Background: an optimization exercise with open tools, aiming at small area. Do not read the settings as production practice. RTL that was checked went through simulation tests only; none was proved equivalent to the original. Some runs may be left out. An edit can pass the tests and still lose a function that they never use. Only the layout flow was run in runs 2 to 6, 8 to 10, 14 and 18; the RTL was not checked for function there. The flow treats the clock pin as an ideal source, which a real chip does not have.

[flow/run.sh]
#!/bin/bash
# synth_recipe.tcl (not shown) runs the flow's synth.tcl, then flattens the netlist and writes it again
# the make line also repeats each setting of config.mk as NAME=value (left out here)
make -C /OpenROAD-flow-scripts/flow DESIGN_CONFIG=/design/flow/config.mk WORK_HOME=/design/flow/orfs CLKGATE_MAP_FILE= SYNTH_SCRIPT=/design/flow/synth_recipe.tcl finish
[flow/config.mk]
export PLATFORM = sky130hd
export DESIGN_NAME = top
export DESIGN_NICKNAME = top
export VERILOG_FILES = /design/flow/design.v
export SDC_FILE = /design/flow/constraint.sdc
export NUM_CORES = 4
export LEC_CHECK = 0
export CAP_MARGIN = 20
export CORE_MARGIN = 2
export CORE_UTILIZATION = 40
export SLEW_MARGIN = 20
[flow/constraint.sdc]
create_clock -name core_clock -period 10.0 [get_ports {clk}]
set_input_delay 2.0000 -clock core_clock [delete_from_list [all_inputs] [get_ports {clk}]]
set_output_delay 2.0000 -clock core_clock [all_outputs]
set_load 0.01 [all_outputs]
[flow/design.v]
module controller (
    input logic clk,
    input logic reset,
    output logic load_sreg,
    output logic transmit_pixel,
    output logic [5:0] pixel,
    output logic [4:0] frame
);
    localparam TRANSMIT_FRAME       = 1'b0;
    localparam IDLE                 = 1'b1;
    localparam [2:0] READ_CH_VALS   = 3'b001;
    localparam [2:0] LOAD_SREG      = 3'b010;
    localparam [2:0] TRANSMIT_PIXEL = 3'b100;
    localparam [8:0] TRANSMIT_CYCLES    = 9'd360;        
    localparam [22:0] IDLE_CYCLES       = 23'd2400;
    logic state;
    logic next_state;
    logic [2:0] transmit_phase;
    logic [2:0] next_transmit_phase;
    logic [5:0] pixel_counter;
    logic [4:0] frame_counter;
    logic [8:0] transmit_counter;
    logic [22:0] idle_counter;
    logic transmit_pixel_done;
    logic idle_done;
    assign transmit_pixel_done = (transmit_counter == TRANSMIT_CYCLES - 1);
    assign idle_done = (idle_counter == IDLE_CYCLES - 1);
    always_ff @(posedge clk) begin
        if (reset) begin
            state <= TRANSMIT_FRAME;
            transmit_phase <= READ_CH_VALS;
        end
        else begin
            state <= next_state;
            transmit_phase <= next_transmit_phase;
        end
    end
    always_comb begin
        next_state = state;
        case (state)
            TRANSMIT_FRAME:
                if ((pixel_counter == 6'd63) && (transmit_pixel_done))
                    next_state = IDLE;
                else
                    next_state = TRANSMIT_FRAME;
            IDLE:
                if (idle_done)
                    next_state = TRANSMIT_FRAME;
                else
                    next_state = IDLE;
        endcase
    end
    always_comb begin
        next_transmit_phase = READ_CH_VALS;
        if (state == TRANSMIT_FRAME) begin
            case (transmit_phase)
                READ_CH_VALS:
                    next_transmit_phase = LOAD_SREG;
                LOAD_SREG:
                    next_transmit_phase = TRANSMIT_PIXEL;
                TRANSMIT_PIXEL:
                    next_transmit_phase = transmit_pixel_done ? READ_CH_VALS : TRANSMIT_PIXEL;
                default: ;
            endcase
        end
    end
    always_ff @(posedge clk) begin
        if (reset) begin
            pixel_counter <= 6'd0;
        end
        else if ((state == TRANSMIT_FRAME) && transmit_pixel_done) begin
            pixel_counter <= pixel_counter + 1;
        end
    end
    always_ff @(posedge clk) begin
        if (reset) begin
            frame_counter <= 5'd0;
        end
        else if (idle_done) begin
            frame_counter <= frame_counter + 1;
        end
    end
    always_ff @(posedge clk) begin
        if (reset) begin
            transmit_counter <= 9'd0;
        end
        else if (transmit_phase == TRANSMIT_PIXEL) begin
            transmit_counter <= transmit_counter + 1;
        end
        else begin
            transmit_counter <= 9'd0;
        end
    end
    always_ff @(posedge clk) begin
        if (reset) begin
            idle_counter <= 23'd0;
        end
        else if (state == IDLE) begin
            idle_counter <= idle_counter + 1;
        end
        else begin
            idle_counter <= 23'd0;
        end
    end
    assign pixel = pixel_counter;
    assign frame = frame_counter;
    assign load_sreg = (transmit_phase == LOAD_SREG);
    assign transmit_pixel = (transmit_phase == TRANSMIT_PIXEL);
endmodule
module ws2812b(
    input logic clk,
    input logic reset,
    input logic serial_in,
    input logic transmit,
    output logic ws2812b_out,
    output logic shift
);
    localparam IDLE = 1'b0;
    localparam TRANSMITTING = 1'b1;
    localparam T0_CYCLE_COUNT = 4'd5;
    localparam T1_CYCLE_COUNT = 4'd10;
    localparam MAX_CYCLE_COUNT = 4'd15;
    logic state;
    logic [3:0] cycle_count;
    logic bit_being_sent;
    always_ff @(posedge clk) begin
        if (reset) begin
            state <= IDLE;
            cycle_count <= 4'd0;
            bit_being_sent <= 1'b0;
        end
        else begin
            case (state)
                IDLE:
                    if (transmit == 1'b1) begin
                        state <= TRANSMITTING;
                        cycle_count <= 4'd0;
                        bit_being_sent <= serial_in;
                    end
                TRANSMITTING:
                    if (transmit == 1'b0) begin
                        state <= IDLE;
                    end
                    else if (cycle_count == MAX_CYCLE_COUNT - 1) begin
                        cycle_count <= 4'd0;
                        bit_being_sent <= serial_in;
                    end
                    else begin
                        cycle_count <= cycle_count + 1;
                    end
                default:
                    state <= IDLE;
            endcase
        end
    end
    always_comb begin
        if (state == TRANSMITTING)
            if (bit_being_sent == 1'b0)
                ws2812b_out = (cycle_count < T0_CYCLE_COUNT);
            else
                ws2812b_out = (cycle_count < T1_CYCLE_COUNT);
        else
            ws2812b_out = 1'b0;
    end
    assign shift = (state == TRANSMITTING) && (cycle_count == 4'd0);
endmodule
module rules (
    input logic clk,
    input logic reset,
    input logic step,            
    input logic [127:0] initial_pattern,
    output logic [127:0] grid    
);
    logic [127:0] next_grid;
    always_ff @(posedge clk) begin
        if (reset) begin
            grid <= initial_pattern;
        end
        else if (step) begin
            grid <= next_grid;
        end
    end
    function automatic int neighbors(input int row, input int col, input logic [127:0] g);
        int living;
        int r, c, nr, nc, idx;
        living = 0;
            for (nr = -1; nr <= 1; nr++) begin  
                for (nc = -1; nc <= 1; nc++) begin  
                    if (!(nr == 0 && nc == 0)) begin  
                        r = (row + nr + 8) % 8;  
                        c = (col + nc + 8) % 8;  
                        idx = r * 8 + c;  
                        if (g[2*idx +: 2] == 2'b11) living++;  
                    end
                end
            end
        neighbors =  living;  
    endfunction
generate;
    genvar ir, ic;
    for (ir=0; ir<8; ir++) begin  
        for (ic=0; ic<8; ic++) begin  
            localparam int index = ir * 8 + ic;  
            int living_neighbors;
            always_comb begin
                living_neighbors = neighbors(ir, ic, grid); 
                if (grid[2*index +: 2] == 2'b11) begin  
                    if (living_neighbors == 2 || living_neighbors==3) begin
                        next_grid[2*index +: 2] = 2'b11;
                    end
                    else begin
                        next_grid[2*index +: 2] = 2'b01;
                    end
                end
                else if (grid[2*index +: 2] == 2'b01) begin  
                    if (living_neighbors == 3) begin
                        next_grid[2*index +: 2] = 2'b11;
                    end
                    else begin
                        next_grid[2*index +: 2] = 2'b10;
                    end
                end
                else if (grid[2*index +: 2] == 2'b10) begin  
                    if (living_neighbors == 3) begin
                        next_grid[2*index +: 2] = 2'b11;
                    end
                    else begin
                        next_grid[2*index +: 2] = 2'b00;
                    end
                end
                else  begin  
                    if (living_neighbors == 3) begin
                        next_grid[2*index +: 2] = 2'b11;
                    end
                    else begin
                        next_grid[2*index +: 2] = 2'b00;
                    end
                end
            end
        end
    end
endgenerate
endmodule
module top(
    input logic         clk,
    input logic         SW,          
    input logic [63:0]  pattern,     
    output logic        _48b         
);
    logic [127:0] grid;
    logic [127:0] initial_pattern;
    logic step_game;
    logic reset;
    logic [23:0] shift_reg;
    logic shift;
    logic ws2812b_out;
    logic [5:0] pixel;
    logic load_sreg;
    logic transmit_pixel;
    logic [4:0] frame;
    logic [4:0] last_frame;
    localparam [23:0] OFF     = 24'h000000;
    localparam [23:0] RED     = 24'h00FF00;
    localparam [23:0] GREEN   = 24'hFF0000;
    localparam [23:0] BLUE    = 24'h0000FF;
    genvar gi;
    generate
        for (gi = 0; gi < 64; gi++) begin : g_init
            assign initial_pattern[2*gi +: 2] = pattern[gi] ? 2'b11 : 2'b00;
        end
    endgenerate
    assign reset = ~SW;
    rules u3 (
        .clk(clk),
        .reset(reset),
        .step(step_game),
        .initial_pattern(initial_pattern),
        .grid(grid)  
    );
    ws2812b u4 (
        .clk            (clk),
        .reset          (reset),
        .serial_in      (shift_reg[23]),
        .transmit       (transmit_pixel),
        .ws2812b_out    (ws2812b_out),
        .shift          (shift)
    );
    controller u5 (
        .clk            (clk),
        .reset          (reset),
        .load_sreg      (load_sreg),
        .transmit_pixel (transmit_pixel),
        .pixel          (pixel),
        .frame          (frame)
    );
    always_ff @(posedge clk) begin
        if (reset)
            last_frame <= 5'd0;
        else
            last_frame <= frame;
    end
    assign step_game = (frame != last_frame);  
    always_ff @(posedge clk) begin
        if (reset) begin
            shift_reg <= OFF;
        end
        else if (load_sreg) begin
            if (grid[2*pixel +: 2] == 2'b11) begin  
                shift_reg <= GREEN;
            end
            else if (grid[2*pixel +: 2] == 2'b01) begin  
                shift_reg <= BLUE;
            end
            else if (grid[2*pixel +: 2] == 2'b10) begin  
                shift_reg <= RED;
            end
            else begin  
                shift_reg <= OFF;
            end
        end
        else if (shift) begin
            shift_reg <= { shift_reg[22:0], 1'b0 };
        end
    end
    assign _48b = ws2812b_out;
endmodule
==> results.sh, run 1 <==
export IMPL_cts_clk_slew_worst_paths_ps=60
export IMPL_worstSetupEndpoint="u3.grid[102]"
export IMPL_finalCriticalPeriod_ps=6410
export IMPL_cp_max_fo=20
export IMPL_area_growth_pct=6.40
export IMPL_worstPathArrival_ps=6710
export IMPL_status="no timing/DRC/antenna violations"
export IMPL_path_common_cell="ha_1"
export IMPL_die_w_um=329
export IMPL_fin_util=0.428
export IMPL_setup_viol=0
export IMPL_synth_top_area_share=0.115
export IMPL_startpoint_type="register"
export IMPL_hold_class="reg2reg"
export IMPL_cp_slowest_cell="ha_1"
export IMPL_synth_mux_area_frac=0.0486
export IMPL_max_cap_violations=0
export IMPL_dpl_hpwl_um=104000
export IMPL_cts_buffer_depth=3
export IMPL_root_buffer="clkbuf_16"
export IMPL_synth_cell_type_count=116
export IMPL_postSynthAreaPerCell_um2=7.90
export IMPL_cts_hold_buf=0
export IMPL_antenna_left=0
export IMPL_rr_startpoint="u3.grid[84]"
export IMPL_synth_top_cell_by_area="ha_1"
export IMPL_bufAreaShareNonClock=0.0327
export IMPL_tightest_slew_ps=1030
export IMPL_avgRoutedWirePerCell_um=22.0
export IMPL_grt_usage=0.260
export IMPL_port_buffers=66
export IMPL_dr_total_vias=40700
export IMPL_nNonClkBuffers=173
export IMPL_synth_most_common_cell="nand2_1"
export IMPL_grt_max_degree=79
export IMPL_r2r_slack_ps=3590
export IMPL_cp_startpoint="u3.grid[84]"
export IMPL_largest_cell_class="multi-input combinational cells"
export IMPL_ys_warn_count=4
export IMPL_placed_area_um2=43800
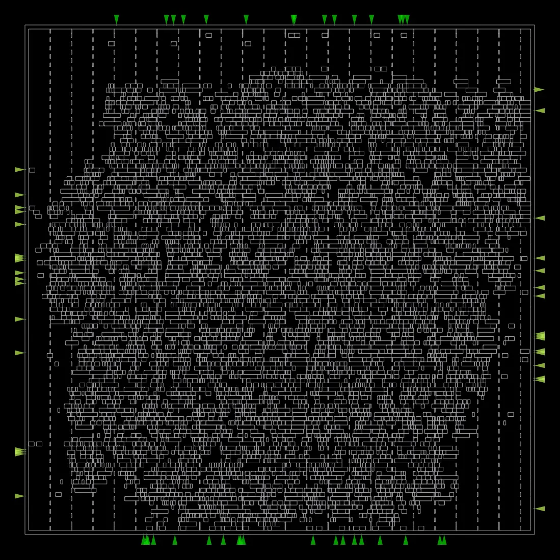
Figure 1: run 1, placed standard cells.
row cnt: 119
Seq cells: 210
core area: 105000 um^2
sequential share of cell area: 0.122
TAP cells: 1391

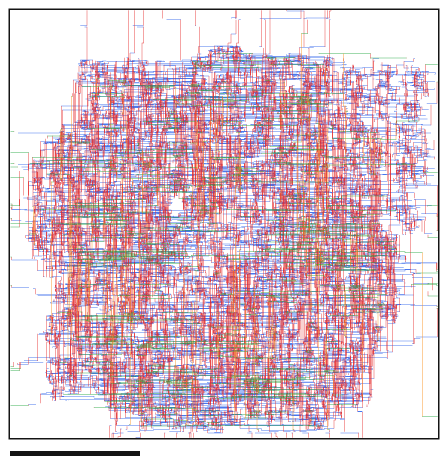
Figure 2: run 1, signal wires by layer.
Bar = 100 um.
metal 4: marked orange, wire length 5950 um. metal 1: marked blue, wire length 63.3 mm. metal 2: marked red, wire length 65.4 mm. metal 3: marked green, wire length 10600 um.

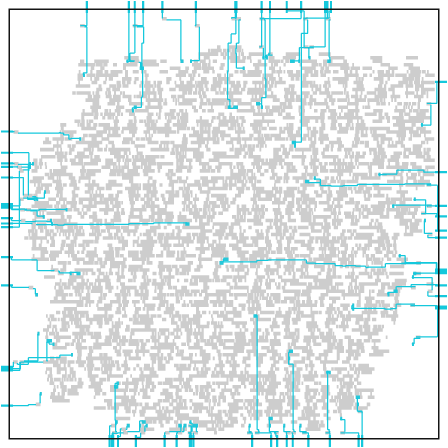
Figure 3: run 1, port wiring.
pattern: marked cyan, bits 64, direction input, edge 19 bottom, 17 left, 15 top, 13 right, end cells 83, wire 3110 um.

Figure 4. Clock network drawn from the DEF (run 1).
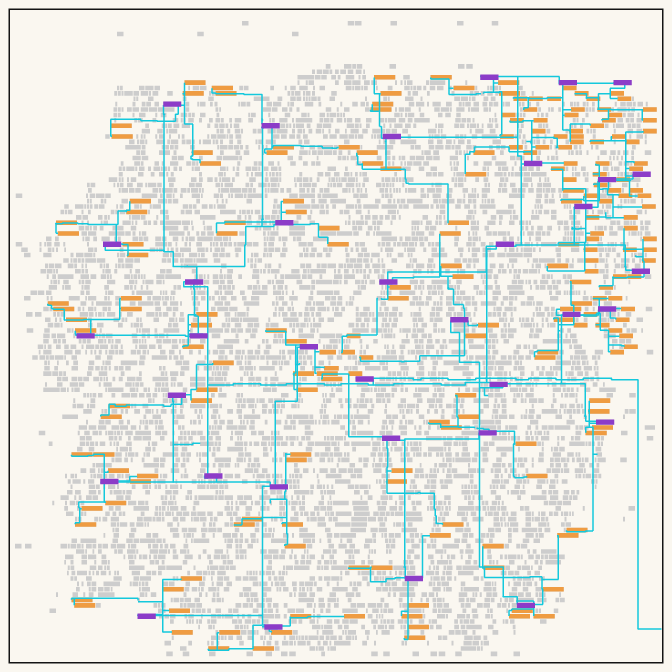

==> run 2, diff against run 1 <==
==> flow/design.v (replaced) <==
module top(
    input  logic        clk,
    input  logic        SW,          
    input  logic [63:0] pattern,     
    output logic        _48b         
);
    logic reset;
    assign reset = ~SW;
    logic [63:0] ra, ry;             
    logic [5:0]  q;                  
    logic        pol;
    logic        fresh;
    logic        inpass;             
    logic [9:1]  L;                  
    logic        E;                  
    logic [7:0]  R0;                 
    assign pol = ~q[0];
    logic ld;
    assign ld = reset & fresh;
    logic a0, a1, a7, a8, a9, a15;
    assign a0  = ra[0]  ^ pol;
    assign a1  = ra[1]  ^ pol;
    assign a7  = ra[7]  ^ pol;
    assign a8  = ra[8]  ^ pol;
    assign a9  = ra[9]  ^ pol;
    assign a15 = ra[15] ^ pol;
    logic h_alive;                   
    logic t1, t7, t8, t9, t15;       
    assign h_alive = a0  & (ry[0]  | fresh);
    assign t1      = a1  & (ry[1]  | fresh);
    assign t7      = a7  & (ry[7]  | fresh);
    assign t8      = a8  & (ry[8]  | fresh);
    assign t9      = a9  & (ry[9]  | fresh);
    assign t15     = a15 & (ry[15] | fresh);
    logic c0, c7, r0, r7;
    assign c0 = (q[2:0] == 3'd0);
    assign c7 = (q[2:0] == 3'd7);
    assign r0 = (q[5:3] == 3'd0);
    assign r7 = (q[5:3] == 3'd7);
    logic nul, nu, nur, nl, nr, ndl, nd, ndr;
    assign nul = c0 ? L[1]  : L[9];
    assign nu  = L[8];
    assign nur = c7 ? E     : L[7];
    assign nl  = c0 ? t7    : L[1];
    assign nr  = c7 ? L[7]  : t1;
    assign ndl = r7 ? R0[0] : (c0 ? t15 : t7);
    assign nd  = r7 ? R0[7] : t8;
    assign ndr = r7 ? R0[6] : (c7 ? t1 : t9);
    logic [3:0] n;
    assign n = nul + nu + nur + nl + nr + ndl + nd + ndr;
    logic h_dead1, h_dead2, new_alive, new_a, new_y;
    assign h_dead1   = ~a0 & ry[0] & ~fresh;
    assign h_dead2   = a0 & ~ry[0] & ~fresh;
    assign new_alive = (n[3:1] == 3'b001) & (n[0] | h_alive);
    assign new_a     = new_alive | h_dead1;
    assign new_y     = new_alive | h_alive;
    always_ff @(posedge clk) begin
        for (int k = 0; k < 63; k++)
            ra[k] <= ~((ld | ra[k+1]) & (SW | pattern[k]));
        ra[63] <= ~((ld | (inpass ? new_a ^ pol : ra[0])) & (SW | pattern[63]));
        ry <= {inpass ? new_y : ry[0], ry[63:1]};
        L  <= {L[8:1], h_alive};
        if (c0) E <= L[8];
        R0 <= {R0[6:0], (inpass & r0) ? h_alive : R0[7]};
        if (reset) q <= 6'd0; else q <= q + 6'd1;
    end
    logic [2:0] m5;
    logic [1:0] s3;
    logic [4:0] w;
    logic [5:0] p;
    logic       idle;
    logic       N, CB;
    logic we, last_win, idle_end, enter_gap, enter_idle, p_zero;
    assign we         = (s3 == 2'd2) & (m5 == 3'd4);
    assign last_win   = ~idle & (w == 5'd23);
    assign idle_end   = idle & (w == 5'd31) & (p == 6'd4);
    assign enter_idle = we & last_win & (p == 6'd63);
    assign enter_gap  = we & ((last_win & (p != 6'd63)) | idle_end);
    assign p_zero     = (p == 6'd0);
    always_ff @(posedge clk) begin
        if (reset) begin
            m5 <= 3'd4; s3 <= 2'd2; w <= 5'd31; p <= 6'd4; idle <= 1'b1;
        end else begin
            m5 <= enter_gap ? 3'd3 : (m5 == 3'd4) ? 3'd0 : m5 + 3'd1;
            if (m5 == 3'd4 && !enter_gap) s3 <= (s3 == 2'd2) ? 2'd0 : s3 + 2'd1;
            if (we) w <= enter_gap ? 5'd31 : enter_idle ? 5'd0 : w + 5'd1;
            if (we && idle_end) p <= 6'd0;
            else if (we && (last_win || (idle && w == 5'd31))) p <= p + 6'd1;
            if (enter_idle) idle <= 1'b1;
            else if (we && idle_end) idle <= 1'b0;
        end
    end
    always_ff @(posedge clk) begin
        if (reset) begin
            inpass <= 1'b0; fresh <= 1'b1;
        end else begin
            if (q == 6'd63) inpass <= idle & p_zero & (w[4:2] == 3'b001);
            if (inpass && q == 6'd63) fresh <= 1'b0;
        end
    end
    logic n_in;
    always_comb begin
        if (idle) n_in = h_alive;
        else case (w[4:3])
            2'd0: n_in = h_dead2;        
            2'd1: n_in = h_dead1;        
            2'd2: n_in = t1;             
            default: n_in = h_alive;
        endcase
    end
    always_ff @(posedge clk) begin
        if (reset) N <= pattern[0];
        else if (q == p && (!idle || p_zero)) N <= n_in;
        if (we && w[2:0] == 3'd7) CB <= N;
    end
    assign _48b = ~idle & ((s3 == 2'd0) | ((s3 == 2'd1) & CB));
endmodule
--- a/flow/config.mk
+++ b/flow/config.mk
@@ -8,4 +8,5 @@
 export CAP_MARGIN = 20
 export CORE_MARGIN = 2
 export CORE_UTILIZATION = 40
+export CTS_BUF_LIST = sky130_fd_sc_hd__clkbuf_8
 export SLEW_MARGIN = 20
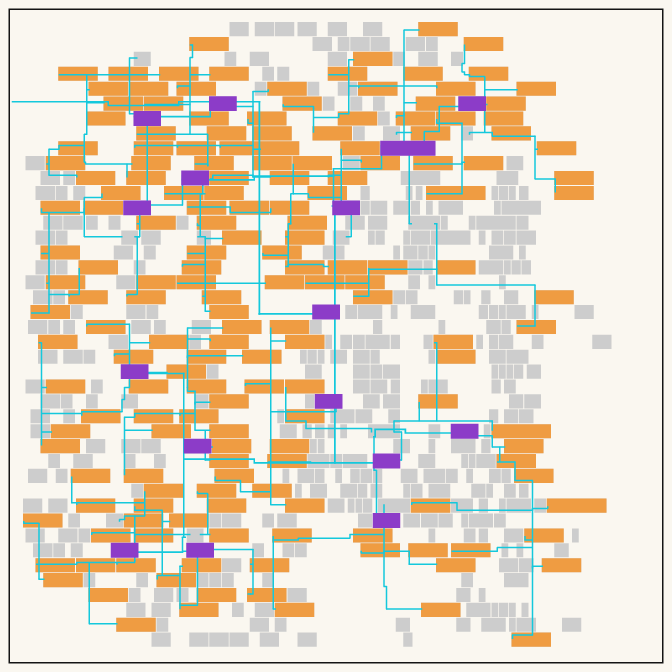
Figure 5: run 2, clock network drawn from the DEF.
clock wires: marked cyan, length 1750 um. flip-flops: marked orange, count 173. clock drivers: marked purple, count 17.
Position of the flops: all over the die.

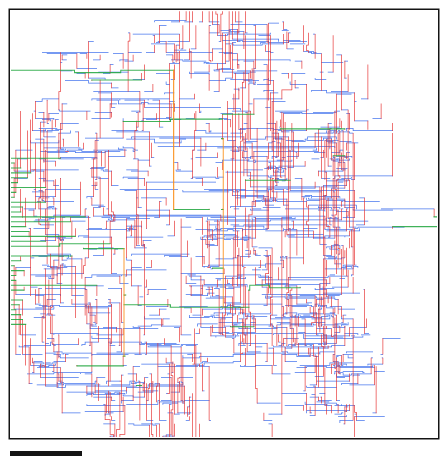
Figure 6: run 2, signal wires by layer.
Bar = 20 um.
metal 3: marked green, wire length 465 um. metal 2: marked red, wire length 4400 um. metal 4: marked orange, wire length 116 um. metal 1: marked blue, wire length 4670 um.

==> run 2 against run 1 <==
Against the previous run: setup slack improved by 1300 ps; clock skew fell by 16 ps; first-iteration DRC count decreased by 97%; utilization increased by 6.8 points; count of clock-buffer cells in the layout shrank 27; die area shrank 87%; cell area fell by 86%.
==> results.sh, run 2 <==
export IMPL_grt_usage=0.147
export IMPL_r2r_slack_ps=4890
export IMPL_num_rows=42
export IMPL_dr_total_vias=3420
export IMPL_hp_start="ry[21]"
export IMPL_die_w_um=119
export IMPL_synth_edff_count=3
export IMPL_cts_clk_slew_worst_paths_ps=100
export IMPL_nWellTaps=176
export IMPL_cp_slowest_cell="dfxtp_1"
export IMPL_placed_area_um2=6100
export IMPL_cts_buffer_depth=2
export IMPL_ys_warn_count=1
export IMPL_hold_class="reg2reg"
export IMPL_worstPathArrival_ps=5450
export IMPL_fmax_ghz=0.196
export IMPL_rr_startpoint="q[0]"
export IMPL_grt_max_degree=79
export IMPL_fp_coreArea_um2=13100
export IMPL_avgRoutedWirePerCell_um=13.6
export IMPL_fin_util=0.496
export IMPL_setup_viol=0
export IMPL_synth_simple_gate_area_frac=0.0808
export IMPL_port_buffers=66
export IMPL_design_seq_count=173
export IMPL_largest_cell_class="registers"
export IMPL_synth_top_cell_by_area="dfxtp_1"
export IMPL_final_cell_mix="dfxtp_1, clkdlybuf4s50_1, o22ai_1, nor2_1, inv_1"
export IMPL_area_growth_pct=22.5
export IMPL_multi_input_area_um2=1650
export IMPL_max_cap_violations=0
export IMPL_synth_cell_type_count=50
export IMPL_bufAreaShareNonClock=0.103
export IMPL_tightest_slew_ps=873
export IMPL_cts_hold_buf=0
export IMPL_min_delay_path_depth=0
export IMPL_synth_most_common_cell="dfxtp_1"
export IMPL_rsz0062_at_grt="no"
export IMPL_dpl_hpwl_um=6460
export IMPL_finalCriticalPeriod_ps=5110
export IMPL_cp_startpoint="q[0]"
export IMPL_synth_top_area_share=0.642
export IMPL_use_met2=0.226
export IMPL_routed_wl_um=9650
export IMPL_antenna_found_initial=0
export IMPL_root_buffer="clkbuf_8"
export IMPL_status="no timing/DRC/antenna violations"
export IMPL_nNonClkBuffers=68
export IMPL_worstSetupEndpoint="ra[63]"
export IMPL_startpoint_type="register"
export IMPL_cp_max_fo=13
Figure 7. M2 wires (run 2).
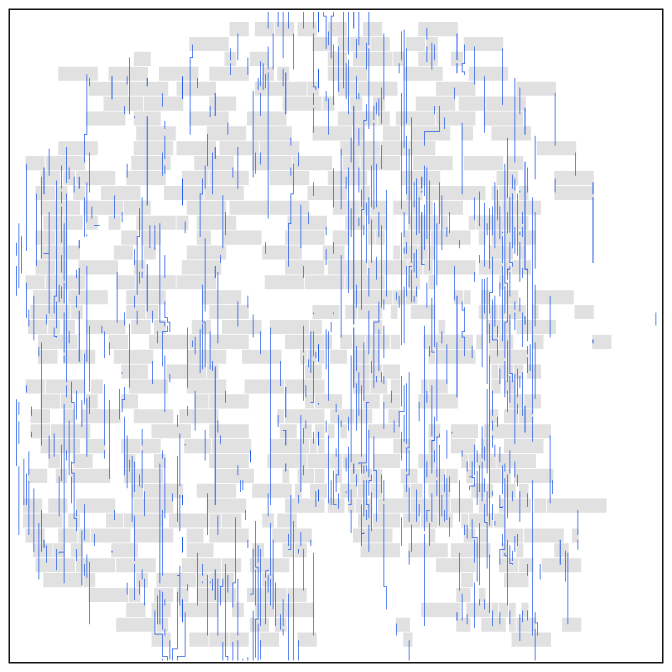

==> run 3, diff against run 2 <==
==> flow/flow/run.sh (new file) <==
#!/bin/bash
# Standard layout, with the port buffers made of the smallest buffer cell.
set -euo pipefail
export BUFFER_PORTS_ARGS="-buffer_cell sky130_fd_sc_hd__buf_1"
bash standard.sh > standard.log 2>&1
==> flow/standard.sh (new file) <==
#!/bin/bash
# synth_recipe.tcl (not shown) runs the flow's synth.tcl, then flattens the netlist and writes it again
# the make line also repeats each setting of config.mk as NAME=value (left out here)
make -C /OpenROAD-flow-scripts/flow DESIGN_CONFIG=/design/flow/config.mk WORK_HOME=/design/flow/orfs CLKGATE_MAP_FILE= SYNTH_SCRIPT=/design/flow/synth_recipe.tcl "${@:-finish}"
removed: flow/run.sh
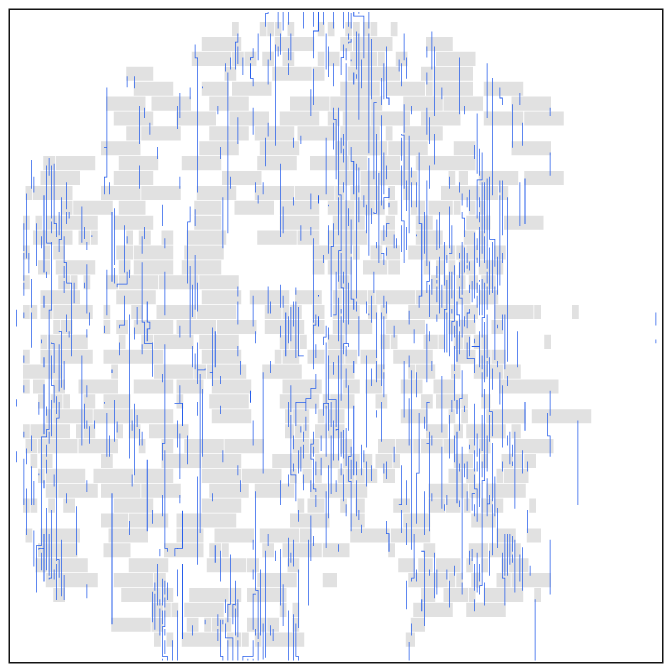
Figure 8: run 3, M2 wires.
504 nets have wire on it. The layer carries 4180 um of wire. The wires run mostly vertical. The longest straight run is 51.2 um.
vias: 3423
met2 GRT Util: 0.206
DRT Wirelength: 9510 um

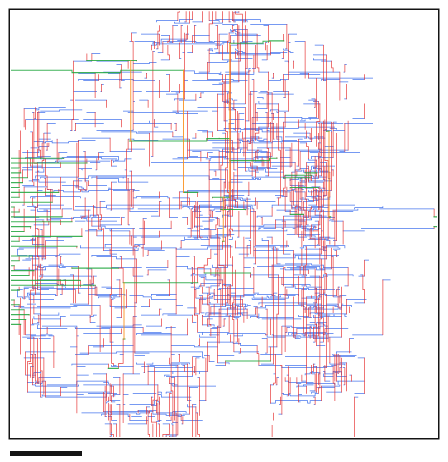
Figure 9: run 3, signal wires by layer.
Bar = 20 um.
metal 4: marked orange, wire length 151 um. metal 3: marked green, wire length 470 um. metal 1: marked blue, wire length 4700 um. metal 2: marked red, wire length 4180 um.
WL/cell: 13.4 um
GR Util All Layers: 0.145

==> run 3 against run 2 <==
Against the previous run: still clean; first-iteration DRC count decreased by 15%; count of clock-buffer cells in the layout increased by 3; final cell count unchanged; hold slack got worse by 1.9 ps; critical path type unchanged; critical endpoint unchanged.
==> results.sh, run 3 <==
export IMPL_rr_startpoint="q[0]"
export IMPL_max_cap_violations=0
export IMPL_min_delay_path_depth=0
export IMPL_grt_max_degree=79
export IMPL_nNonClkBuffers=68
export IMPL_fin_util=0.467
export IMPL_startpoint_type="register"
export IMPL_cp_startpoint="q[0]"
export IMPL_cts_buffer_depth=2
export IMPL_finalCriticalPeriod_ps=5130
export IMPL_cts_hold_buf=0
export IMPL_root_buffer="clkbuf_8"
export IMPL_cp_slowest_cell="dfxtp_1"
export IMPL_multi_input_area_um2=1650
export IMPL_cp_max_fo=13
export IMPL_antenna_found_initial=0
export IMPL_fin_setup_tns_ps=0
export IMPL_worstSetupEndpoint="ra[63]"
export IMPL_rsz0062_at_grt="no"
export IMPL_bufAreaShareNonClock=0.0432
export IMPL_synth_top_area_share=0.642
export IMPL_layout_commonest_cell="dfxtp_1"
export IMPL_postSynthAreaPerCell_um2=11.6
export IMPL_cts_clk_slew_worst_paths_ps=90
export IMPL_synth_cell_type_count=50
export IMPL_status="no timing/DRC/antenna violations"
export IMPL_synth_top_cell_by_area="dfxtp_1"
export IMPL_worstPathArrival_ps=5470
export IMPL_fp_coreArea_um2=13100
export IMPL_area_growth_pct=15.3
export IMPL_ys_warn_count=1
export IMPL_port_buffers=66
export IMPL_tightest_slew_ps=894
export IMPL_nWellTaps=176
export IMPL_antenna_left=0
export IMPL_design_seq_count=173
export IMPL_hp_start="ry[47]"
export IMPL_synth_most_common_cell="dfxtp_1"
export IMPL_placed_area_um2=5700
export IMPL_dpl_hpwl_um=6200
export IMPL_largest_cell_class="registers"
export IMPL_r2r_slack_ps=4870
export IMPL_num_rows=42
export IMPL_synth_xor_area_share=0.0281
export IMPL_final_cell_mix="dfxtp_1, buf_1, o22ai_1, nor2_1, inv_1"
export IMPL_fmax_ghz=0.195
export IMPL_die_w_um=119
export IMPL_synth_mux_area_frac=0.0156
Figure 10. Port wiring (run 3).
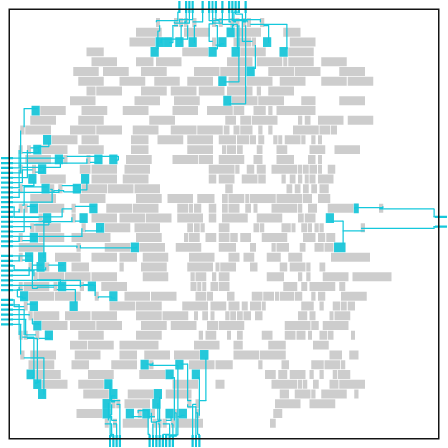

==> run 4, diff against run 3 <==
==> flow/flow/run.sh (replaced) <==
#!/bin/bash
# Standard layout, with the port buffers made of the smallest buffer cell
# and a clock tree without dummy loads.
set -euo pipefail
export BUFFER_PORTS_ARGS="-buffer_cell sky130_fd_sc_hd__buf_1"
export CTS_ARGS="-sink_clustering_enable -repair_clock_nets -dont_use_dummy_load -buf_list sky130_fd_sc_hd__clkbuf_8"
bash standard.sh > standard.log 2>&1
--- a/flow/config.mk
+++ b/flow/config.mk
@@ -8,5 +8,4 @@
 export CAP_MARGIN = 20
 export CORE_MARGIN = 2
 export CORE_UTILIZATION = 40
-export CTS_BUF_LIST = sky130_fd_sc_hd__clkbuf_8
 export SLEW_MARGIN = 20
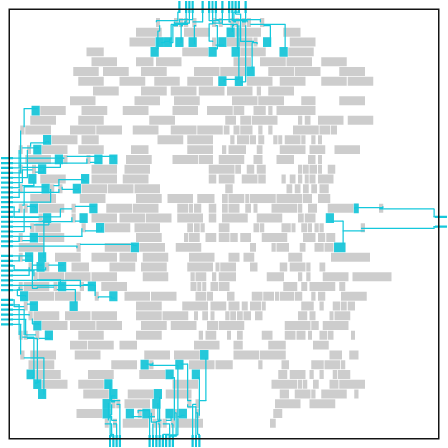
Figure 11: run 4, port wiring.
pattern: marked cyan, bits 64, direction input, edge 33 left, 15 bottom, 14 top, 2 right, end cells 65, wire 1150 um.
I/O Buffers: 66
# IOs: 67

==> run 4 against run 3 <==
Against the previous run: wire length decreased by 0.90%; sequential share of layout area increased by 1.7 points; maximum frequency increased by 0.12%; first-iteration DRC count increased by 51%; non-clock buffer count unchanged; critical endpoint unchanged; count of clock-buffer cells in the layout decreased by 3; hold slack got worse by 15 ps; die area unchanged; clock skew increased by 19 ps; still clean; flip-flop and latch count unchanged; largest cell class unchanged.
==> results.sh, run 4 <==
export IMPL_status="no timing/DRC/antenna violations"
export IMPL_multi_input_area_um2=1650
export IMPL_placed_area_um2=5700
export IMPL_hold_class="reg2reg"
export IMPL_tightest_slew_ps=894
export IMPL_cts_hold_buf=0
export IMPL_worstSetupEndpoint="ra[63]"
export IMPL_setup_viol=0
export IMPL_synth_simple_gate_area_frac=0.0808
export IMPL_cp_startpoint="q[0]"
export IMPL_cp_max_fo=13
export IMPL_nWellTaps=176
export IMPL_cts_buffer_depth=2
export IMPL_fin_setup_tns_ps=0
export IMPL_use_met2=0.207
export IMPL_postSynthAreaPerCell_um2=11.6
export IMPL_cp_slowest_cell="dfxtp_1"
export IMPL_synth_xor_area_share=0.0281
export IMPL_antenna_found_initial=0
export IMPL_max_cap_violations=0
export IMPL_num_rows=42
export IMPL_antenna_left=0
export IMPL_finalCriticalPeriod_ps=5120
export IMPL_layout_commonest_cell="dfxtp_1"
export IMPL_synth_top_cell_by_area="dfxtp_1"
export IMPL_dr_total_vias=3429
export IMPL_hp_start="ry[19]"
export IMPL_synth_most_common_cell="dfxtp_1"
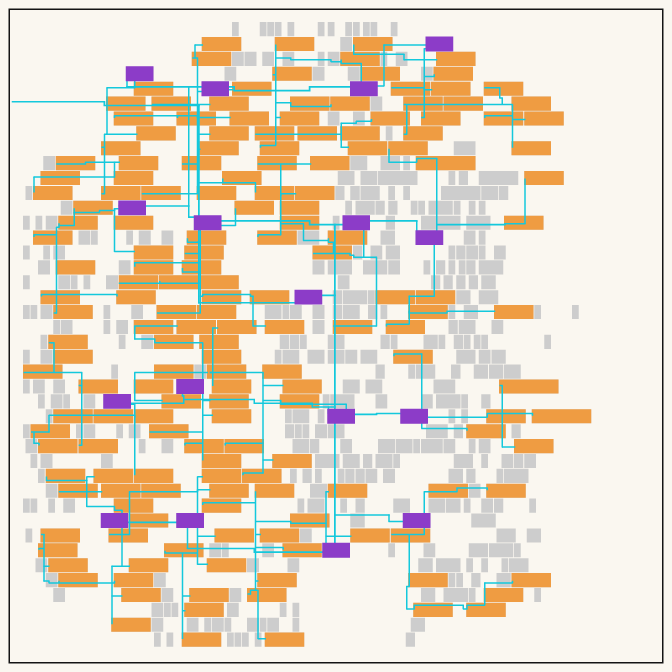
Figure 12: run 4, clock network drawn from the DEF.
flip-flops: marked orange, count 173. clock drivers: marked purple, count 17. clock wires: marked cyan, length 1700 um.
There are 18 routed clock nets.
Clock Skews: 25.9 ps
clock latency on the worst-skew pair: 440 ps

==> run 5, diff against run 4 <==
==> flow/flow/run.sh (replaced) <==
#!/bin/bash
# Standard layout, with the port buffers made of the smallest buffer cell
# and a clock tree without dummy loads.
set -euo pipefail
export BUFFER_PORTS_ARGS="-buffer_cell sky130_fd_sc_hd__buf_1"
export CTS_ARGS="-sink_clustering_enable -repair_clock_nets -dont_use_dummy_load -buf_list {sky130_fd_sc_hd__clkbuf_4 sky130_fd_sc_hd__clkbuf_8}"

bash standard.sh > standard.log 2>&1
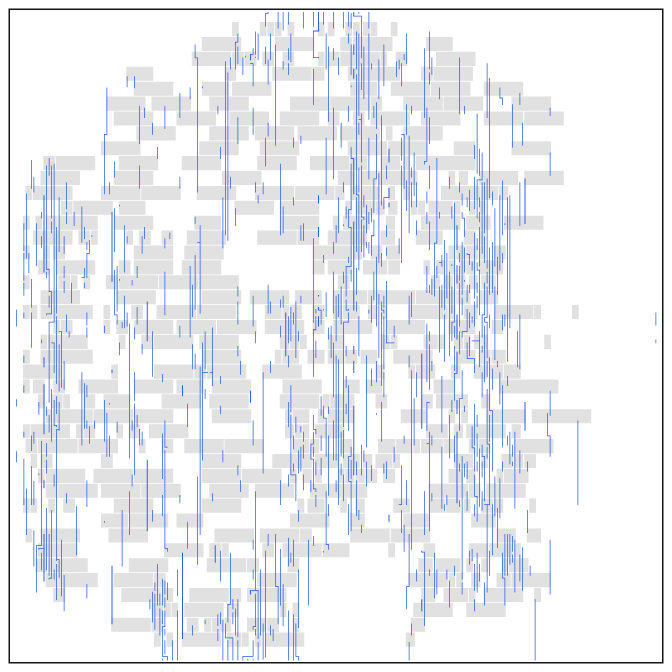
Figure 13: run 5, M2 wires.
The layer carries 4150 um of wire. The longest straight run is 32.6 um. 508 nets have wire on it. The wires run mostly vertical.

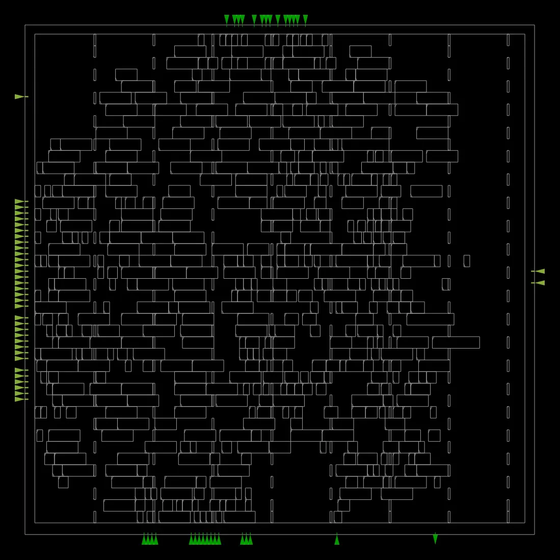
Figure 14: run 5, placed standard cells.
Seq cells: 173
core area: 13100 um^2
final core utilization: 0.453
filler cell count: 1224
row cnt: 42

==> run 5 against run 4 <==
Against the previous run: count of clock-buffer cells in the layout did not move; final cell count is the same; synthesized cell count unchanged; still clean.
==> results.sh, run 5 <==
export IMPL_fin_setup_tns_ps=0
export IMPL_hold_class="reg2reg"
export IMPL_routed_wl_um=9420
export IMPL_cts_buffer_depth=2
export IMPL_nWellTaps=176
export IMPL_status="no timing/DRC/antenna violations"
export IMPL_nNonClkBuffers=68
export IMPL_synth_simple_gate_area_frac=0.0808
export IMPL_grt_usage=0.144
export IMPL_sh_seq_area=0.589
export IMPL_rsz0062_at_grt="no"
export IMPL_layout_commonest_cell="dfxtp_1"
export IMPL_placed_area_um2=5700
export IMPL_synth_cell_type_count=50
export IMPL_setup_viol=0
export IMPL_r2r_end="ra[63]"
export IMPL_ys_warn_count=1
export IMPL_tightest_slew_ps=894
export IMPL_synth_top_cell_by_area="dfxtp_1"
export IMPL_synth_most_common_cell="dfxtp_1"
export IMPL_antenna_found_initial=0
export IMPL_area_growth_pct=11.9
export IMPL_bufAreaShareNonClock=0.0445
export IMPL_cp_startpoint="q[0]"
export IMPL_final_cell_mix="dfxtp_1, buf_1, o22ai_1, nor2_1, inv_1"
export IMPL_largest_cell_class="registers"
export IMPL_rr_startpoint="q[0]"
export IMPL_ios=67
export IMPL_port_buffers=66
export IMPL_r2r_slack_ps=4880
export IMPL_synth_edff_count=3
export IMPL_cp_slowest_cell="dfxtp_1"
export IMPL_synth_top_area_share=0.642
export IMPL_dr_total_vias=3429
export IMPL_grt_max_degree=79
export IMPL_cts_hold_buf=0
export IMPL_startpoint_type="register"
export IMPL_finalCriticalPeriod_ps=5120
export IMPL_postSynthAreaPerCell_um2=11.6
export IMPL_worstSetupEndpoint="ra[63]"
export IMPL_hp_start="ry[19]"
export IMPL_cts_clk_slew_worst_paths_ps=80
export IMPL_insertion_delay_ps=440
export IMPL_skew_ps=25.9
export IMPL_dpl_hpwl_um=6200
export IMPL_root_buffer="clkbuf_8"
export IMPL_use_met2=0.207
Figure 15. Signal wires by layer (run 5).
Bar = 20 um.
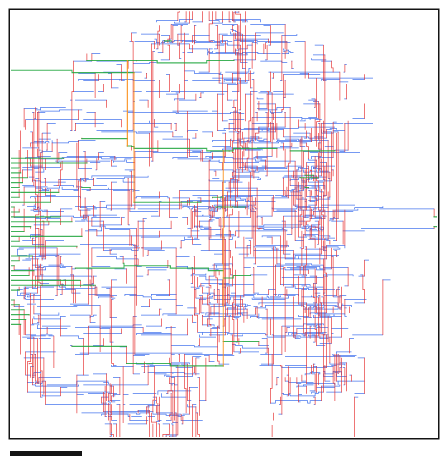

==> run 6, diff against run 5 <==
==> flow/flow/run.sh (replaced) <==
#!/bin/bash
# Standard layout, with the port buffers made of the smallest buffer cell,
# a clock tree of small buffers without dummy loads, and the clock buffers
# that drive slow edges upsized after clock tree synthesis.
set -euo pipefail
here=$(pwd)
export BUFFER_PORTS_ARGS="-buffer_cell sky130_fd_sc_hd__buf_1"
export CTS_ARGS="-sink_clustering_enable -repair_clock_nets -dont_use_dummy_load -buf_list sky130_fd_sc_hd__clkbuf_4"
export POST_CTS_TCL="$here/flow/post_cts.tcl"
bash standard.sh > standard.log 2>&1
==> flow/flow/post_cts.tcl (new file) <==
# Upsize the clock buffers whose flip-flop loads would see a slow clock edge.
estimate_parasitics -placement
set upsized 0
foreach inst [get_cells clkbuf*] {
  if { [get_property $inst ref_name] != "sky130_fd_sc_hd__clkbuf_4" } { continue }
  set net [get_nets -of_objects [get_pins [get_full_name $inst]/X]]
  set worst 0
  foreach p [get_pins -of_objects $net -filter "direction == input"] {
    foreach prop {slew_max_rise slew_max_fall} {
      set s [get_property $p $prop]
      if { $s > $worst } { set worst $s }
    }
  }
  if { $worst > 0.112 } {
    puts "post_cts: upsizing [get_full_name $inst] (worst load slew $worst ns)"
    replace_cell $inst sky130_fd_sc_hd__clkbuf_8
    incr upsized
  }
}
if { $upsized > 0 } {
  detailed_placement
  check_placement -verbose
  estimate_parasitics -placement
}
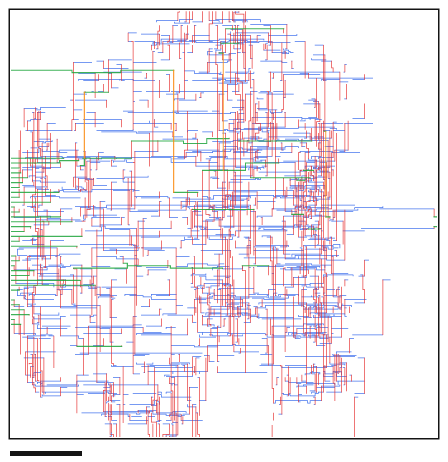
Figure 16: run 6, signal wires by layer.
Bar = 20 um.
metal 2: marked red, wire length 4230 um. metal 3: marked green, wire length 512 um. metal 4: marked orange, wire length 109 um. metal 1: marked blue, wire length 4500 um.

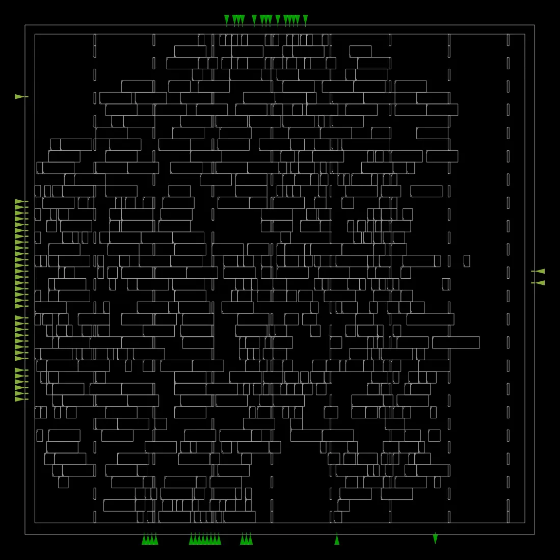
Figure 17: run 6, placed standard cells.
sequential share of cell area: 0.595
filler cell count: 1233
final core utilization: 0.448

==> run 6 against run 5 <==
Against the previous run: still clean on timing, DRC and antenna; die area unchanged; count of clock-buffer cells in the layout unchanged; synthesized area unchanged; non-clock buffer count unchanged; critical path depth did not move; synthesized cell count stayed put; hold slack got worse by 13 ps; critical path type unchanged; highest routed layer unchanged.
==> results.sh, run 6 <==
export IMPL_cp_startpoint="q[0]"
export IMPL_ys_warn_count=1
export IMPL_synth_mux_area_frac=0.0156
export IMPL_synth_most_common_cell="dfxtp_1"
export IMPL_ios=67
export IMPL_cp_slowest_cell="dfxtp_1"
export IMPL_port_buffers=66
export IMPL_cp_max_fo=13
export IMPL_synth_xor_area_share=0.0281
export IMPL_tightest_slew_ps=897
export IMPL_setup_viol=0
export IMPL_status="no timing/DRC/antenna violations"
export IMPL_bufAreaShareNonClock=0.0450
export IMPL_insertion_delay_ps=430
export IMPL_cts_clk_slew_worst_paths_ps=100
export IMPL_nNonClkBuffers=68
export IMPL_finalCriticalPeriod_ps=5130
export IMPL_num_rows=42
export IMPL_grt_max_degree=79
export IMPL_area_growth_pct=10.7
export IMPL_dpl_hpwl_um=6200
export IMPL_final_cell_mix="dfxtp_1, buf_1, o22ai_1, nor2_1, inv_1"
export IMPL_max_cap_violations=0
export IMPL_fin_setup_tns_ps=0
export IMPL_synth_top_cell_by_area="dfxtp_1"
Figure 18. M2 wires (run 6).
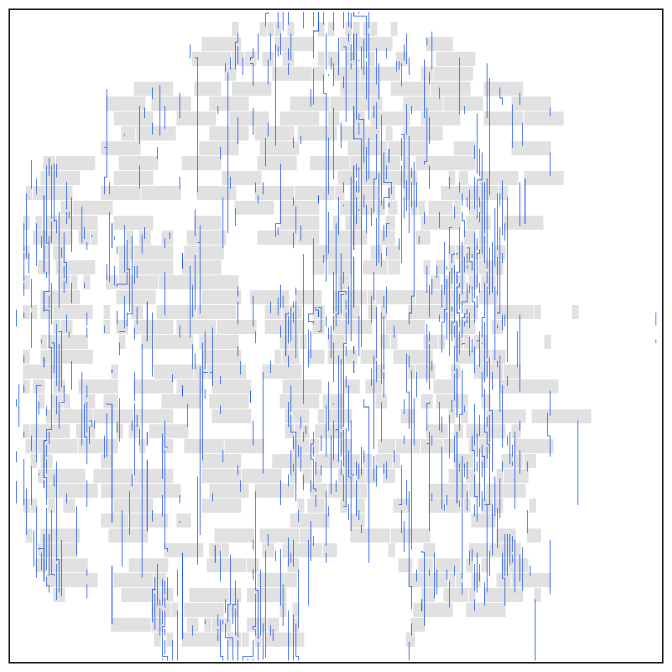

==> run 7, diff against run 6 <==
--- a/flow/design.v
+++ b/flow/design.v
@@ -67,41 +67,36 @@
     logic [2:0] m5;
     logic [1:0] s3;
     logic [4:0] w;
-    logic [5:0] p;
-    logic       idle;
+    logic [6:0] p;
     logic       N, CB;
-    logic we, last_win, idle_end, enter_gap, enter_idle, p_zero;
+    logic we, last_win, idle_end, enter_gap, enter_idle;
     assign we         = (s3 == 2'd2) & (m5 == 3'd4);
-    assign last_win   = ~idle & (w == 5'd23);
-    assign idle_end   = idle & (w == 5'd31) & (p == 6'd4);
-    assign enter_idle = we & last_win & (p == 6'd63);
-    assign enter_gap  = we & ((last_win & (p != 6'd63)) | idle_end);
-    assign p_zero     = (p == 6'd0);
+    assign last_win   = ~p[6] & (w == 5'd23);
+    assign idle_end   = p[6] & p[2] & (w == 5'd31);
+    assign enter_idle = we & last_win & (p[5:0] == 6'd63);
+    assign enter_gap  = we & ((last_win & (p[5:0] != 6'd63)) | idle_end);
     always_ff @(posedge clk) begin
         if (reset) begin
-            m5 <= 3'd4; s3 <= 2'd2; w <= 5'd31; p <= 6'd4; idle <= 1'b1;
+            m5 <= 3'd4; s3 <= 2'd2; w <= 5'd31; p <= 7'd68;
         end else begin
             m5 <= enter_gap ? 3'd3 : (m5 == 3'd4) ? 3'd0 : m5 + 3'd1;
             if (m5 == 3'd4 && !enter_gap) s3 <= (s3 == 2'd2) ? 2'd0 : s3 + 2'd1;
             if (we) w <= enter_gap ? 5'd31 : enter_idle ? 5'd0 : w + 5'd1;
-            if (we && idle_end) p <= 6'd0;
-            else if (we && (last_win || (idle && w == 5'd31))) p <= p + 6'd1;
-            if (enter_idle) idle <= 1'b1;
-            else if (we && idle_end) idle <= 1'b0;
+            if (we && idle_end) p <= 7'd0;
+            else if (we && (last_win || (p[6] && w == 5'd31))) p <= p + 7'd1;
         end
     end
     always_ff @(posedge clk) begin
         if (reset) begin
             inpass <= 1'b0; fresh <= 1'b1;
-        end else begin
-            if (q == 6'd63) inpass <= idle & p_zero & (w[4:2] == 3'b001);
-            if (inpass && q == 6'd63) fresh <= 1'b0;
+        end else if (q == 6'd63) begin
+            inpass <= ~inpass & (p == 7'd63) & (w[4:3] == 2'd1);
+            if (inpass) fresh <= 1'b0;
         end
     end
     logic n_in;
     always_comb begin
-        if (idle) n_in = h_alive;
-        else case (w[4:3])
+        case (w[4:3])
             2'd0: n_in = h_dead2;        
             2'd1: n_in = h_dead1;        
             2'd2: n_in = t1;             
@@ -110,8 +105,8 @@
     end
     always_ff @(posedge clk) begin
         if (reset) N <= pattern[0];
-        else if (q == p && (!idle || p_zero)) N <= n_in;
+        else if (q == p[5:0] && !p[6]) N <= n_in;
         if (we && w[2:0] == 3'd7) CB <= N;
     end
-    assign _48b = ~idle & ((s3 == 2'd0) | ((s3 == 2'd1) & CB));
+    assign _48b = ~p[6] & ((s3 == 2'd0) | ((s3 == 2'd1) & CB));
 endmodule
--- a/flow/flow/post_cts.tcl
+++ b/flow/flow/post_cts.tcl
@@ -11,7 +11,7 @@
       if { $s > $worst } { set worst $s }
     }
   }
-  if { $worst > 0.112 } {
+  if { $worst > 0.122 } {
     puts "post_cts: upsizing [get_full_name $inst] (worst load slew $worst ns)"
     replace_cell $inst sky130_fd_sc_hd__clkbuf_8
     incr upsized
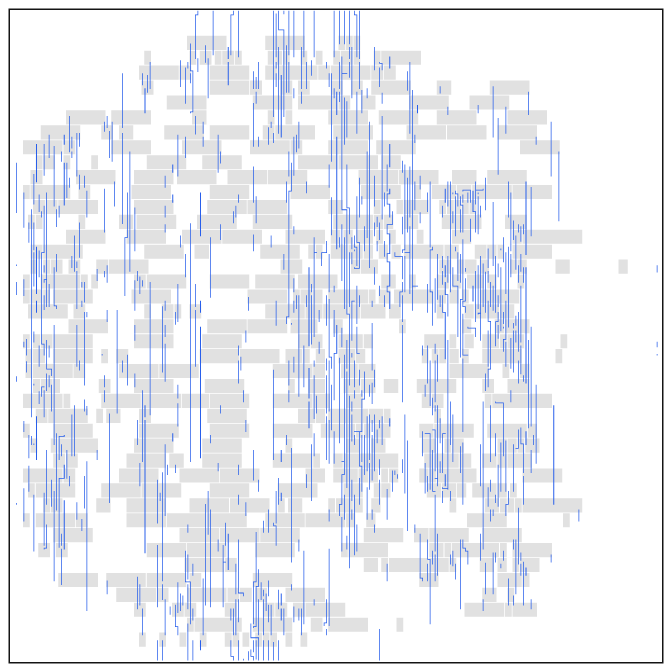
Figure 19: run 7, M2 wires.
The layer carries 4200 um of wire. The layer holds 45% of the routed length. 505 nets have wire on it. The wires run mostly vertical. The longest straight run is 43.4 um.

==> run 7 against run 6 <==
Against the previous run: still clean; count of clock-buffer cells in the layout stayed put; via count is 1.3% lower; wire length is 0.24% lower; final cell count is 1.0% lower; highest routed layer unchanged.
==> results.sh, run 7 <==
export IMPL_status="no timing/DRC/antenna violations"
export IMPL_insertion_delay_ps=420
export IMPL_finalCriticalPeriod_ps=5120
export IMPL_area_growth_pct=9.72
export IMPL_cp_startpoint="q[0]"
export IMPL_multi_input_area_um2=1610
export IMPL_r2r_slack_ps=4880
export IMPL_worstSetupEndpoint="ra[63]"
export IMPL_cp_max_fo=15
export IMPL_fin_util=0.453
export IMPL_cp_slowest_cell="dfxtp_1"
export IMPL_startpoint_type="register"
export IMPL_nNonClkBuffers=68
export IMPL_dpl_hpwl_um=6170
export IMPL_grt_usage=0.140
export IMPL_dr_total_vias=3379
export IMPL_port_buffers=66
export IMPL_synth_most_common_cell="dfxtp_1"
export IMPL_cts_clk_slew_worst_paths_ps=110
export IMPL_bufAreaShareNonClock=0.0456
export IMPL_sh_seq_area=0.603
export IMPL_setup_viol=0
export IMPL_fp_coreArea_um2=12800
export IMPL_num_rows=41
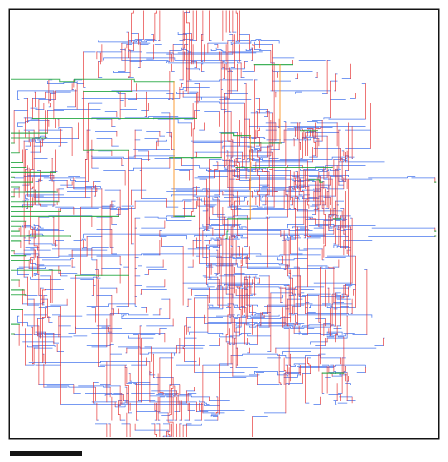
Figure 20: run 7, signal wires by layer.
Bar = 20 um.
metal 2: marked red, wire length 4200 um. metal 4: marked orange, wire length 82.3 um. metal 3: marked green, wire length 424 um. metal 1: marked blue, wire length 4630 um.

Figure 21. Placed standard cells (run 7).
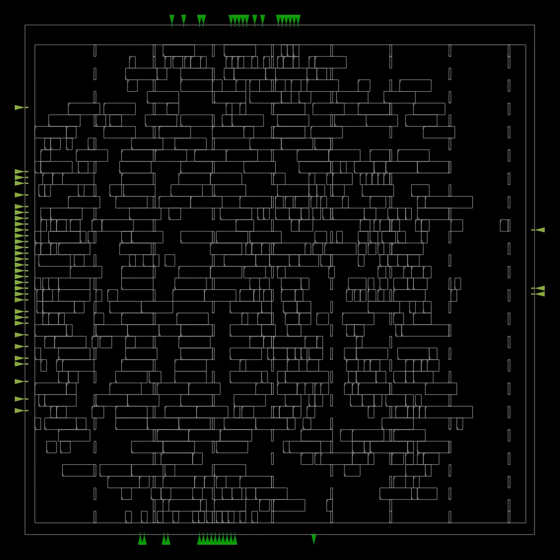

==> run 8, diff against run 7 <==
==> flow/design.v (replaced) <==
module top(
    input  logic        clk,
    input  logic        SW,          
    input  logic [63:0] pattern,     
    output logic        _48b         
);
    logic reset;
    assign reset = ~SW;
    logic [63:0] ra, ry;             
    logic [5:0]  d;                  
    logic        tpar;               
    logic        pol;
    logic        fresh;
    logic        inpass;             
    logic [9:1]  L;                  
    logic        E;                  
    logic [7:0]  R0;                 
    assign pol = ~tpar;
    logic ld;
    assign ld = reset & fresh;
    logic a0, a1, a7, a8, a9, a15;
    assign a0  = ra[0]  ^ pol;
    assign a1  = ra[1]  ^ pol;
    assign a7  = ra[7]  ^ pol;
    assign a8  = ra[8]  ^ pol;
    assign a9  = ra[9]  ^ pol;
    assign a15 = ra[15] ^ pol;
    logic h_alive;                   
    logic t1, t7, t8, t9, t15;       
    assign h_alive = a0  & (ry[0]  | fresh);
    assign t1      = a1  & (ry[1]  | fresh);
    assign t7      = a7  & (ry[7]  | fresh);
    assign t8      = a8  & (ry[8]  | fresh);
    assign t9      = a9  & (ry[9]  | fresh);
    assign t15     = a15 & (ry[15] | fresh);
    logic c0, c7, r0, r7;
    assign c0 = (d[2:0] == 3'd0);
    assign c7 = (d[2:0] == 3'd7);
    assign r0 = (d[5:3] == 3'd0);
    assign r7 = (d[5:3] == 3'd7);
    logic nul, nu, nur, nl, nr, ndl, nd, ndr;
    assign nul = c0 ? L[1]  : L[9];
    assign nu  = L[8];
    assign nur = c7 ? E     : L[7];
    assign nl  = c0 ? t7    : L[1];
    assign nr  = c7 ? L[7]  : t1;
    assign ndl = r7 ? R0[0] : (c0 ? t15 : t7);
    assign nd  = r7 ? R0[7] : t8;
    assign ndr = r7 ? R0[6] : (c7 ? t1 : t9);
    logic [3:0] n;
    assign n = nul + nu + nur + nl + nr + ndl + nd + ndr;
    logic h_dead1, h_dead2, new_alive, new_a, new_y;
    assign h_dead1   = ~a0 & ry[0] & ~fresh;
    assign h_dead2   = a0 & ~ry[0] & ~fresh;
    assign new_alive = (n[3:1] == 3'b001) & (n[0] | h_alive);
    assign new_a     = new_alive | h_dead1;
    assign new_y     = new_alive | h_alive;
    always_ff @(posedge clk) begin
        for (int k = 0; k < 63; k++)
            ra[k] <= ~((ld | ra[k+1]) & (SW | pattern[k]));
        ra[63] <= ~((ld | (inpass ? new_a ^ pol : ra[0])) & (SW | pattern[63]));
        ry <= {inpass ? new_y : ry[0], ry[63:1]};
        L  <= {L[8:1], h_alive};
        if (c0) E <= L[8];
        R0 <= {R0[6:0], (inpass & r0) ? h_alive : R0[7]};
    end
    logic [3:0] ph;                  
    logic       sh, sd;
    logic [4:0] w;
    logic       idle, fpar;
    logic [2:0] blk;
    logic       N, CB;
    logic we, wlast, slot_end, frame_end, idle_end, enter_gap;
    assign we        = (ph == 4'd1);
    assign sh        = (ph == 4'd2) | (ph == 4'd4) | (ph == 4'd9) | (ph == 4'd3) | (ph == 4'd6);
    assign sd        = (ph == 4'd13) | (ph == 4'd10) | (ph == 4'd5) | (ph == 4'd11) | (ph == 4'd7);
    assign wlast     = we & (w == 5'd31);
    assign slot_end  = wlast & ~idle;
    assign frame_end = slot_end & (d[4:0] == 5'd1) & (d[5] == fpar);
    assign idle_end  = wlast & idle & blk[2];
    assign enter_gap = (slot_end & ~frame_end) | idle_end;
    always_ff @(posedge clk) begin
        if (reset) begin
            ph <= 4'd1; w <= 5'd31;
            idle <= 1'b1; blk <= 3'd4; fpar <= 1'b0; d <= 6'd0; tpar <= 1'b0;
        end else begin
            ph <= enter_gap ? 4'd8 : {ph[2:0], ph[3] ^ ph[2]};
            if (we) w <= enter_gap ? 5'd7 : w + 5'd1;
            if (frame_end) begin
                idle <= 1'b1; fpar <= ~fpar;
            end else if (idle_end) begin
                idle <= 1'b0; blk <= 3'd0;
            end else if (wlast && idle) blk <= blk + 3'd1;
            if (!slot_end) d <= d + 6'd1;
            tpar <= ~tpar;
        end
    end
    always_ff @(posedge clk) begin
        if (reset) begin
            inpass <= 1'b0; fresh <= 1'b1;
        end else if (d == 6'd63) begin
            inpass <= idle & (blk == 3'd0) & (w[4:2] == 3'b001);
            if (inpass) fresh <= 1'b0;
        end
    end
    logic n_in;
    always_comb begin
        if (idle) n_in = h_alive;
        else case (w[4:3])
            2'd1: n_in = h_dead2;        
            2'd2: n_in = h_dead1;        
            2'd3: n_in = t1;             
            default: n_in = h_alive;     
        endcase
    end
    always_ff @(posedge clk) begin
        if (d == 6'd0) N <= n_in;
        if (we && w[2:0] == 3'd7) CB <= N;
    end
    assign _48b = ~idle & (sh | (sd & CB));
endmodule
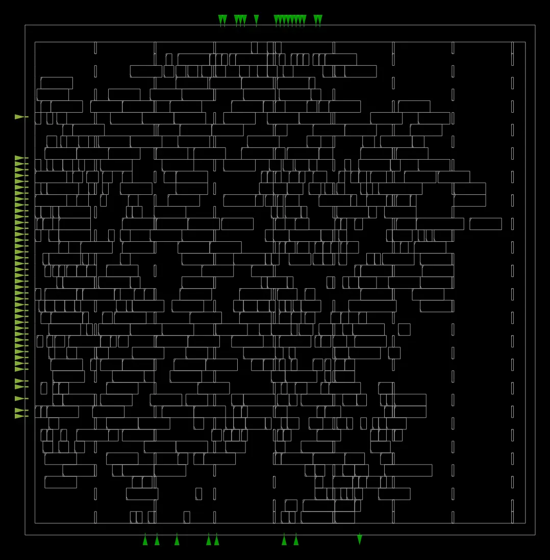
Figure 22: run 8, placed standard cells.
Seq cells: 171
row cnt: 41

==> run 8 against run 7 <==
Against the previous run: critical path type unchanged; hold slack got worse by 5.0 ps; critical path depth stayed put; critical endpoint unchanged; final cell count down 1.6%; flip-flop and latch count shrank 2; setup slack better by 510 ps.
==> results.sh, run 8 <==
export IMPL_synth_cell_type_count=51
export IMPL_antenna_found_initial=0
export IMPL_grt_usage=0.132
export IMPL_insertion_delay_ps=420
export IMPL_postSynthAreaPerCell_um2=11.8
export IMPL_cp_max_fo=7
export IMPL_grt_max_degree=86
export IMPL_synth_edff_count=3
export IMPL_dpl_hpwl_um=5930
export IMPL_r2r_slack_ps=5390
export IMPL_cts_clk_slew_worst_paths_ps=120
export IMPL_worstSetupEndpoint="ra[63]"
export IMPL_synth_xor_area_share=0.0202
export IMPL_fin_util=0.453
export IMPL_use_met2=0.203
export IMPL_status="no timing/DRC/antenna violations"
export IMPL_synth_top_cell_by_area="dfxtp_1"
export IMPL_layout_commonest_cell="dfxtp_1"
export IMPL_sh_seq_area=0.601
export IMPL_area_growth_pct=10.1
export IMPL_cp_startpoint="d[0]"
export IMPL_fmax_ghz=0.217
export IMPL_synth_simple_gate_area_frac=0.0845
export IMPL_worstPathArrival_ps=4960
export IMPL_rsz0062_at_grt="no"
export IMPL_multi_input_area_um2=1580
export IMPL_ios=67
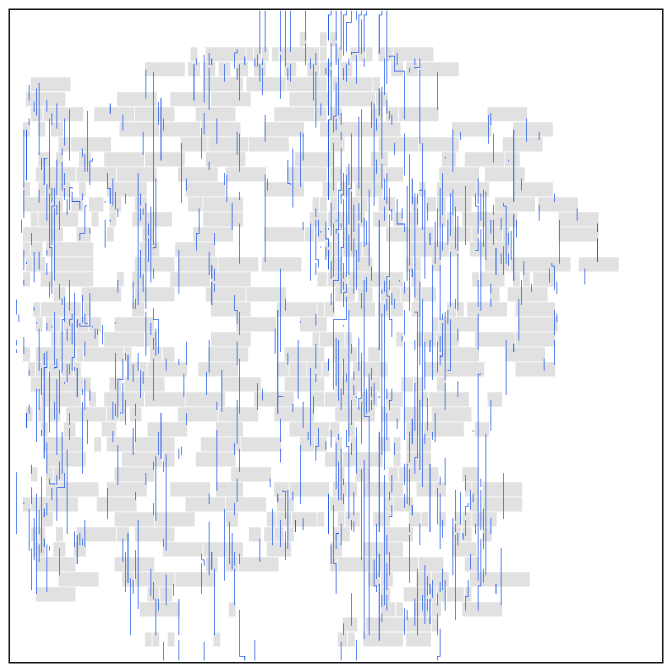
Figure 23: run 8, M2 wires.
The layer carries 3860 um of wire. 500 nets have wire on it.

Figure 24. Signal wires by layer (run 8).
Bar = 20 um.
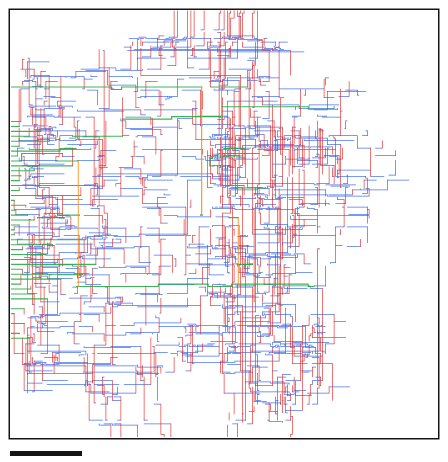

==> run 9, diff against run 8 <==
--- a/flow/design.v
+++ b/flow/design.v
@@ -64,16 +64,15 @@
         if (c0) E <= L[8];
         R0 <= {R0[6:0], (inpass & r0) ? h_alive : R0[7]};
     end
-    logic [3:0] ph;                  
+    logic [2:0] m;
     logic       sh, sd;
     logic [4:0] w;
     logic       idle, fpar;
     logic [2:0] blk;
     logic       N, CB;
-    logic we, wlast, slot_end, frame_end, idle_end, enter_gap;
-    assign we        = (ph == 4'd1);
-    assign sh        = (ph == 4'd2) | (ph == 4'd4) | (ph == 4'd9) | (ph == 4'd3) | (ph == 4'd6);
-    assign sd        = (ph == 4'd13) | (ph == 4'd10) | (ph == 4'd5) | (ph == 4'd11) | (ph == 4'd7);
+    logic mend, we, wlast, slot_end, frame_end, idle_end, enter_gap;
+    assign mend      = m[2] & ~m[1];
+    assign we        = mend & ~sh & ~sd;
     assign wlast     = we & (w == 5'd31);
     assign slot_end  = wlast & ~idle;
     assign frame_end = slot_end & (d[4:0] == 5'd1) & (d[5] == fpar);
@@ -81,10 +80,14 @@
     assign enter_gap = (slot_end & ~frame_end) | idle_end;
     always_ff @(posedge clk) begin
         if (reset) begin
-            ph <= 4'd1; w <= 5'd31;
+            m <= 3'b100; sh <= 1'b0; sd <= 1'b0; w <= 5'd31;
             idle <= 1'b1; blk <= 3'd4; fpar <= 1'b0; d <= 6'd0; tpar <= 1'b0;
         end else begin
-            ph <= enter_gap ? 4'd8 : {ph[2:0], ph[3] ^ ph[2]};
+            m <= {m[1] | enter_gap, m[0] | enter_gap, ~(m[2] | m[1] | enter_gap)};
+            if (mend) begin
+                sh <= ~sh & ~sd & ~enter_gap;
+                sd <= sh;
+            end
             if (we) w <= enter_gap ? 5'd7 : w + 5'd1;
             if (frame_end) begin
                 idle <= 1'b1; fpar <= ~fpar;
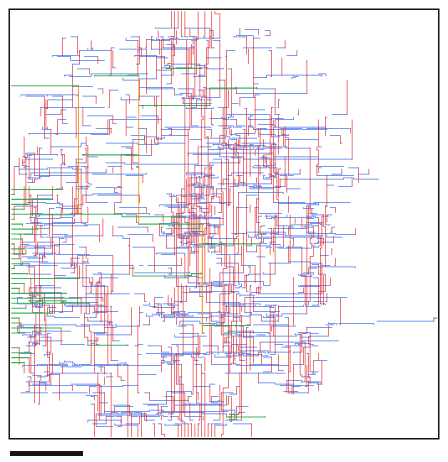
Figure 25: run 9, signal wires by layer.
Bar = 20 um.
metal 1: marked blue, wire length 4140 um. metal 2: marked red, wire length 3940 um. metal 3: marked green, wire length 453 um. metal 4: marked orange, wire length 106 um.

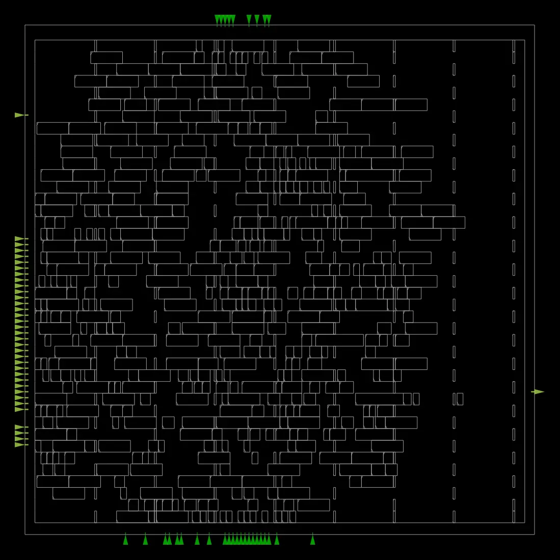
Figure 26: run 9, placed standard cells.
TAP cells: 172
core area: 12600 um^2
filler cell count: 1211
Finished Layout Cells: 668

==> run 9 against run 8 <==
Against the previous run: count of clock-buffer cells in the layout unchanged; critical path depth decreased by 2; via count decreased by 0.98%; maximum frequency increased by 2.1%; largest cell class unchanged.
==> results.sh, run 9 <==
export IMPL_grt_max_degree=90
export IMPL_synth_top_cell_by_area="dfxtp_1"
export IMPL_postSynthAreaPerCell_um2=11.9
export IMPL_r2r_end="ra[63]"
export IMPL_max_cap_violations=0
export IMPL_ys_warn_count=1
export IMPL_synth_cell_type_count=46
export IMPL_synth_xor_area_share=0.0220
export IMPL_path_common_cell="fa_1"
export IMPL_cts_clk_slew_worst_paths_ps=110
export IMPL_worstPathArrival_ps=4770
export IMPL_dr_total_vias=3222
export IMPL_hold_class="reg2reg"
export IMPL_antenna_found_initial=0
export IMPL_worstSetupEndpoint="ra[63]"
export IMPL_routed_wl_um=8640
export IMPL_rsz0062_at_grt="no"
export IMPL_nNonClkBuffers=68
export IMPL_insertion_delay_ps=410
export IMPL_bufAreaShareNonClock=0.0460
export IMPL_skew_ps=33.6
export IMPL_fin_setup_tns_ps=0
export IMPL_ios=67
export IMPL_multi_input_area_um2=1570
export IMPL_dpl_hpwl_um=5750
export IMPL_status="no timing/DRC/antenna violations"
export IMPL_r2r_slack_ps=5490
export IMPL_synth_top_area_share=0.654
export IMPL_tightest_slew_ps=830
export IMPL_area_growth_pct=10.9
Figure 27. Port wiring (run 9).
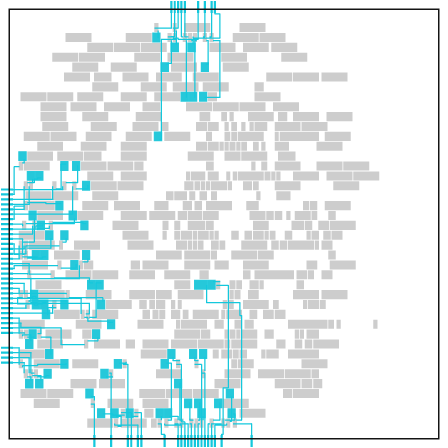

==> run 10, diff against run 9 <==
--- a/flow/design.v
+++ b/flow/design.v
@@ -64,36 +64,35 @@
         if (c0) E <= L[8];
         R0 <= {R0[6:0], (inpass & r0) ? h_alive : R0[7]};
     end
-    logic [2:0] m;
+    logic [3:0] ph;                  
     logic       sh, sd;
     logic [4:0] w;
     logic       idle, fpar;
     logic [2:0] blk;
     logic       N, CB;
-    logic mend, we, wlast, slot_end, frame_end, idle_end, enter_gap;
-    assign mend      = m[2] & ~m[1];
-    assign we        = mend & ~sh & ~sd;
+    logic we, wlast, slot_end, frame_end, idle_end, enter_gap;
+    assign we        = (ph == 4'd1);
+    assign sh        = (ph == 4'd2) | (ph == 4'd4) | (ph == 4'd9) | (ph == 4'd3) | (ph == 4'd6);
+    assign sd        = (ph == 4'd13) | (ph == 4'd10) | (ph == 4'd5) | (ph == 4'd11) | (ph == 4'd7);
     assign wlast     = we & (w == 5'd31);
     assign slot_end  = wlast & ~idle;
     assign frame_end = slot_end & (d[4:0] == 5'd1) & (d[5] == fpar);
     assign idle_end  = wlast & idle & blk[2];
     assign enter_gap = (slot_end & ~frame_end) | idle_end;
+    logic restart;
+    assign restart = idle_end | reset;
     always_ff @(posedge clk) begin
+        ph <= reset ? 4'd12 : enter_gap ? 4'd8 : {ph[2:0], ph[3] ^ ph[2]};
+        if (reset || enter_gap) w <= 5'd7;
+        else if (we) w <= w + 5'd1;
+        if (restart) begin
+            idle <= 1'b0; blk <= 3'd0;
+        end else if (frame_end) idle <= 1'b1;
+        else if (wlast && idle) blk <= blk + 3'd1;
         if (reset) begin
-            m <= 3'b100; sh <= 1'b0; sd <= 1'b0; w <= 5'd31;
-            idle <= 1'b1; blk <= 3'd4; fpar <= 1'b0; d <= 6'd0; tpar <= 1'b0;
+            fpar <= 1'b0; d <= 6'd0; tpar <= 1'b0;
         end else begin
-            m <= {m[1] | enter_gap, m[0] | enter_gap, ~(m[2] | m[1] | enter_gap)};
-            if (mend) begin
-                sh <= ~sh & ~sd & ~enter_gap;
-                sd <= sh;
-            end
-            if (we) w <= enter_gap ? 5'd7 : w + 5'd1;
-            if (frame_end) begin
-                idle <= 1'b1; fpar <= ~fpar;
-            end else if (idle_end) begin
-                idle <= 1'b0; blk <= 3'd0;
-            end else if (wlast && idle) blk <= blk + 3'd1;
+            if (frame_end) fpar <= ~fpar;
             if (!slot_end) d <= d + 6'd1;
             tpar <= ~tpar;
         end
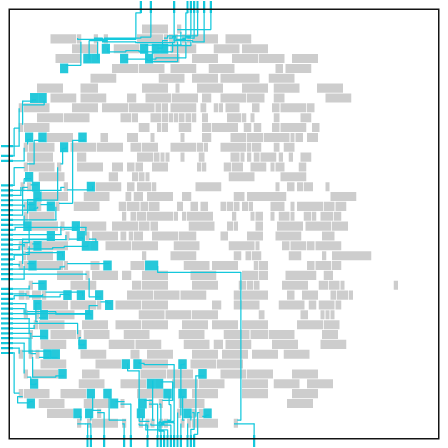
Figure 28: run 10, port wiring.
pattern: marked cyan, bits 64, direction input, edge 37 left, 18 bottom, 9 top, end cells 64, wire 1290 um.

==> run 10 against run 9 <==
Against the previous run: critical endpoint unchanged; critical path type unchanged; count of clock-buffer cells in the layout unchanged; final cell count is 0.75% higher; highest routed layer unchanged; via count up 1.1%; synthesized cell count increased by 1.6%; non-clock buffer count unchanged; setup slack improved by 180 ps.
==> results.sh, run 10 <==
export IMPL_status="no timing/DRC/antenna violations"
export IMPL_layout_commonest_cell="dfxtp_1"
export IMPL_nNonClkBuffers=68
export IMPL_finalNonFillerCells=673
export IMPL_insertion_delay_ps=430
export IMPL_ios=67
export IMPL_ys_warn_count=1
export IMPL_largest_cell_class="registers"
export IMPL_grt_usage=0.140
export IMPL_fin_util=0.454
export IMPL_hold_class="reg2reg"
export IMPL_rr_startpoint="tpar"
export IMPL_r2r_end="ra[63]"
export IMPL_cts_clk_slew_worst_paths_ps=110
export IMPL_tightest_slew_ps=771
export IMPL_cp_max_fo=15
export IMPL_nWellTaps=172
export IMPL_cp_slowest_cell="dfxtp_1"
export IMPL_synth_most_common_cell="dfxtp_1"
export IMPL_port_buffers=66
export IMPL_sh_seq_area=0.601
export IMPL_die_w_um=118
export IMPL_fp_coreArea_um2=12700
export IMPL_grt_max_degree=82
export IMPL_worstSetupEndpoint="ra[63]"
export IMPL_bufAreaShareNonClock=0.0459
export IMPL_synth_top_area_share=0.646
export IMPL_avgRoutedWirePerCell_um=13.5
export IMPL_nFillCells=1221
export IMPL_area_growth_pct=10.3
export IMPL_rsz0062_at_grt="no"
export IMPL_setup_viol=0
export IMPL_antenna_found_initial=0
export IMPL_synth_simple_gate_area_frac=0.0877
export IMPL_worstPathArrival_ps=4650
export IMPL_postSynthAreaPerCell_um2=11.8
export IMPL_skew_ps=35.1
export IMPL_synth_edff_count=3
export IMPL_dpl_hpwl_um=6080
export IMPL_synth_mux_area_frac=0.0139
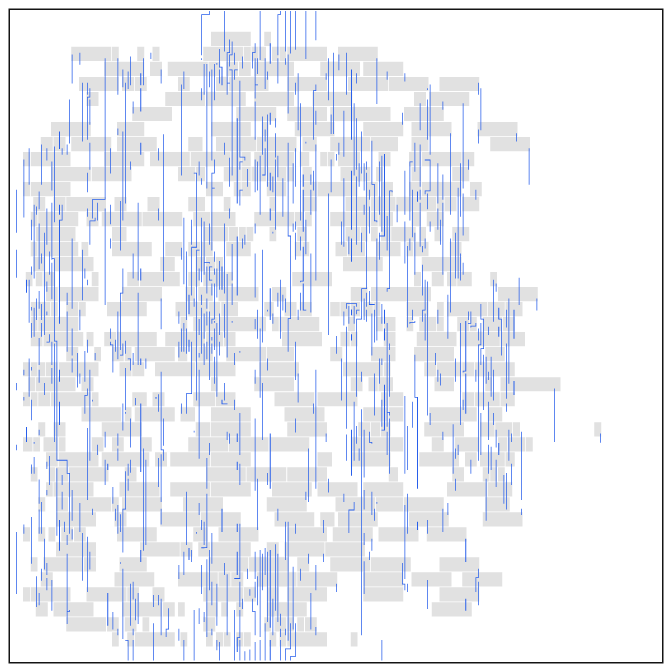
Figure 29: run 10, M2 wires.
485 nets have wire on it. The layer holds 43% of the routed length. The longest straight run is 40.8 um. The layer carries 3940 um of wire. The wires run mostly vertical.
met2 GRT Util: 0.200
DRT Wirelength: 9060 um

Figure 30. Clock network drawn from the DEF (run 10).
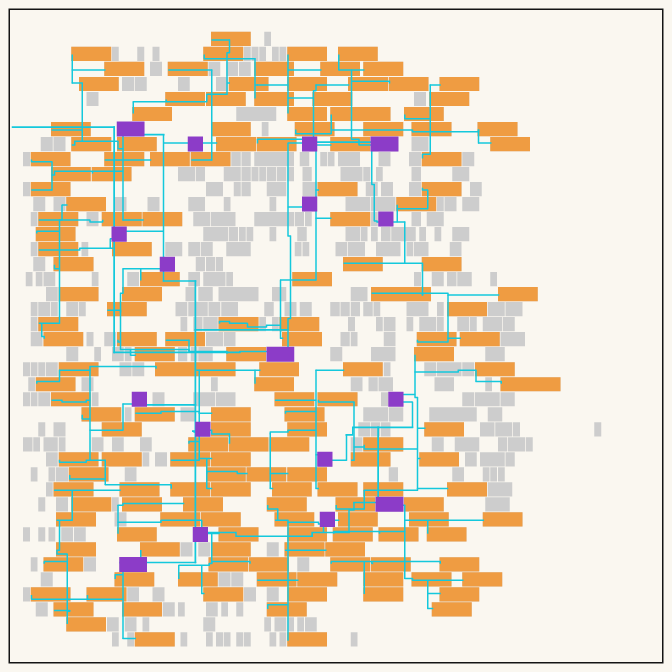

==> run 11, diff against run 10 <==
--- a/flow/design.v
+++ b/flow/design.v
@@ -47,12 +47,16 @@
     assign ndl = r7 ? R0[0] : (c0 ? t15 : t7);
     assign nd  = r7 ? R0[7] : t8;
     assign ndr = r7 ? R0[6] : (c7 ? t1 : t9);
-    logic [3:0] n;
-    assign n = nul + nu + nur + nl + nr + ndl + nd + ndr;
+    logic u0, u1, b0, b1, s0, s1, z0, z1, one;
+    assign {u1, u0} = nul + nu + nur;
+    assign {b1, b0} = ndl + nd + ndr;
+    assign {s1, s0} = nl + nr;
+    assign {z1, z0} = u0 + b0 + s0;
+    assign one = ((z1 ^ u1) & ~(b1 | s1)) | ((b1 ^ s1) & ~(z1 | u1));
     logic h_dead1, h_dead2, new_alive, new_a, new_y;
     assign h_dead1   = ~a0 & ry[0] & ~fresh;
     assign h_dead2   = a0 & ~ry[0] & ~fresh;
-    assign new_alive = (n[3:1] == 3'b001) & (n[0] | h_alive);
+    assign new_alive = one & (z0 | h_alive);
     assign new_a     = new_alive | h_dead1;
     assign new_y     = new_alive | h_alive;
     always_ff @(posedge clk) begin
@@ -83,19 +87,12 @@
     assign restart = idle_end | reset;
     always_ff @(posedge clk) begin
         ph <= reset ? 4'd12 : enter_gap ? 4'd8 : {ph[2:0], ph[3] ^ ph[2]};
-        if (reset || enter_gap) w <= 5'd7;
-        else if (we) w <= w + 5'd1;
-        if (restart) begin
-            idle <= 1'b0; blk <= 3'd0;
-        end else if (frame_end) idle <= 1'b1;
-        else if (wlast && idle) blk <= blk + 3'd1;
-        if (reset) begin
-            fpar <= 1'b0; d <= 6'd0; tpar <= 1'b0;
-        end else begin
-            if (frame_end) fpar <= ~fpar;
-            if (!slot_end) d <= d + 6'd1;
-            tpar <= ~tpar;
-        end
+        w <= (reset | enter_gap) ? 5'd7 : w + {4'd0, we};
+        blk <= restart ? 3'd0 : blk + {2'd0, wlast & idle};
+        idle <= ~restart & (idle | frame_end);
+        fpar <= ~reset & (fpar ^ frame_end);
+        d <= reset ? 6'd0 : d + {5'd0, ~slot_end};
+        tpar <= ~(reset | tpar);
     end
     always_ff @(posedge clk) begin
         if (reset) begin
--- a/flow/config.mk
+++ b/flow/config.mk
@@ -5,7 +5,7 @@
 export SDC_FILE = /design/flow/constraint.sdc
 export NUM_CORES = 4
 export LEC_CHECK = 0
-export CAP_MARGIN = 20
+export CAP_MARGIN = 0
 export CORE_MARGIN = 2
 export CORE_UTILIZATION = 40
-export SLEW_MARGIN = 20
+export SLEW_MARGIN = 0
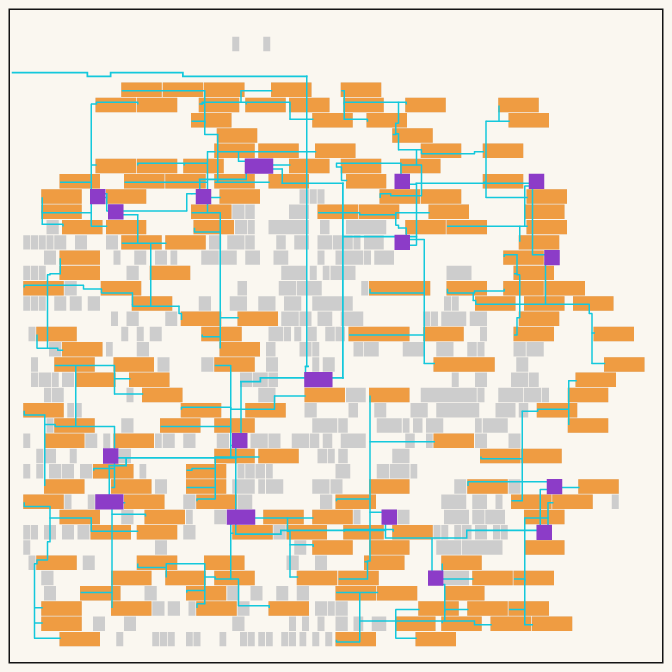
Figure 31: run 11, clock network drawn from the DEF.
clock wires: marked cyan, length 1650 um. flip-flops: marked orange, count 171. clock drivers: marked purple, count 17.
There are 18 routed clock nets.
Clock Skews: 35.1 ps

==> run 11 against run 10 <==
Against the previous run: highest routed layer unchanged; synthesized area is 3.3% lower; die area down 3.2%; clock skew is essentially flat; global-route usage is 0.19 points lower; critical endpoint is now _48b.
==> results.sh, run 11 <==
export IMPL_status="no timing/DRC/antenna violations"
export IMPL_startpoint_type="register"
export IMPL_synth_top_area_share=0.668
export IMPL_synth_simple_gate_area_frac=0.0750
export IMPL_multi_input_area_um2=1440
export IMPL_cp_slowest_cell="dfxtp_1"
export IMPL_antenna_left=0
export IMPL_antenna_found_initial=0
export IMPL_r2r_end="ra[63]"
export IMPL_tightest_slew_ps=744
export IMPL_dpl_hpwl_um=5550
export IMPL_synth_top_cell_by_area="dfxtp_1"
export IMPL_max_cap_violations=0
export IMPL_rr_startpoint="tpar"
export IMPL_area_growth_pct=10.8
export IMPL_die_w_um=116
export IMPL_placed_area_um2=5430
export IMPL_routed_wl_um=8270
export IMPL_grt_usage=0.138
export IMPL_layout_commonest_cell="dfxtp_1"
export IMPL_setup_viol=0
export IMPL_fmax_ghz=0.261
export IMPL_nNonClkBuffers=68
export IMPL_synth_edff_count=3
export IMPL_hold_class="reg2reg"
export IMPL_use_met2=0.199
export IMPL_synth_xor_area_share=0.0243
export IMPL_grt_max_degree=79
export IMPL_ios=67
export IMPL_synth_cell_type_count=46
export IMPL_insertion_delay_ps=420
export IMPL_fin_setup_tns_ps=0
export IMPL_finalCriticalPeriod_ps=3830
export IMPL_postSynthAreaPerCell_um2=12.5
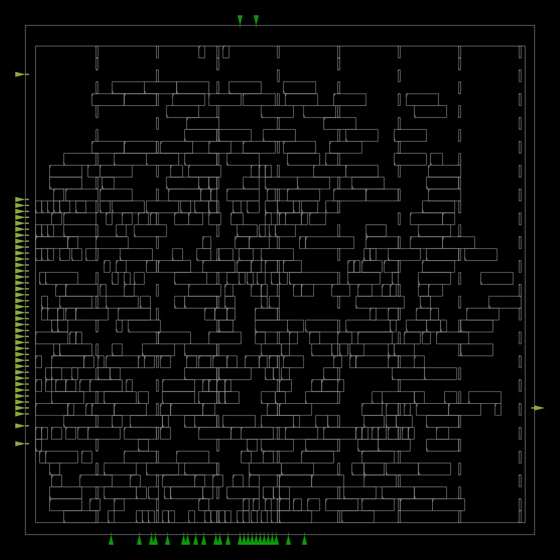
Figure 32: run 11, placed standard cells.
TAP cells: 168
row cnt: 40
core area: 12200 um^2
final core utilization: 0.459
Finished Layout Cells: 637

==> run 12, diff against run 11 <==
--- a/flow/config.mk
+++ b/flow/config.mk
@@ -5,7 +5,7 @@
 export SDC_FILE = /design/flow/constraint.sdc
 export NUM_CORES = 4
 export LEC_CHECK = 0
-export CAP_MARGIN = 0
+export CAP_MARGIN = 20
 export CORE_MARGIN = 2
 export CORE_UTILIZATION = 40
-export SLEW_MARGIN = 0
+export SLEW_MARGIN = 20
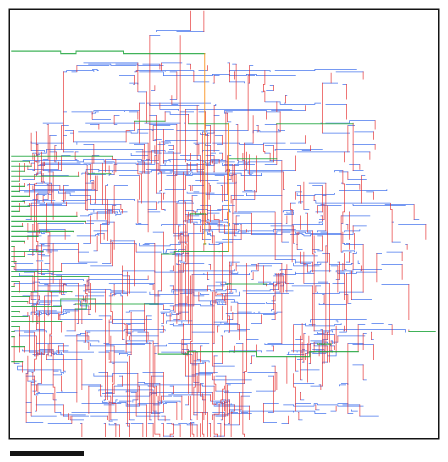
Figure 33: run 12, signal wires by layer.
Bar = 20 um.
metal 2: marked red, wire length 3600 um. metal 4: marked orange, wire length 86.4 um. metal 1: marked blue, wire length 4060 um. metal 3: marked green, wire length 525 um.

==> run 12 against run 11 <==
Against the previous run: flip-flop and latch count is the same; synthesized cell count is the same; global-route usage is the same; utilization is the same; critical path type unchanged.
==> results.sh, run 12 <==
export IMPL_startpoint_type="register"
export IMPL_routed_wl_um=8270
export IMPL_cp_startpoint="ph[2]"
export IMPL_grt_max_degree=79
export IMPL_synth_cell_type_count=46
export IMPL_avgRoutedWirePerCell_um=13.0
export IMPL_dpl_hpwl_um=5550
export IMPL_fin_setup_tns_ps=0
export IMPL_ios=67
export IMPL_finalNonFillerCells=637
export IMPL_finalCriticalPeriod_ps=3830
export IMPL_grt_usage=0.138
export IMPL_status="no timing/DRC/antenna violations"
export IMPL_synth_top_cell_by_area="dfxtp_1"
export IMPL_multi_input_area_um2=1440
export IMPL_hold_class="reg2reg"
export IMPL_nNonClkBuffers=68
export IMPL_synth_top_area_share=0.668
export IMPL_antenna_left=0
export IMPL_port_buffers=66
export IMPL_nFillCells=1149
export IMPL_cts_clk_slew_worst_paths_ps=90
export IMPL_num_rows=40
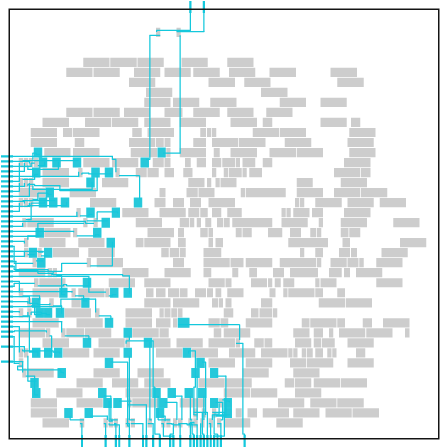
Figure 34: run 12, port wiring.
pattern: marked cyan, bits 64, direction input, edge 39 left, 23 bottom, 2 top, end cells 64, wire 1320 um.

Figure 35. M2 wires (run 12).
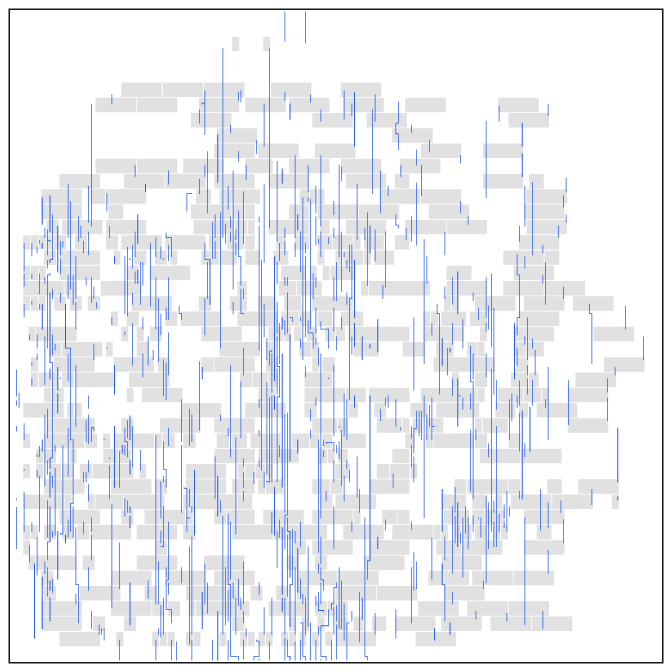

==> run 13, diff against run 12 <==
--- a/flow/flow/post_cts.tcl
+++ b/flow/flow/post_cts.tcl
@@ -1,5 +1,7 @@
-# Upsize the clock buffers whose flip-flop loads would see a slow clock edge.
+# After clock tree synthesis: trade the ample setup slack for smaller cells,
+# then upsize the clock buffers whose flip-flop loads would see a slow edge.
 estimate_parasitics -placement
+repair_timing -recover_power 100 -setup_margin 1.0
 set upsized 0
 foreach inst [get_cells clkbuf*] {
   if { [get_property $inst ref_name] != "sky130_fd_sc_hd__clkbuf_4" } { continue }
@@ -17,8 +19,6 @@
     incr upsized
   }
 }
-if { $upsized > 0 } {
-  detailed_placement
-  check_placement -verbose
-  estimate_parasitics -placement
-}
+detailed_placement
+check_placement -verbose
+estimate_parasitics -placement
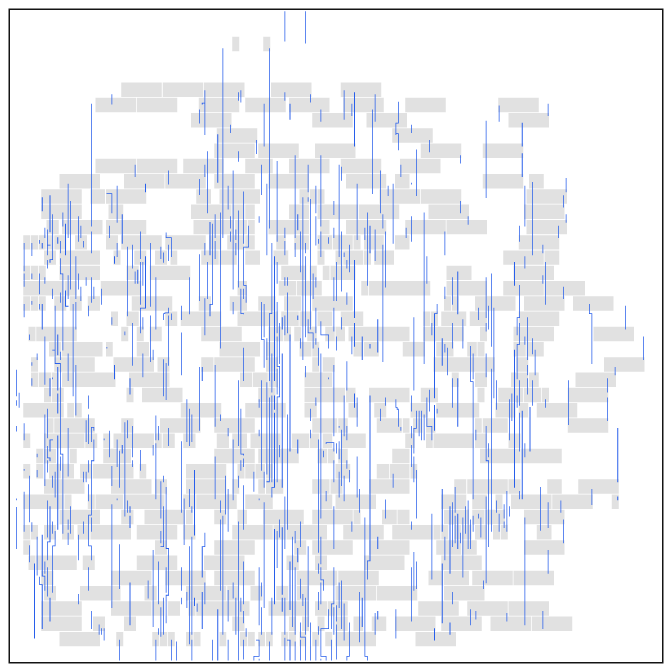
Figure 36: run 13, M2 wires.
The layer holds 44% of the routed length. The wires run mostly vertical.
vias: 2985
met2 GRT Util: 0.200
DRT Wirelength: 8230 um

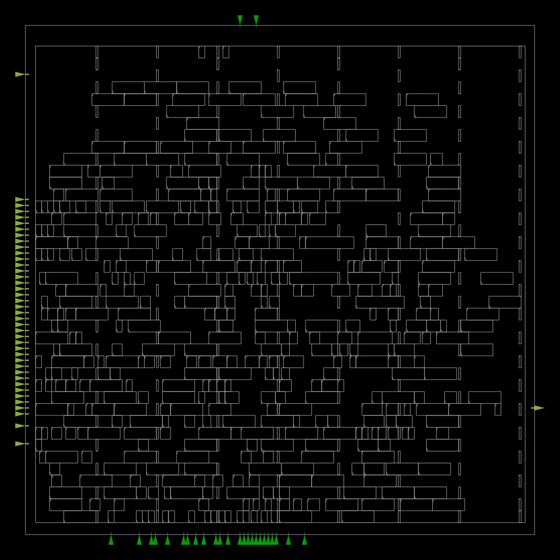
Figure 37: run 13, placed standard cells.
Finished Layout Cells: 638
filler cell count: 1162

==> run 13 against run 12 <==
Against the previous run: hold slack barely moved; die area unchanged; synthesized cell count is the same; maximum frequency rose by 0.99%; count of clock-buffer cells in the layout stayed put; register-to-register slack lost 240 ps; synthesized area stayed put; global-route usage barely moved; via count barely moved.
==> results.sh, run 13 <==
export IMPL_r2r_slack_ps=6240
export IMPL_die_w_um=116
export IMPL_final_cell_mix="dfxtp_1, buf_1, o22ai_1, inv_1, clkbuf_4"
export IMPL_postSynthAreaPerCell_um2=12.5
export IMPL_rsz0062_at_grt="no"
export IMPL_antenna_found_initial=0
export IMPL_r2r_end="ra[63]"
export IMPL_grt_max_degree=79
export IMPL_synth_simple_gate_area_frac=0.0750
export IMPL_synth_xor_area_share=0.0243
export IMPL_hp_start="ry[45]"
export IMPL_hold_class="reg2reg"
export IMPL_ios=67
export IMPL_antenna_left=0
export IMPL_finalCriticalPeriod_ps=3800
export IMPL_insertion_delay_ps=420
export IMPL_tightest_slew_ps=807
export IMPL_fp_coreArea_um2=12200
export IMPL_avgRoutedWirePerCell_um=12.9
export IMPL_synth_most_common_cell="dfxtp_1"
export IMPL_skew_ps=34.3
export IMPL_worstSetupEndpoint="_48b"
export IMPL_status="no timing/DRC/antenna violations"
Figure 38. Port wiring (run 13).
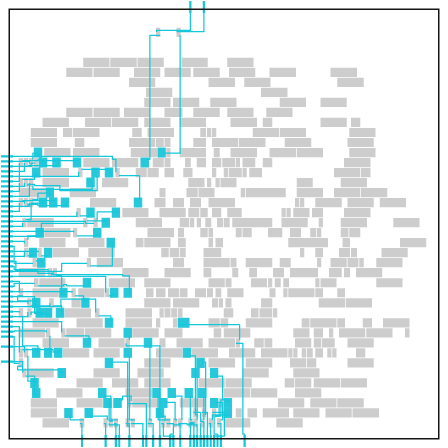

==> run 14, diff against run 13 <==
--- a/flow/design.v
+++ b/flow/design.v
@@ -38,19 +38,16 @@
     assign c7 = (d[2:0] == 3'd7);
     assign r0 = (d[5:3] == 3'd0);
     assign r7 = (d[5:3] == 3'd7);
-    logic nul, nu, nur, nl, nr, ndl, nd, ndr;
-    assign nul = c0 ? L[1]  : L[9];
-    assign nu  = L[8];
-    assign nur = c7 ? E     : L[7];
-    assign nl  = c0 ? t7    : L[1];
-    assign nr  = c7 ? L[7]  : t1;
-    assign ndl = r7 ? R0[0] : (c0 ? t15 : t7);
-    assign nd  = r7 ? R0[7] : t8;
-    assign ndr = r7 ? R0[6] : (c7 ? t1 : t9);
+    logic cl1, cl2, cr1, cr2, cm;
+    assign cl1 = c0 ? t7 : L[9];
+    assign cl2 = r7 ? R0[0] : (c0 ? t15 : t7);
+    assign cr1 = c7 ? E : t1;
+    assign cr2 = r7 ? R0[6] : (c7 ? t1 : t9);
+    assign cm  = r7 ? R0[7] : t8;
     logic u0, u1, b0, b1, s0, s1, z0, z1, one;
-    assign {u1, u0} = nul + nu + nur;
-    assign {b1, b0} = ndl + nd + ndr;
-    assign {s1, s0} = nl + nr;
+    assign {u1, u0} = L[1] + cl1 + cl2;
+    assign {b1, b0} = L[7] + cr1 + cr2;
+    assign {s1, s0} = L[8] + cm;
     assign {z1, z0} = u0 + b0 + s0;
     assign one = ((z1 ^ u1) & ~(b1 | s1)) | ((b1 ^ s1) & ~(z1 | u1));
     logic h_dead1, h_dead2, new_alive, new_a, new_y;
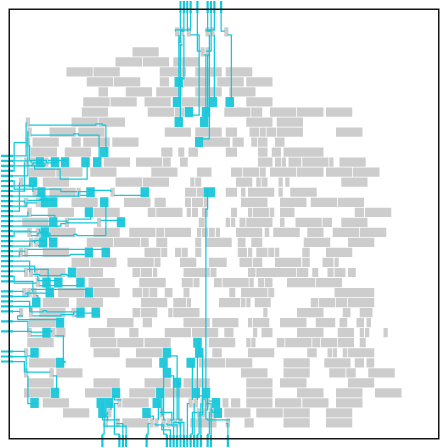
Figure 39: run 14, port wiring.
pattern: marked cyan, bits 64, direction input, edge 36 left, 19 bottom, 9 top, end cells 64, wire 1330 um.

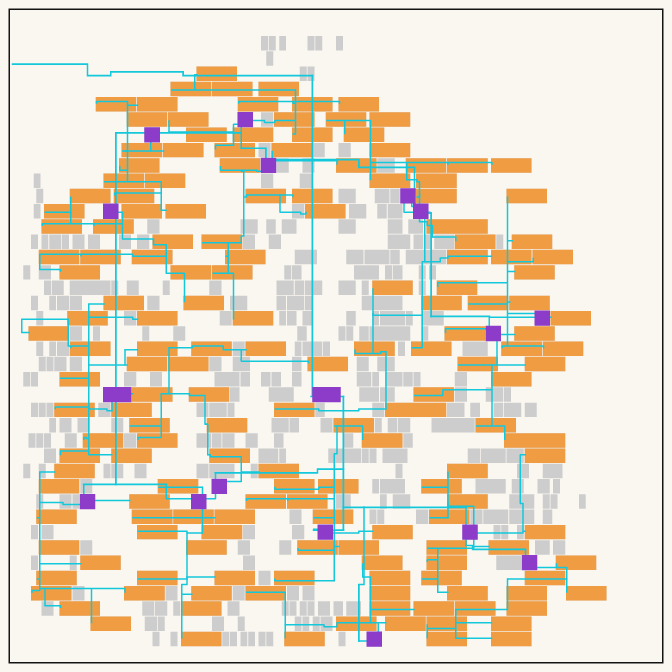
Figure 40: run 14, clock network drawn from the DEF.
clock wires: marked cyan, length 1710 um. flip-flops: marked orange, count 171. clock drivers: marked purple, count 17.
There are 18 routed clock nets.

==> run 14 against run 13 <==
Against the previous run: still clean on timing, DRC and antenna; synthesized area fell by 0.27%; critical path depth did not move; flip-flop and latch count did not move; synthesized cell count rose by 0.25%; via count rose by 2.3%; clock skew fell by 6.9 ps; count of clock-buffer cells in the layout did not move; final cell count rose by 0.16%; critical path type is now in2reg; highest routed layer unchanged.
==> results.sh, run 14 <==
export IMPL_status="no timing/DRC/antenna violations"
export IMPL_synth_top_cell_by_area="dfxtp_1"
export IMPL_antenna_found_initial=0
export IMPL_rr_startpoint="d[1]"
export IMPL_skew_ps=27.4
export IMPL_setup_viol=0
export IMPL_cp_startpoint="SW"
export IMPL_dr_total_vias=3054
export IMPL_fin_util=0.458
export IMPL_synth_xor_area_share=0.0244
export IMPL_bufAreaShareNonClock=0.0508
export IMPL_finalCriticalPeriod_ps=3880
export IMPL_rsz0062_at_grt="no"
export IMPL_avgRoutedWirePerCell_um=13.5
export IMPL_worstSetupEndpoint="ra[52]"
export IMPL_startpoint_type="input port"
export IMPL_synth_simple_gate_area_frac=0.0767
export IMPL_r2r_end="ra[63]"
export IMPL_routed_wl_um=8620
export IMPL_r2r_slack_ps=6180
export IMPL_die_w_um=116
export IMPL_nNonClkBuffers=69
export IMPL_sh_seq_area=0.623
export IMPL_min_delay_path_depth=0
export IMPL_finalNonFillerCells=639
export IMPL_path_common_cell="clkbuf_2"
export IMPL_synth_most_common_cell="dfxtp_1"
export IMPL_ios=67
export IMPL_grt_max_degree=79
export IMPL_cp_max_fo=78
export IMPL_final_cell_mix="dfxtp_1, buf_1, o22ai_1, inv_1, clkbuf_4"
export IMPL_antenna_left=0
export IMPL_area_growth_pct=10.4
export IMPL_use_met2=0.212
export IMPL_fmax_ghz=0.258
export IMPL_worstPathArrival_ps=4140
export IMPL_grt_usage=0.146
export IMPL_dpl_hpwl_um=5760
export IMPL_fp_coreArea_um2=12100
export IMPL_multi_input_area_um2=1400
export IMPL_cp_slowest_cell="nor2b_1"
export IMPL_synth_cell_type_count=44
export IMPL_insertion_delay_ps=430
export IMPL_cts_clk_slew_worst_paths_ps=120
export IMPL_num_rows=40
Figure 41. Signal wires by layer (run 14).
Bar = 20 um.
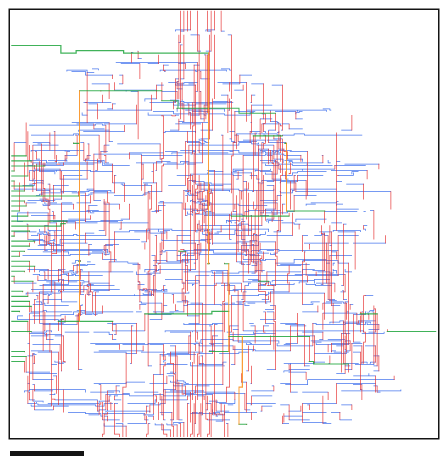

==> run 15, diff against run 14 <==
--- a/flow/design.v
+++ b/flow/design.v
@@ -68,13 +68,14 @@
     logic [3:0] ph;                  
     logic       sh, sd;
     logic [4:0] w;
-    logic       idle, fpar;
+    logic       idle, fpar;          
     logic [2:0] blk;
     logic       N, CB;
     logic we, wlast, slot_end, frame_end, idle_end, enter_gap;
     assign we        = (ph == 4'd1);
     assign sh        = (ph == 4'd2) | (ph == 4'd4) | (ph == 4'd9) | (ph == 4'd3) | (ph == 4'd6);
     assign sd        = (ph == 4'd13) | (ph == 4'd10) | (ph == 4'd5) | (ph == 4'd11) | (ph == 4'd7);
+    assign idle      = ~&blk;
     assign wlast     = we & (w == 5'd31);
     assign slot_end  = wlast & ~idle;
     assign frame_end = slot_end & (d[4:0] == 5'd1) & (d[5] == fpar);
@@ -85,8 +86,7 @@
     always_ff @(posedge clk) begin
         ph <= reset ? 4'd12 : enter_gap ? 4'd8 : {ph[2:0], ph[3] ^ ph[2]};
         w <= (reset | enter_gap) ? 5'd7 : w + {4'd0, we};
-        blk <= restart ? 3'd0 : blk + {2'd0, wlast & idle};
-        idle <= ~restart & (idle | frame_end);
+        blk <= restart ? 3'd7 : blk + {2'd0, wlast & (idle | frame_end)};
         fpar <= ~reset & (fpar ^ frame_end);
         d <= reset ? 6'd0 : d + {5'd0, ~slot_end};
         tpar <= ~(reset | tpar);
@@ -95,7 +95,7 @@
         if (reset) begin
             inpass <= 1'b0; fresh <= 1'b1;
         end else if (d == 6'd63) begin
-            inpass <= idle & (blk == 3'd0) & (w[4:2] == 3'b001);
+            inpass <= (blk == 3'd0) & (w[4:2] == 3'b001);
             if (inpass) fresh <= 1'b0;
         end
     end
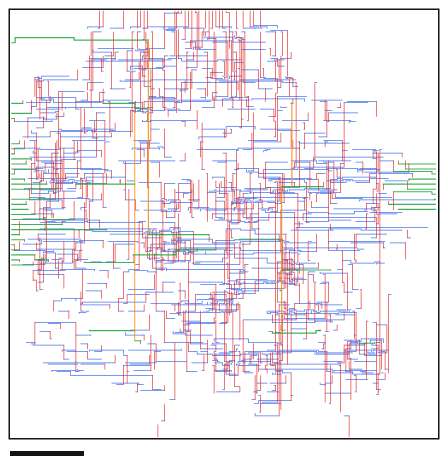
Figure 42: run 15, signal wires by layer.
Bar = 20 um.
metal 2: marked red, wire length 3550 um. metal 1: marked blue, wire length 4220 um. metal 3: marked green, wire length 448 um. metal 4: marked orange, wire length 177 um.

==> run 15 against run 14 <==
Against the previous run: final cell count decreased by 0.16%; synthesized cell count decreased by 0.50%; still clean on timing, DRC and antenna; non-clock buffer count unchanged; synthesized area decreased by 1.5%; count of clock-buffer cells in the layout unchanged; die area decreased by 1.4%; flip-flop and latch count decreased by 1.
==> results.sh, run 15 <==
export IMPL_num_rows=40
export IMPL_synth_most_common_cell="dfxtp_1"
export IMPL_skew_ps=28.0
export IMPL_cp_startpoint="SW"
export IMPL_design_seq_count=170
export IMPL_ios=67
export IMPL_synth_cell_type_count=46
export IMPL_fin_setup_tns_ps=0
export IMPL_synth_xor_area_share=0.0248
export IMPL_area_growth_pct=11.5
export IMPL_synth_simple_gate_area_frac=0.0764
export IMPL_largest_cell_class="registers"
export IMPL_layout_commonest_cell="dfxtp_1"
export IMPL_worstSetupEndpoint="ra[63]"
export IMPL_worstPathArrival_ps=4150
export IMPL_cts_clk_slew_worst_paths_ps=110
export IMPL_postSynthAreaPerCell_um2=12.3
export IMPL_max_cap_violations=0
export IMPL_avgRoutedWirePerCell_um=13.2
export IMPL_r2r_slack_ps=6500
export IMPL_hold_class="reg2reg"
export IMPL_tightest_slew_ps=753
export IMPL_synth_top_cell_by_area="dfxtp_1"
export IMPL_antenna_left=0
export IMPL_antenna_found_initial=0
export IMPL_grt_usage=0.138
export IMPL_min_delay_path_depth=0
export IMPL_synth_mux_area_frac=0.00860
export IMPL_dpl_hpwl_um=5690
export IMPL_finalNonFillerCells=638
export IMPL_dr_total_vias=3030
export IMPL_nWellTaps=168
export IMPL_path_common_cell="clkbuf_2"
export IMPL_synth_edff_count=3
export IMPL_startpoint_type="input port"
export IMPL_r2r_end="ra[63]"
export IMPL_routed_wl_um=8390
export IMPL_synth_top_area_share=0.676
export IMPL_port_buffers=66
export IMPL_use_met2=0.196
export IMPL_status="no timing/DRC/antenna violations"
export IMPL_bufAreaShareNonClock=0.0510
export IMPL_ys_warn_count=1
export IMPL_setup_viol=0
export IMPL_final_cell_mix="dfxtp_1, buf_1, o22ai_1, clkbuf_4"
export IMPL_multi_input_area_um2=1400
export IMPL_finalCriticalPeriod_ps=3830
export IMPL_hp_start="R0[3]"
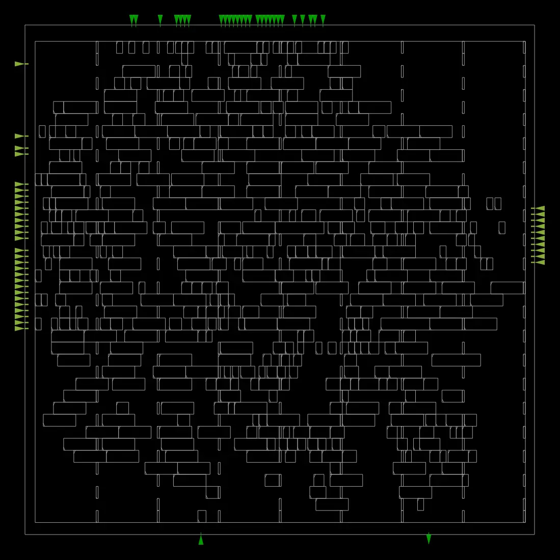
Figure 43: run 15, placed standard cells.
filler cell count: 1132
core area: 12100 um^2
sequential share of cell area: 0.623
final core utilization: 0.457

==> run 16, diff against run 15 <==
--- a/flow/flow/run.sh
+++ b/flow/flow/run.sh
@@ -5,6 +5,6 @@
 set -euo pipefail
 here=$(pwd)
 export BUFFER_PORTS_ARGS="-buffer_cell sky130_fd_sc_hd__buf_1"
-export CTS_ARGS="-sink_clustering_enable -repair_clock_nets -dont_use_dummy_load -buf_list sky130_fd_sc_hd__clkbuf_4"
+export CTS_ARGS="-sink_clustering_enable -repair_clock_nets -dont_use_dummy_load -buf_list sky130_fd_sc_hd__clkbuf_4 -sink_clustering_size 20 -sink_clustering_max_diameter 100"
 export POST_CTS_TCL="$here/flow/post_cts.tcl"
 bash standard.sh > standard.log 2>&1
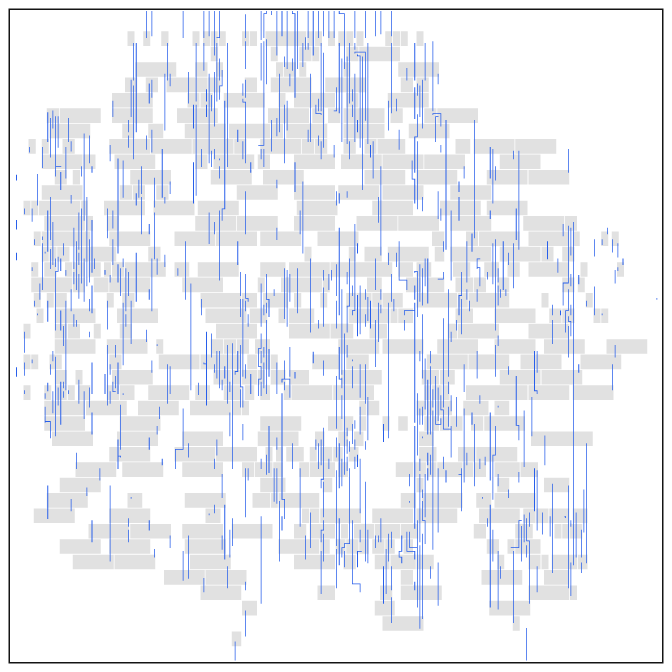
Figure 44: run 16, M2 wires.
470 nets have wire on it. The layer holds 42% of the routed length. The longest straight run is 60.5 um. The wires run mostly vertical. The layer carries 3550 um of wire.

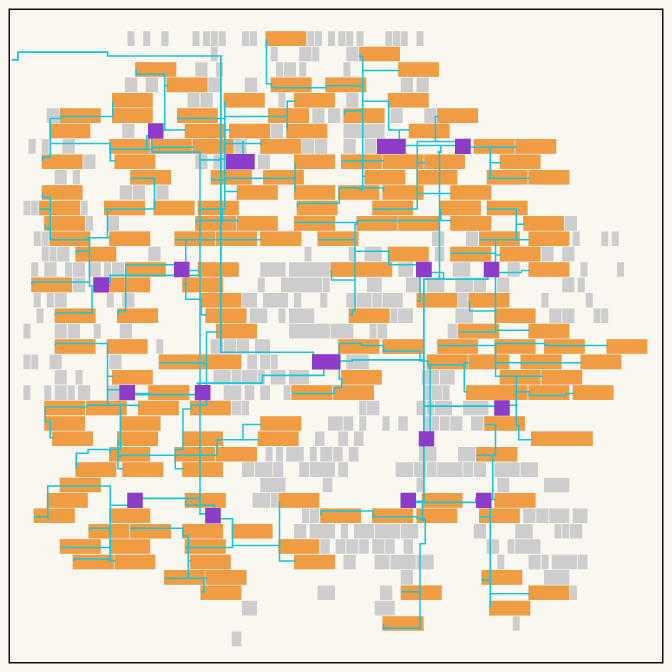
Figure 45: run 16, clock network drawn from the DEF.
clock drivers: marked purple, count 17. flip-flops: marked orange, count 170. clock wires: marked cyan, length 1590 um.
Position of the flops: all over the die.
clock latency on the worst-skew pair: 420 ps
Clock Skews: 28.0 ps

==> run 16 against run 15 <==
Against the previous run: critical path depth unchanged; flip-flop and latch count unchanged; critical endpoint unchanged; clock skew unchanged; non-clock buffer count unchanged; hold slack unchanged; first-iteration DRC count unchanged; largest cell class unchanged.
==> results.sh, run 16 <==
export IMPL_status="no timing/DRC/antenna violations"
export IMPL_fmax_ghz=0.261
export IMPL_final_cell_mix="dfxtp_1, buf_1, o22ai_1, clkbuf_4"
export IMPL_antenna_found_initial=0
export IMPL_r2r_slack_ps=6500
export IMPL_nNonClkBuffers=69
export IMPL_fp_coreArea_um2=12100
export IMPL_min_delay_path_depth=0
export IMPL_synth_edff_count=3
export IMPL_ios=67
export IMPL_num_rows=40
export IMPL_max_cap_violations=0
export IMPL_avgRoutedWirePerCell_um=13.2
export IMPL_finalNonFillerCells=638
export IMPL_finalCriticalPeriod_ps=3830
export IMPL_startpoint_type="input port"
export IMPL_postSynthAreaPerCell_um2=12.3
export IMPL_grt_usage=0.138
export IMPL_nFillCells=1132
export IMPL_cp_max_fo=71
export IMPL_placed_area_um2=5360
export IMPL_path_common_cell="clkbuf_2"
export IMPL_port_buffers=66
export IMPL_bufAreaShareNonClock=0.0510
export IMPL_die_w_um=115
export IMPL_dpl_hpwl_um=5690
export IMPL_synth_mux_area_frac=0.00860
export IMPL_sh_seq_area=0.623
export IMPL_worstPathArrival_ps=4150
export IMPL_multi_input_area_um2=1400
export IMPL_synth_most_common_cell="dfxtp_1"
export IMPL_fin_util=0.457
export IMPL_synth_simple_gate_area_frac=0.0764
export IMPL_r2r_end="ra[63]"
export IMPL_rr_startpoint="d[1]"
export IMPL_cp_slowest_cell="nor2b_1"
export IMPL_layout_commonest_cell="dfxtp_1"
export IMPL_synth_xor_area_share=0.0248
export IMPL_area_growth_pct=11.5
export IMPL_antenna_left=0
Figure 46. Port wiring (run 16).
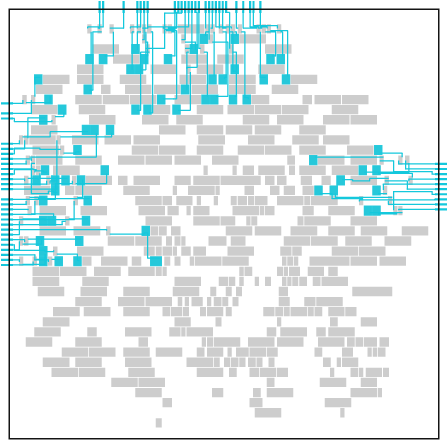

==> run 17, diff against run 16 <==
==> flow/flow/run.sh (replaced) <==
#!/bin/bash
# Standard layout, with the port buffers made of the smallest buffer cell,
# a clock tree of small buffers without dummy loads, and the clock buffers
# that drive slow edges upsized after clock tree synthesis.
set -euo pipefail
here=$(pwd)
export BUFFER_PORTS_ARGS="-buffer_cell sky130_fd_sc_hd__buf_1"
export CTS_ARGS="-sink_clustering_enable -repair_clock_nets -dont_use_dummy_load -buf_list sky130_fd_sc_hd__clkbuf_8 -sink_clustering_size 25 -sink_clustering_max_diameter 100"
export POST_CTS_TCL="$here/flow/post_cts.tcl"
bash standard.sh > standard.log 2>&1
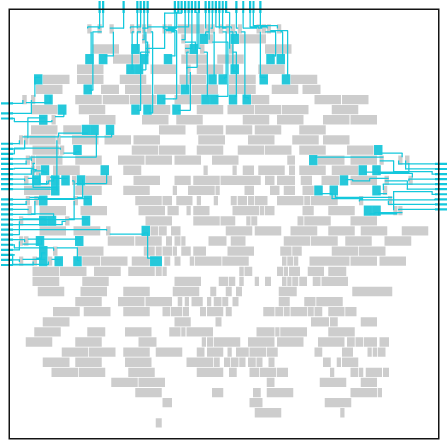
Figure 47: run 17, port wiring.
pattern: marked cyan, bits 64, direction input, edge 27 top, 27 left, 10 right, end cells 65, wire 1320 um.

==> run 17 against run 16 <==
Against the previous run: still clean; clock skew is 6.1 ps lower; hold slack worse by 9.6 ps; register-to-register slack hardly changed; global-route usage hardly changed; critical path type unchanged; largest cell class unchanged.
==> results.sh, run 17 <==
export IMPL_largest_cell_class="registers"
export IMPL_busiest_layer="met2"
export IMPL_avgRoutedWirePerCell_um=13.2
export IMPL_cp_slowest_cell="nor2b_1"
export IMPL_layout_commonest_cell="dfxtp_1"
export IMPL_skew_ps=21.9
export IMPL_finalNonFillerCells=638
export IMPL_multi_input_area_um2=1400
export IMPL_hold_class="reg2reg"
export IMPL_synth_cell_type_count=46
export IMPL_insertion_delay_ps=440
export IMPL_die_w_um=115
export IMPL_r2r_end="ra[63]"
export IMPL_hp_start="ry[31]"
export IMPL_grt_usage=0.138
export IMPL_synth_mux_area_frac=0.00860
export IMPL_max_cap_violations=0
export IMPL_setup_viol=0
export IMPL_startpoint_type="input port"
export IMPL_synth_top_cell_by_area="dfxtp_1"
export IMPL_cp_startpoint="SW"
export IMPL_finalCriticalPeriod_ps=3820
export IMPL_num_rows=40
export IMPL_design_seq_count=170
export IMPL_placed_area_um2=5360
export IMPL_cts_clk_slew_worst_paths_ps=90
export IMPL_die_y_um=115
export IMPL_r2r_slack_ps=6500
export IMPL_fp_coreArea_um2=12100
export IMPL_hold_viol=0
export IMPL_ios=67
export IMPL_min_delay_path_depth=0
export IMPL_tightest_slew_ps=756
export IMPL_synth_xor_area_share=0.0248
export IMPL_status="no timing/DRC/antenna violations"
export IMPL_synth_top_area_share=0.676
export IMPL_synth_simple_gate_area_frac=0.0764
export IMPL_nWellTaps=168
export IMPL_use_met2=0.196
export IMPL_cp_max_fo=71
export IMPL_nNonClkBuffers=69
export IMPL_path_common_cell="clkbuf_2"
export IMPL_routed_wl_um=8440
export IMPL_worstSetupEndpoint="ra[63]"
export IMPL_port_buffers=66
export IMPL_dpl_hpwl_um=5690
export IMPL_synth_most_common_cell="dfxtp_1"
export IMPL_ys_warn_count=1
export IMPL_bufAreaShareNonClock=0.0502
export IMPL_synthArstFlopShare=0
export IMPL_area_growth_pct=13.2
export IMPL_final_cell_mix="dfxtp_1, buf_1, o22ai_1, clkbuf_8"
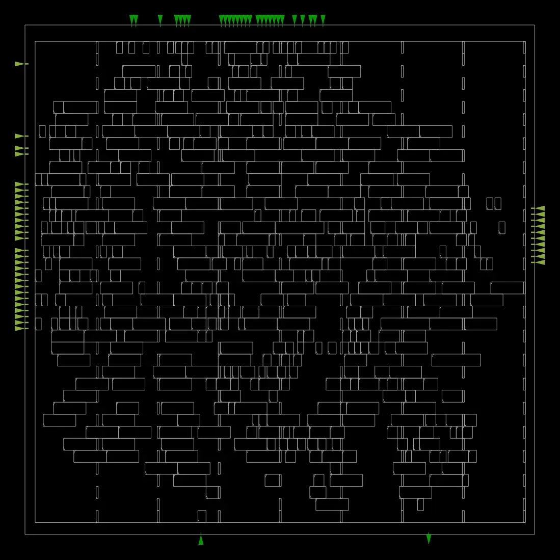
Figure 48: run 17, placed standard cells.
sequential share of cell area: 0.613
final core utilization: 0.465

Figure 49. M2 wires (run 17).
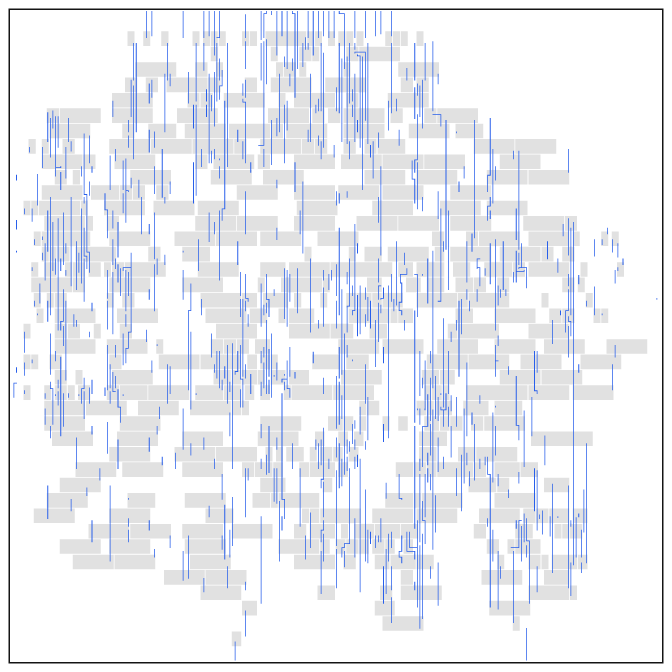

==> run 18, diff against run 17 <==
--- a/flow/design.v
+++ b/flow/design.v
@@ -65,16 +65,15 @@
         if (c0) E <= L[8];
         R0 <= {R0[6:0], (inpass & r0) ? h_alive : R0[7]};
     end
-    logic [3:0] ph;                  
+    logic [2:0] m;
     logic       sh, sd;
     logic [4:0] w;
     logic       idle, fpar;          
     logic [2:0] blk;
     logic       N, CB;
-    logic we, wlast, slot_end, frame_end, idle_end, enter_gap;
-    assign we        = (ph == 4'd1);
-    assign sh        = (ph == 4'd2) | (ph == 4'd4) | (ph == 4'd9) | (ph == 4'd3) | (ph == 4'd6);
-    assign sd        = (ph == 4'd13) | (ph == 4'd10) | (ph == 4'd5) | (ph == 4'd11) | (ph == 4'd7);
+    logic mend, we, wlast, slot_end, frame_end, idle_end, enter_gap;
+    assign mend      = m[2] & ~m[1];
+    assign we        = mend & ~sh & ~sd;
     assign idle      = ~&blk;
     assign wlast     = we & (w == 5'd31);
     assign slot_end  = wlast & ~idle;
@@ -84,7 +83,13 @@
     logic restart;
     assign restart = idle_end | reset;
     always_ff @(posedge clk) begin
-        ph <= reset ? 4'd12 : enter_gap ? 4'd8 : {ph[2:0], ph[3] ^ ph[2]};
+        m <= reset ? 3'b011 : enter_gap ? 3'b110 : {m[1], m[0], ~(m[2] | m[1])};
+        if (reset) begin
+            sh <= 1'b0; sd <= 1'b0;
+        end else if (mend) begin
+            sh <= ~sh & ~sd & ~enter_gap;
+            sd <= sh;
+        end
         w <= (reset | enter_gap) ? 5'd7 : w + {4'd0, we};
         blk <= restart ? 3'd7 : blk + {2'd0, wlast & (idle | frame_end)};
         fpar <= ~reset & (fpar ^ frame_end);
==> flow/flow/run.sh (replaced) <==
#!/bin/bash
# Standard layout, with the port buffers made of the smallest buffer cell,
# a clock tree of small buffers without dummy loads, and the clock buffers
# that drive slow edges upsized after clock tree synthesis.
set -euo pipefail
here=$(pwd)
export BUFFER_PORTS_ARGS="-buffer_cell sky130_fd_sc_hd__buf_1"
export CTS_ARGS="-sink_clustering_enable -repair_clock_nets -dont_use_dummy_load -buf_list sky130_fd_sc_hd__clkbuf_4"
export POST_CTS_TCL="$here/flow/post_cts.tcl"
bash standard.sh > standard.log 2>&1
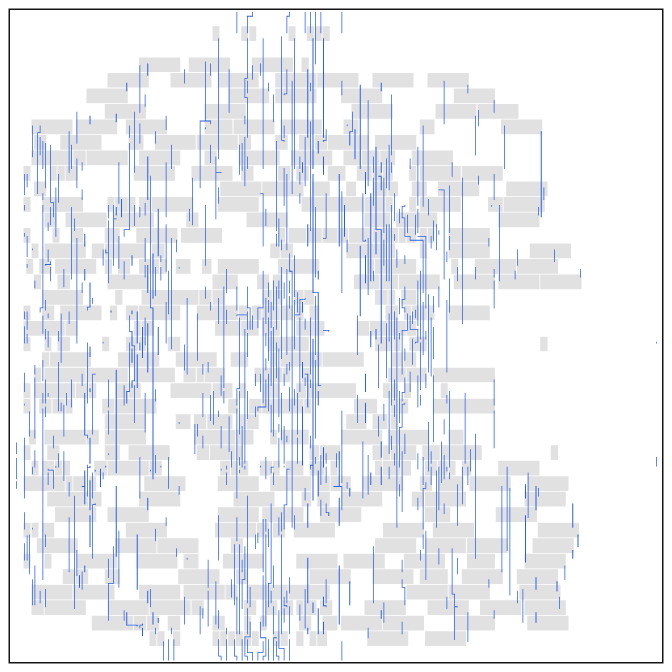
Figure 50: run 18, M2 wires.
449 nets have wire on it. The wires run mostly vertical.

==> run 18 against run 17 <==
Against the previous run: via count shrank 0.20%; sequential share of layout area up 2.4 points; first-iteration DRC count increased by 9.6%; cell area shrank 3.2%; flip-flop and latch count increased by 1; largest cell class unchanged; final cell count shrank 4.2%; synthesized cell count shrank 1.5%.
==> results.sh, run 18 <==
export IMPL_r2r_end="ra[63]"
export IMPL_fin_setup_tns_ps=0
export IMPL_synth_top_area_share=0.691
export IMPL_hold_viol=0
export IMPL_min_delay_path_depth=0
export IMPL_design_seq_count=171
export IMPL_routed_wl_um=8500
export IMPL_finalCriticalPeriod_ps=3920
export IMPL_insertion_delay_ps=420
export IMPL_worstPathArrival_ps=4180
export IMPL_num_rows=40
export IMPL_postSynthAreaPerCell_um2=12.3
export IMPL_die_y_um=114
export IMPL_rsz0062_at_grt="no"
export IMPL_nNonClkBuffers=69
export IMPL_fin_util=0.453
export IMPL_busiest_layer="met2"
export IMPL_synth_xor_area_share=0.0234
export IMPL_final_cell_mix="dfxtp_1, buf_1, o22ai_1, nor2_1, clkbuf_4"
export IMPL_port_buffers=66
export IMPL_placed_area_um2=5260
export IMPL_grt_usage=0.144
export IMPL_setup_viol=0
export IMPL_startpoint_type="input port"
export IMPL_status="no timing/DRC/antenna violations"
export IMPL_avgRoutedWirePerCell_um=13.9
export IMPL_dr_total_vias=3016
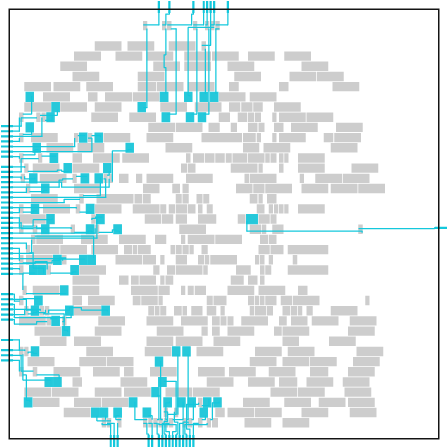
Figure 51: run 18, port wiring.
pattern: marked cyan, bits 64, direction input, edge 39 left, 16 bottom, 8 top, 1 right, end cells 64, wire 1210 um.

[separate check: timing with driven ports]
The results above use ideal ports. As a check the final layouts listed here were re-extracted and re-timed, cells and wires unchanged. Step 1: set_driving_cell puts a clkbuf_16 on clk and a buf_2 on each other input, an assumption about the parent block. Step 2 moves the port delays by t, midway between the first and last clock arrival at a register: inputs arrive t later, outputs are due t later. That takes back most of the time a late clock gives input paths. Three values: no drivers, after step 1, after step 2; two values: the first two.
| run | t (ns) | setup WS [ns] | worst setup path after step 2 | worst data-port slew with drivers (ns) | pins driven straight from the clock port |
|---|---|---|---|---|---|
| run 1 | 0.656 | 3.593 / 3.593 / 3.593 | register to register | 0.06 | 1 |
| run 2 | 0.469 | 4.889 / 4.889 / 4.889 | register to register | 0.05 | 1 |
| run 3 | 0.473 | 4.870 / 4.870 / 4.870 | register to register | 0.04 | 1 |
| run 4 | 0.462 | 4.876 / 4.876 / 4.876 | register to register | 0.04 | 1 |
| run 5 | 0.462 | 4.876 / 4.876 / 4.876 | register to register | 0.04 | 1 |
| run 6 | 0.447 | 4.868 / 4.868 / 4.868 | register to register | 0.04 | 1 |
| run 7 | 0.431 | 4.878 / 4.878 / 4.878 | register to register | 0.04 | 1 |
| run 8 | 0.433 | 5.391 / 5.391 / 5.391 | register to register | 0.04 | 1 |
| run 9 | 0.427 | 5.486 / 5.486 / 5.486 | register to register | 0.05 | 1 |
| run 10 | 0.442 | 5.665 / 5.665 / 5.665 | register to register | 0.05 | 1 |
| run 11 | 0.432 | 6.167 / 6.134 / 6.371 | input to register | 0.05 | 1 |
| run 12 | 0.432 | 6.167 / 6.134 / 6.371 | input to register | 0.05 | 1 |
| run 13 | 0.434 | 6.204 / 6.171 / 5.784 | input to register | 0.05 | 1 |
| run 14 | 0.449 | 6.122 / 6.127 / 5.685 | input to register | 0.04 | 1 |
| run 15 | 0.441 | 6.174 / 6.163 / 5.748 | input to register | 0.04 | 1 |
| run 16 | 0.441 | 6.174 / 6.163 / 5.748 | input to register | 0.04 | 1 |
| run 17 | 0.463 | 6.180 / 6.150 / 5.732 | input to register | 0.04 | 1 |
| run 18 | 0.438 | 6.082 / 6.093 / 5.655 | input to register | 0.04 | 1 |
After both steps every run listed still meets setup and hold. For run 17, which loses most, drivers alone change the setup slack by -0.030 ns; drivers and shift together by -0.448 ns.
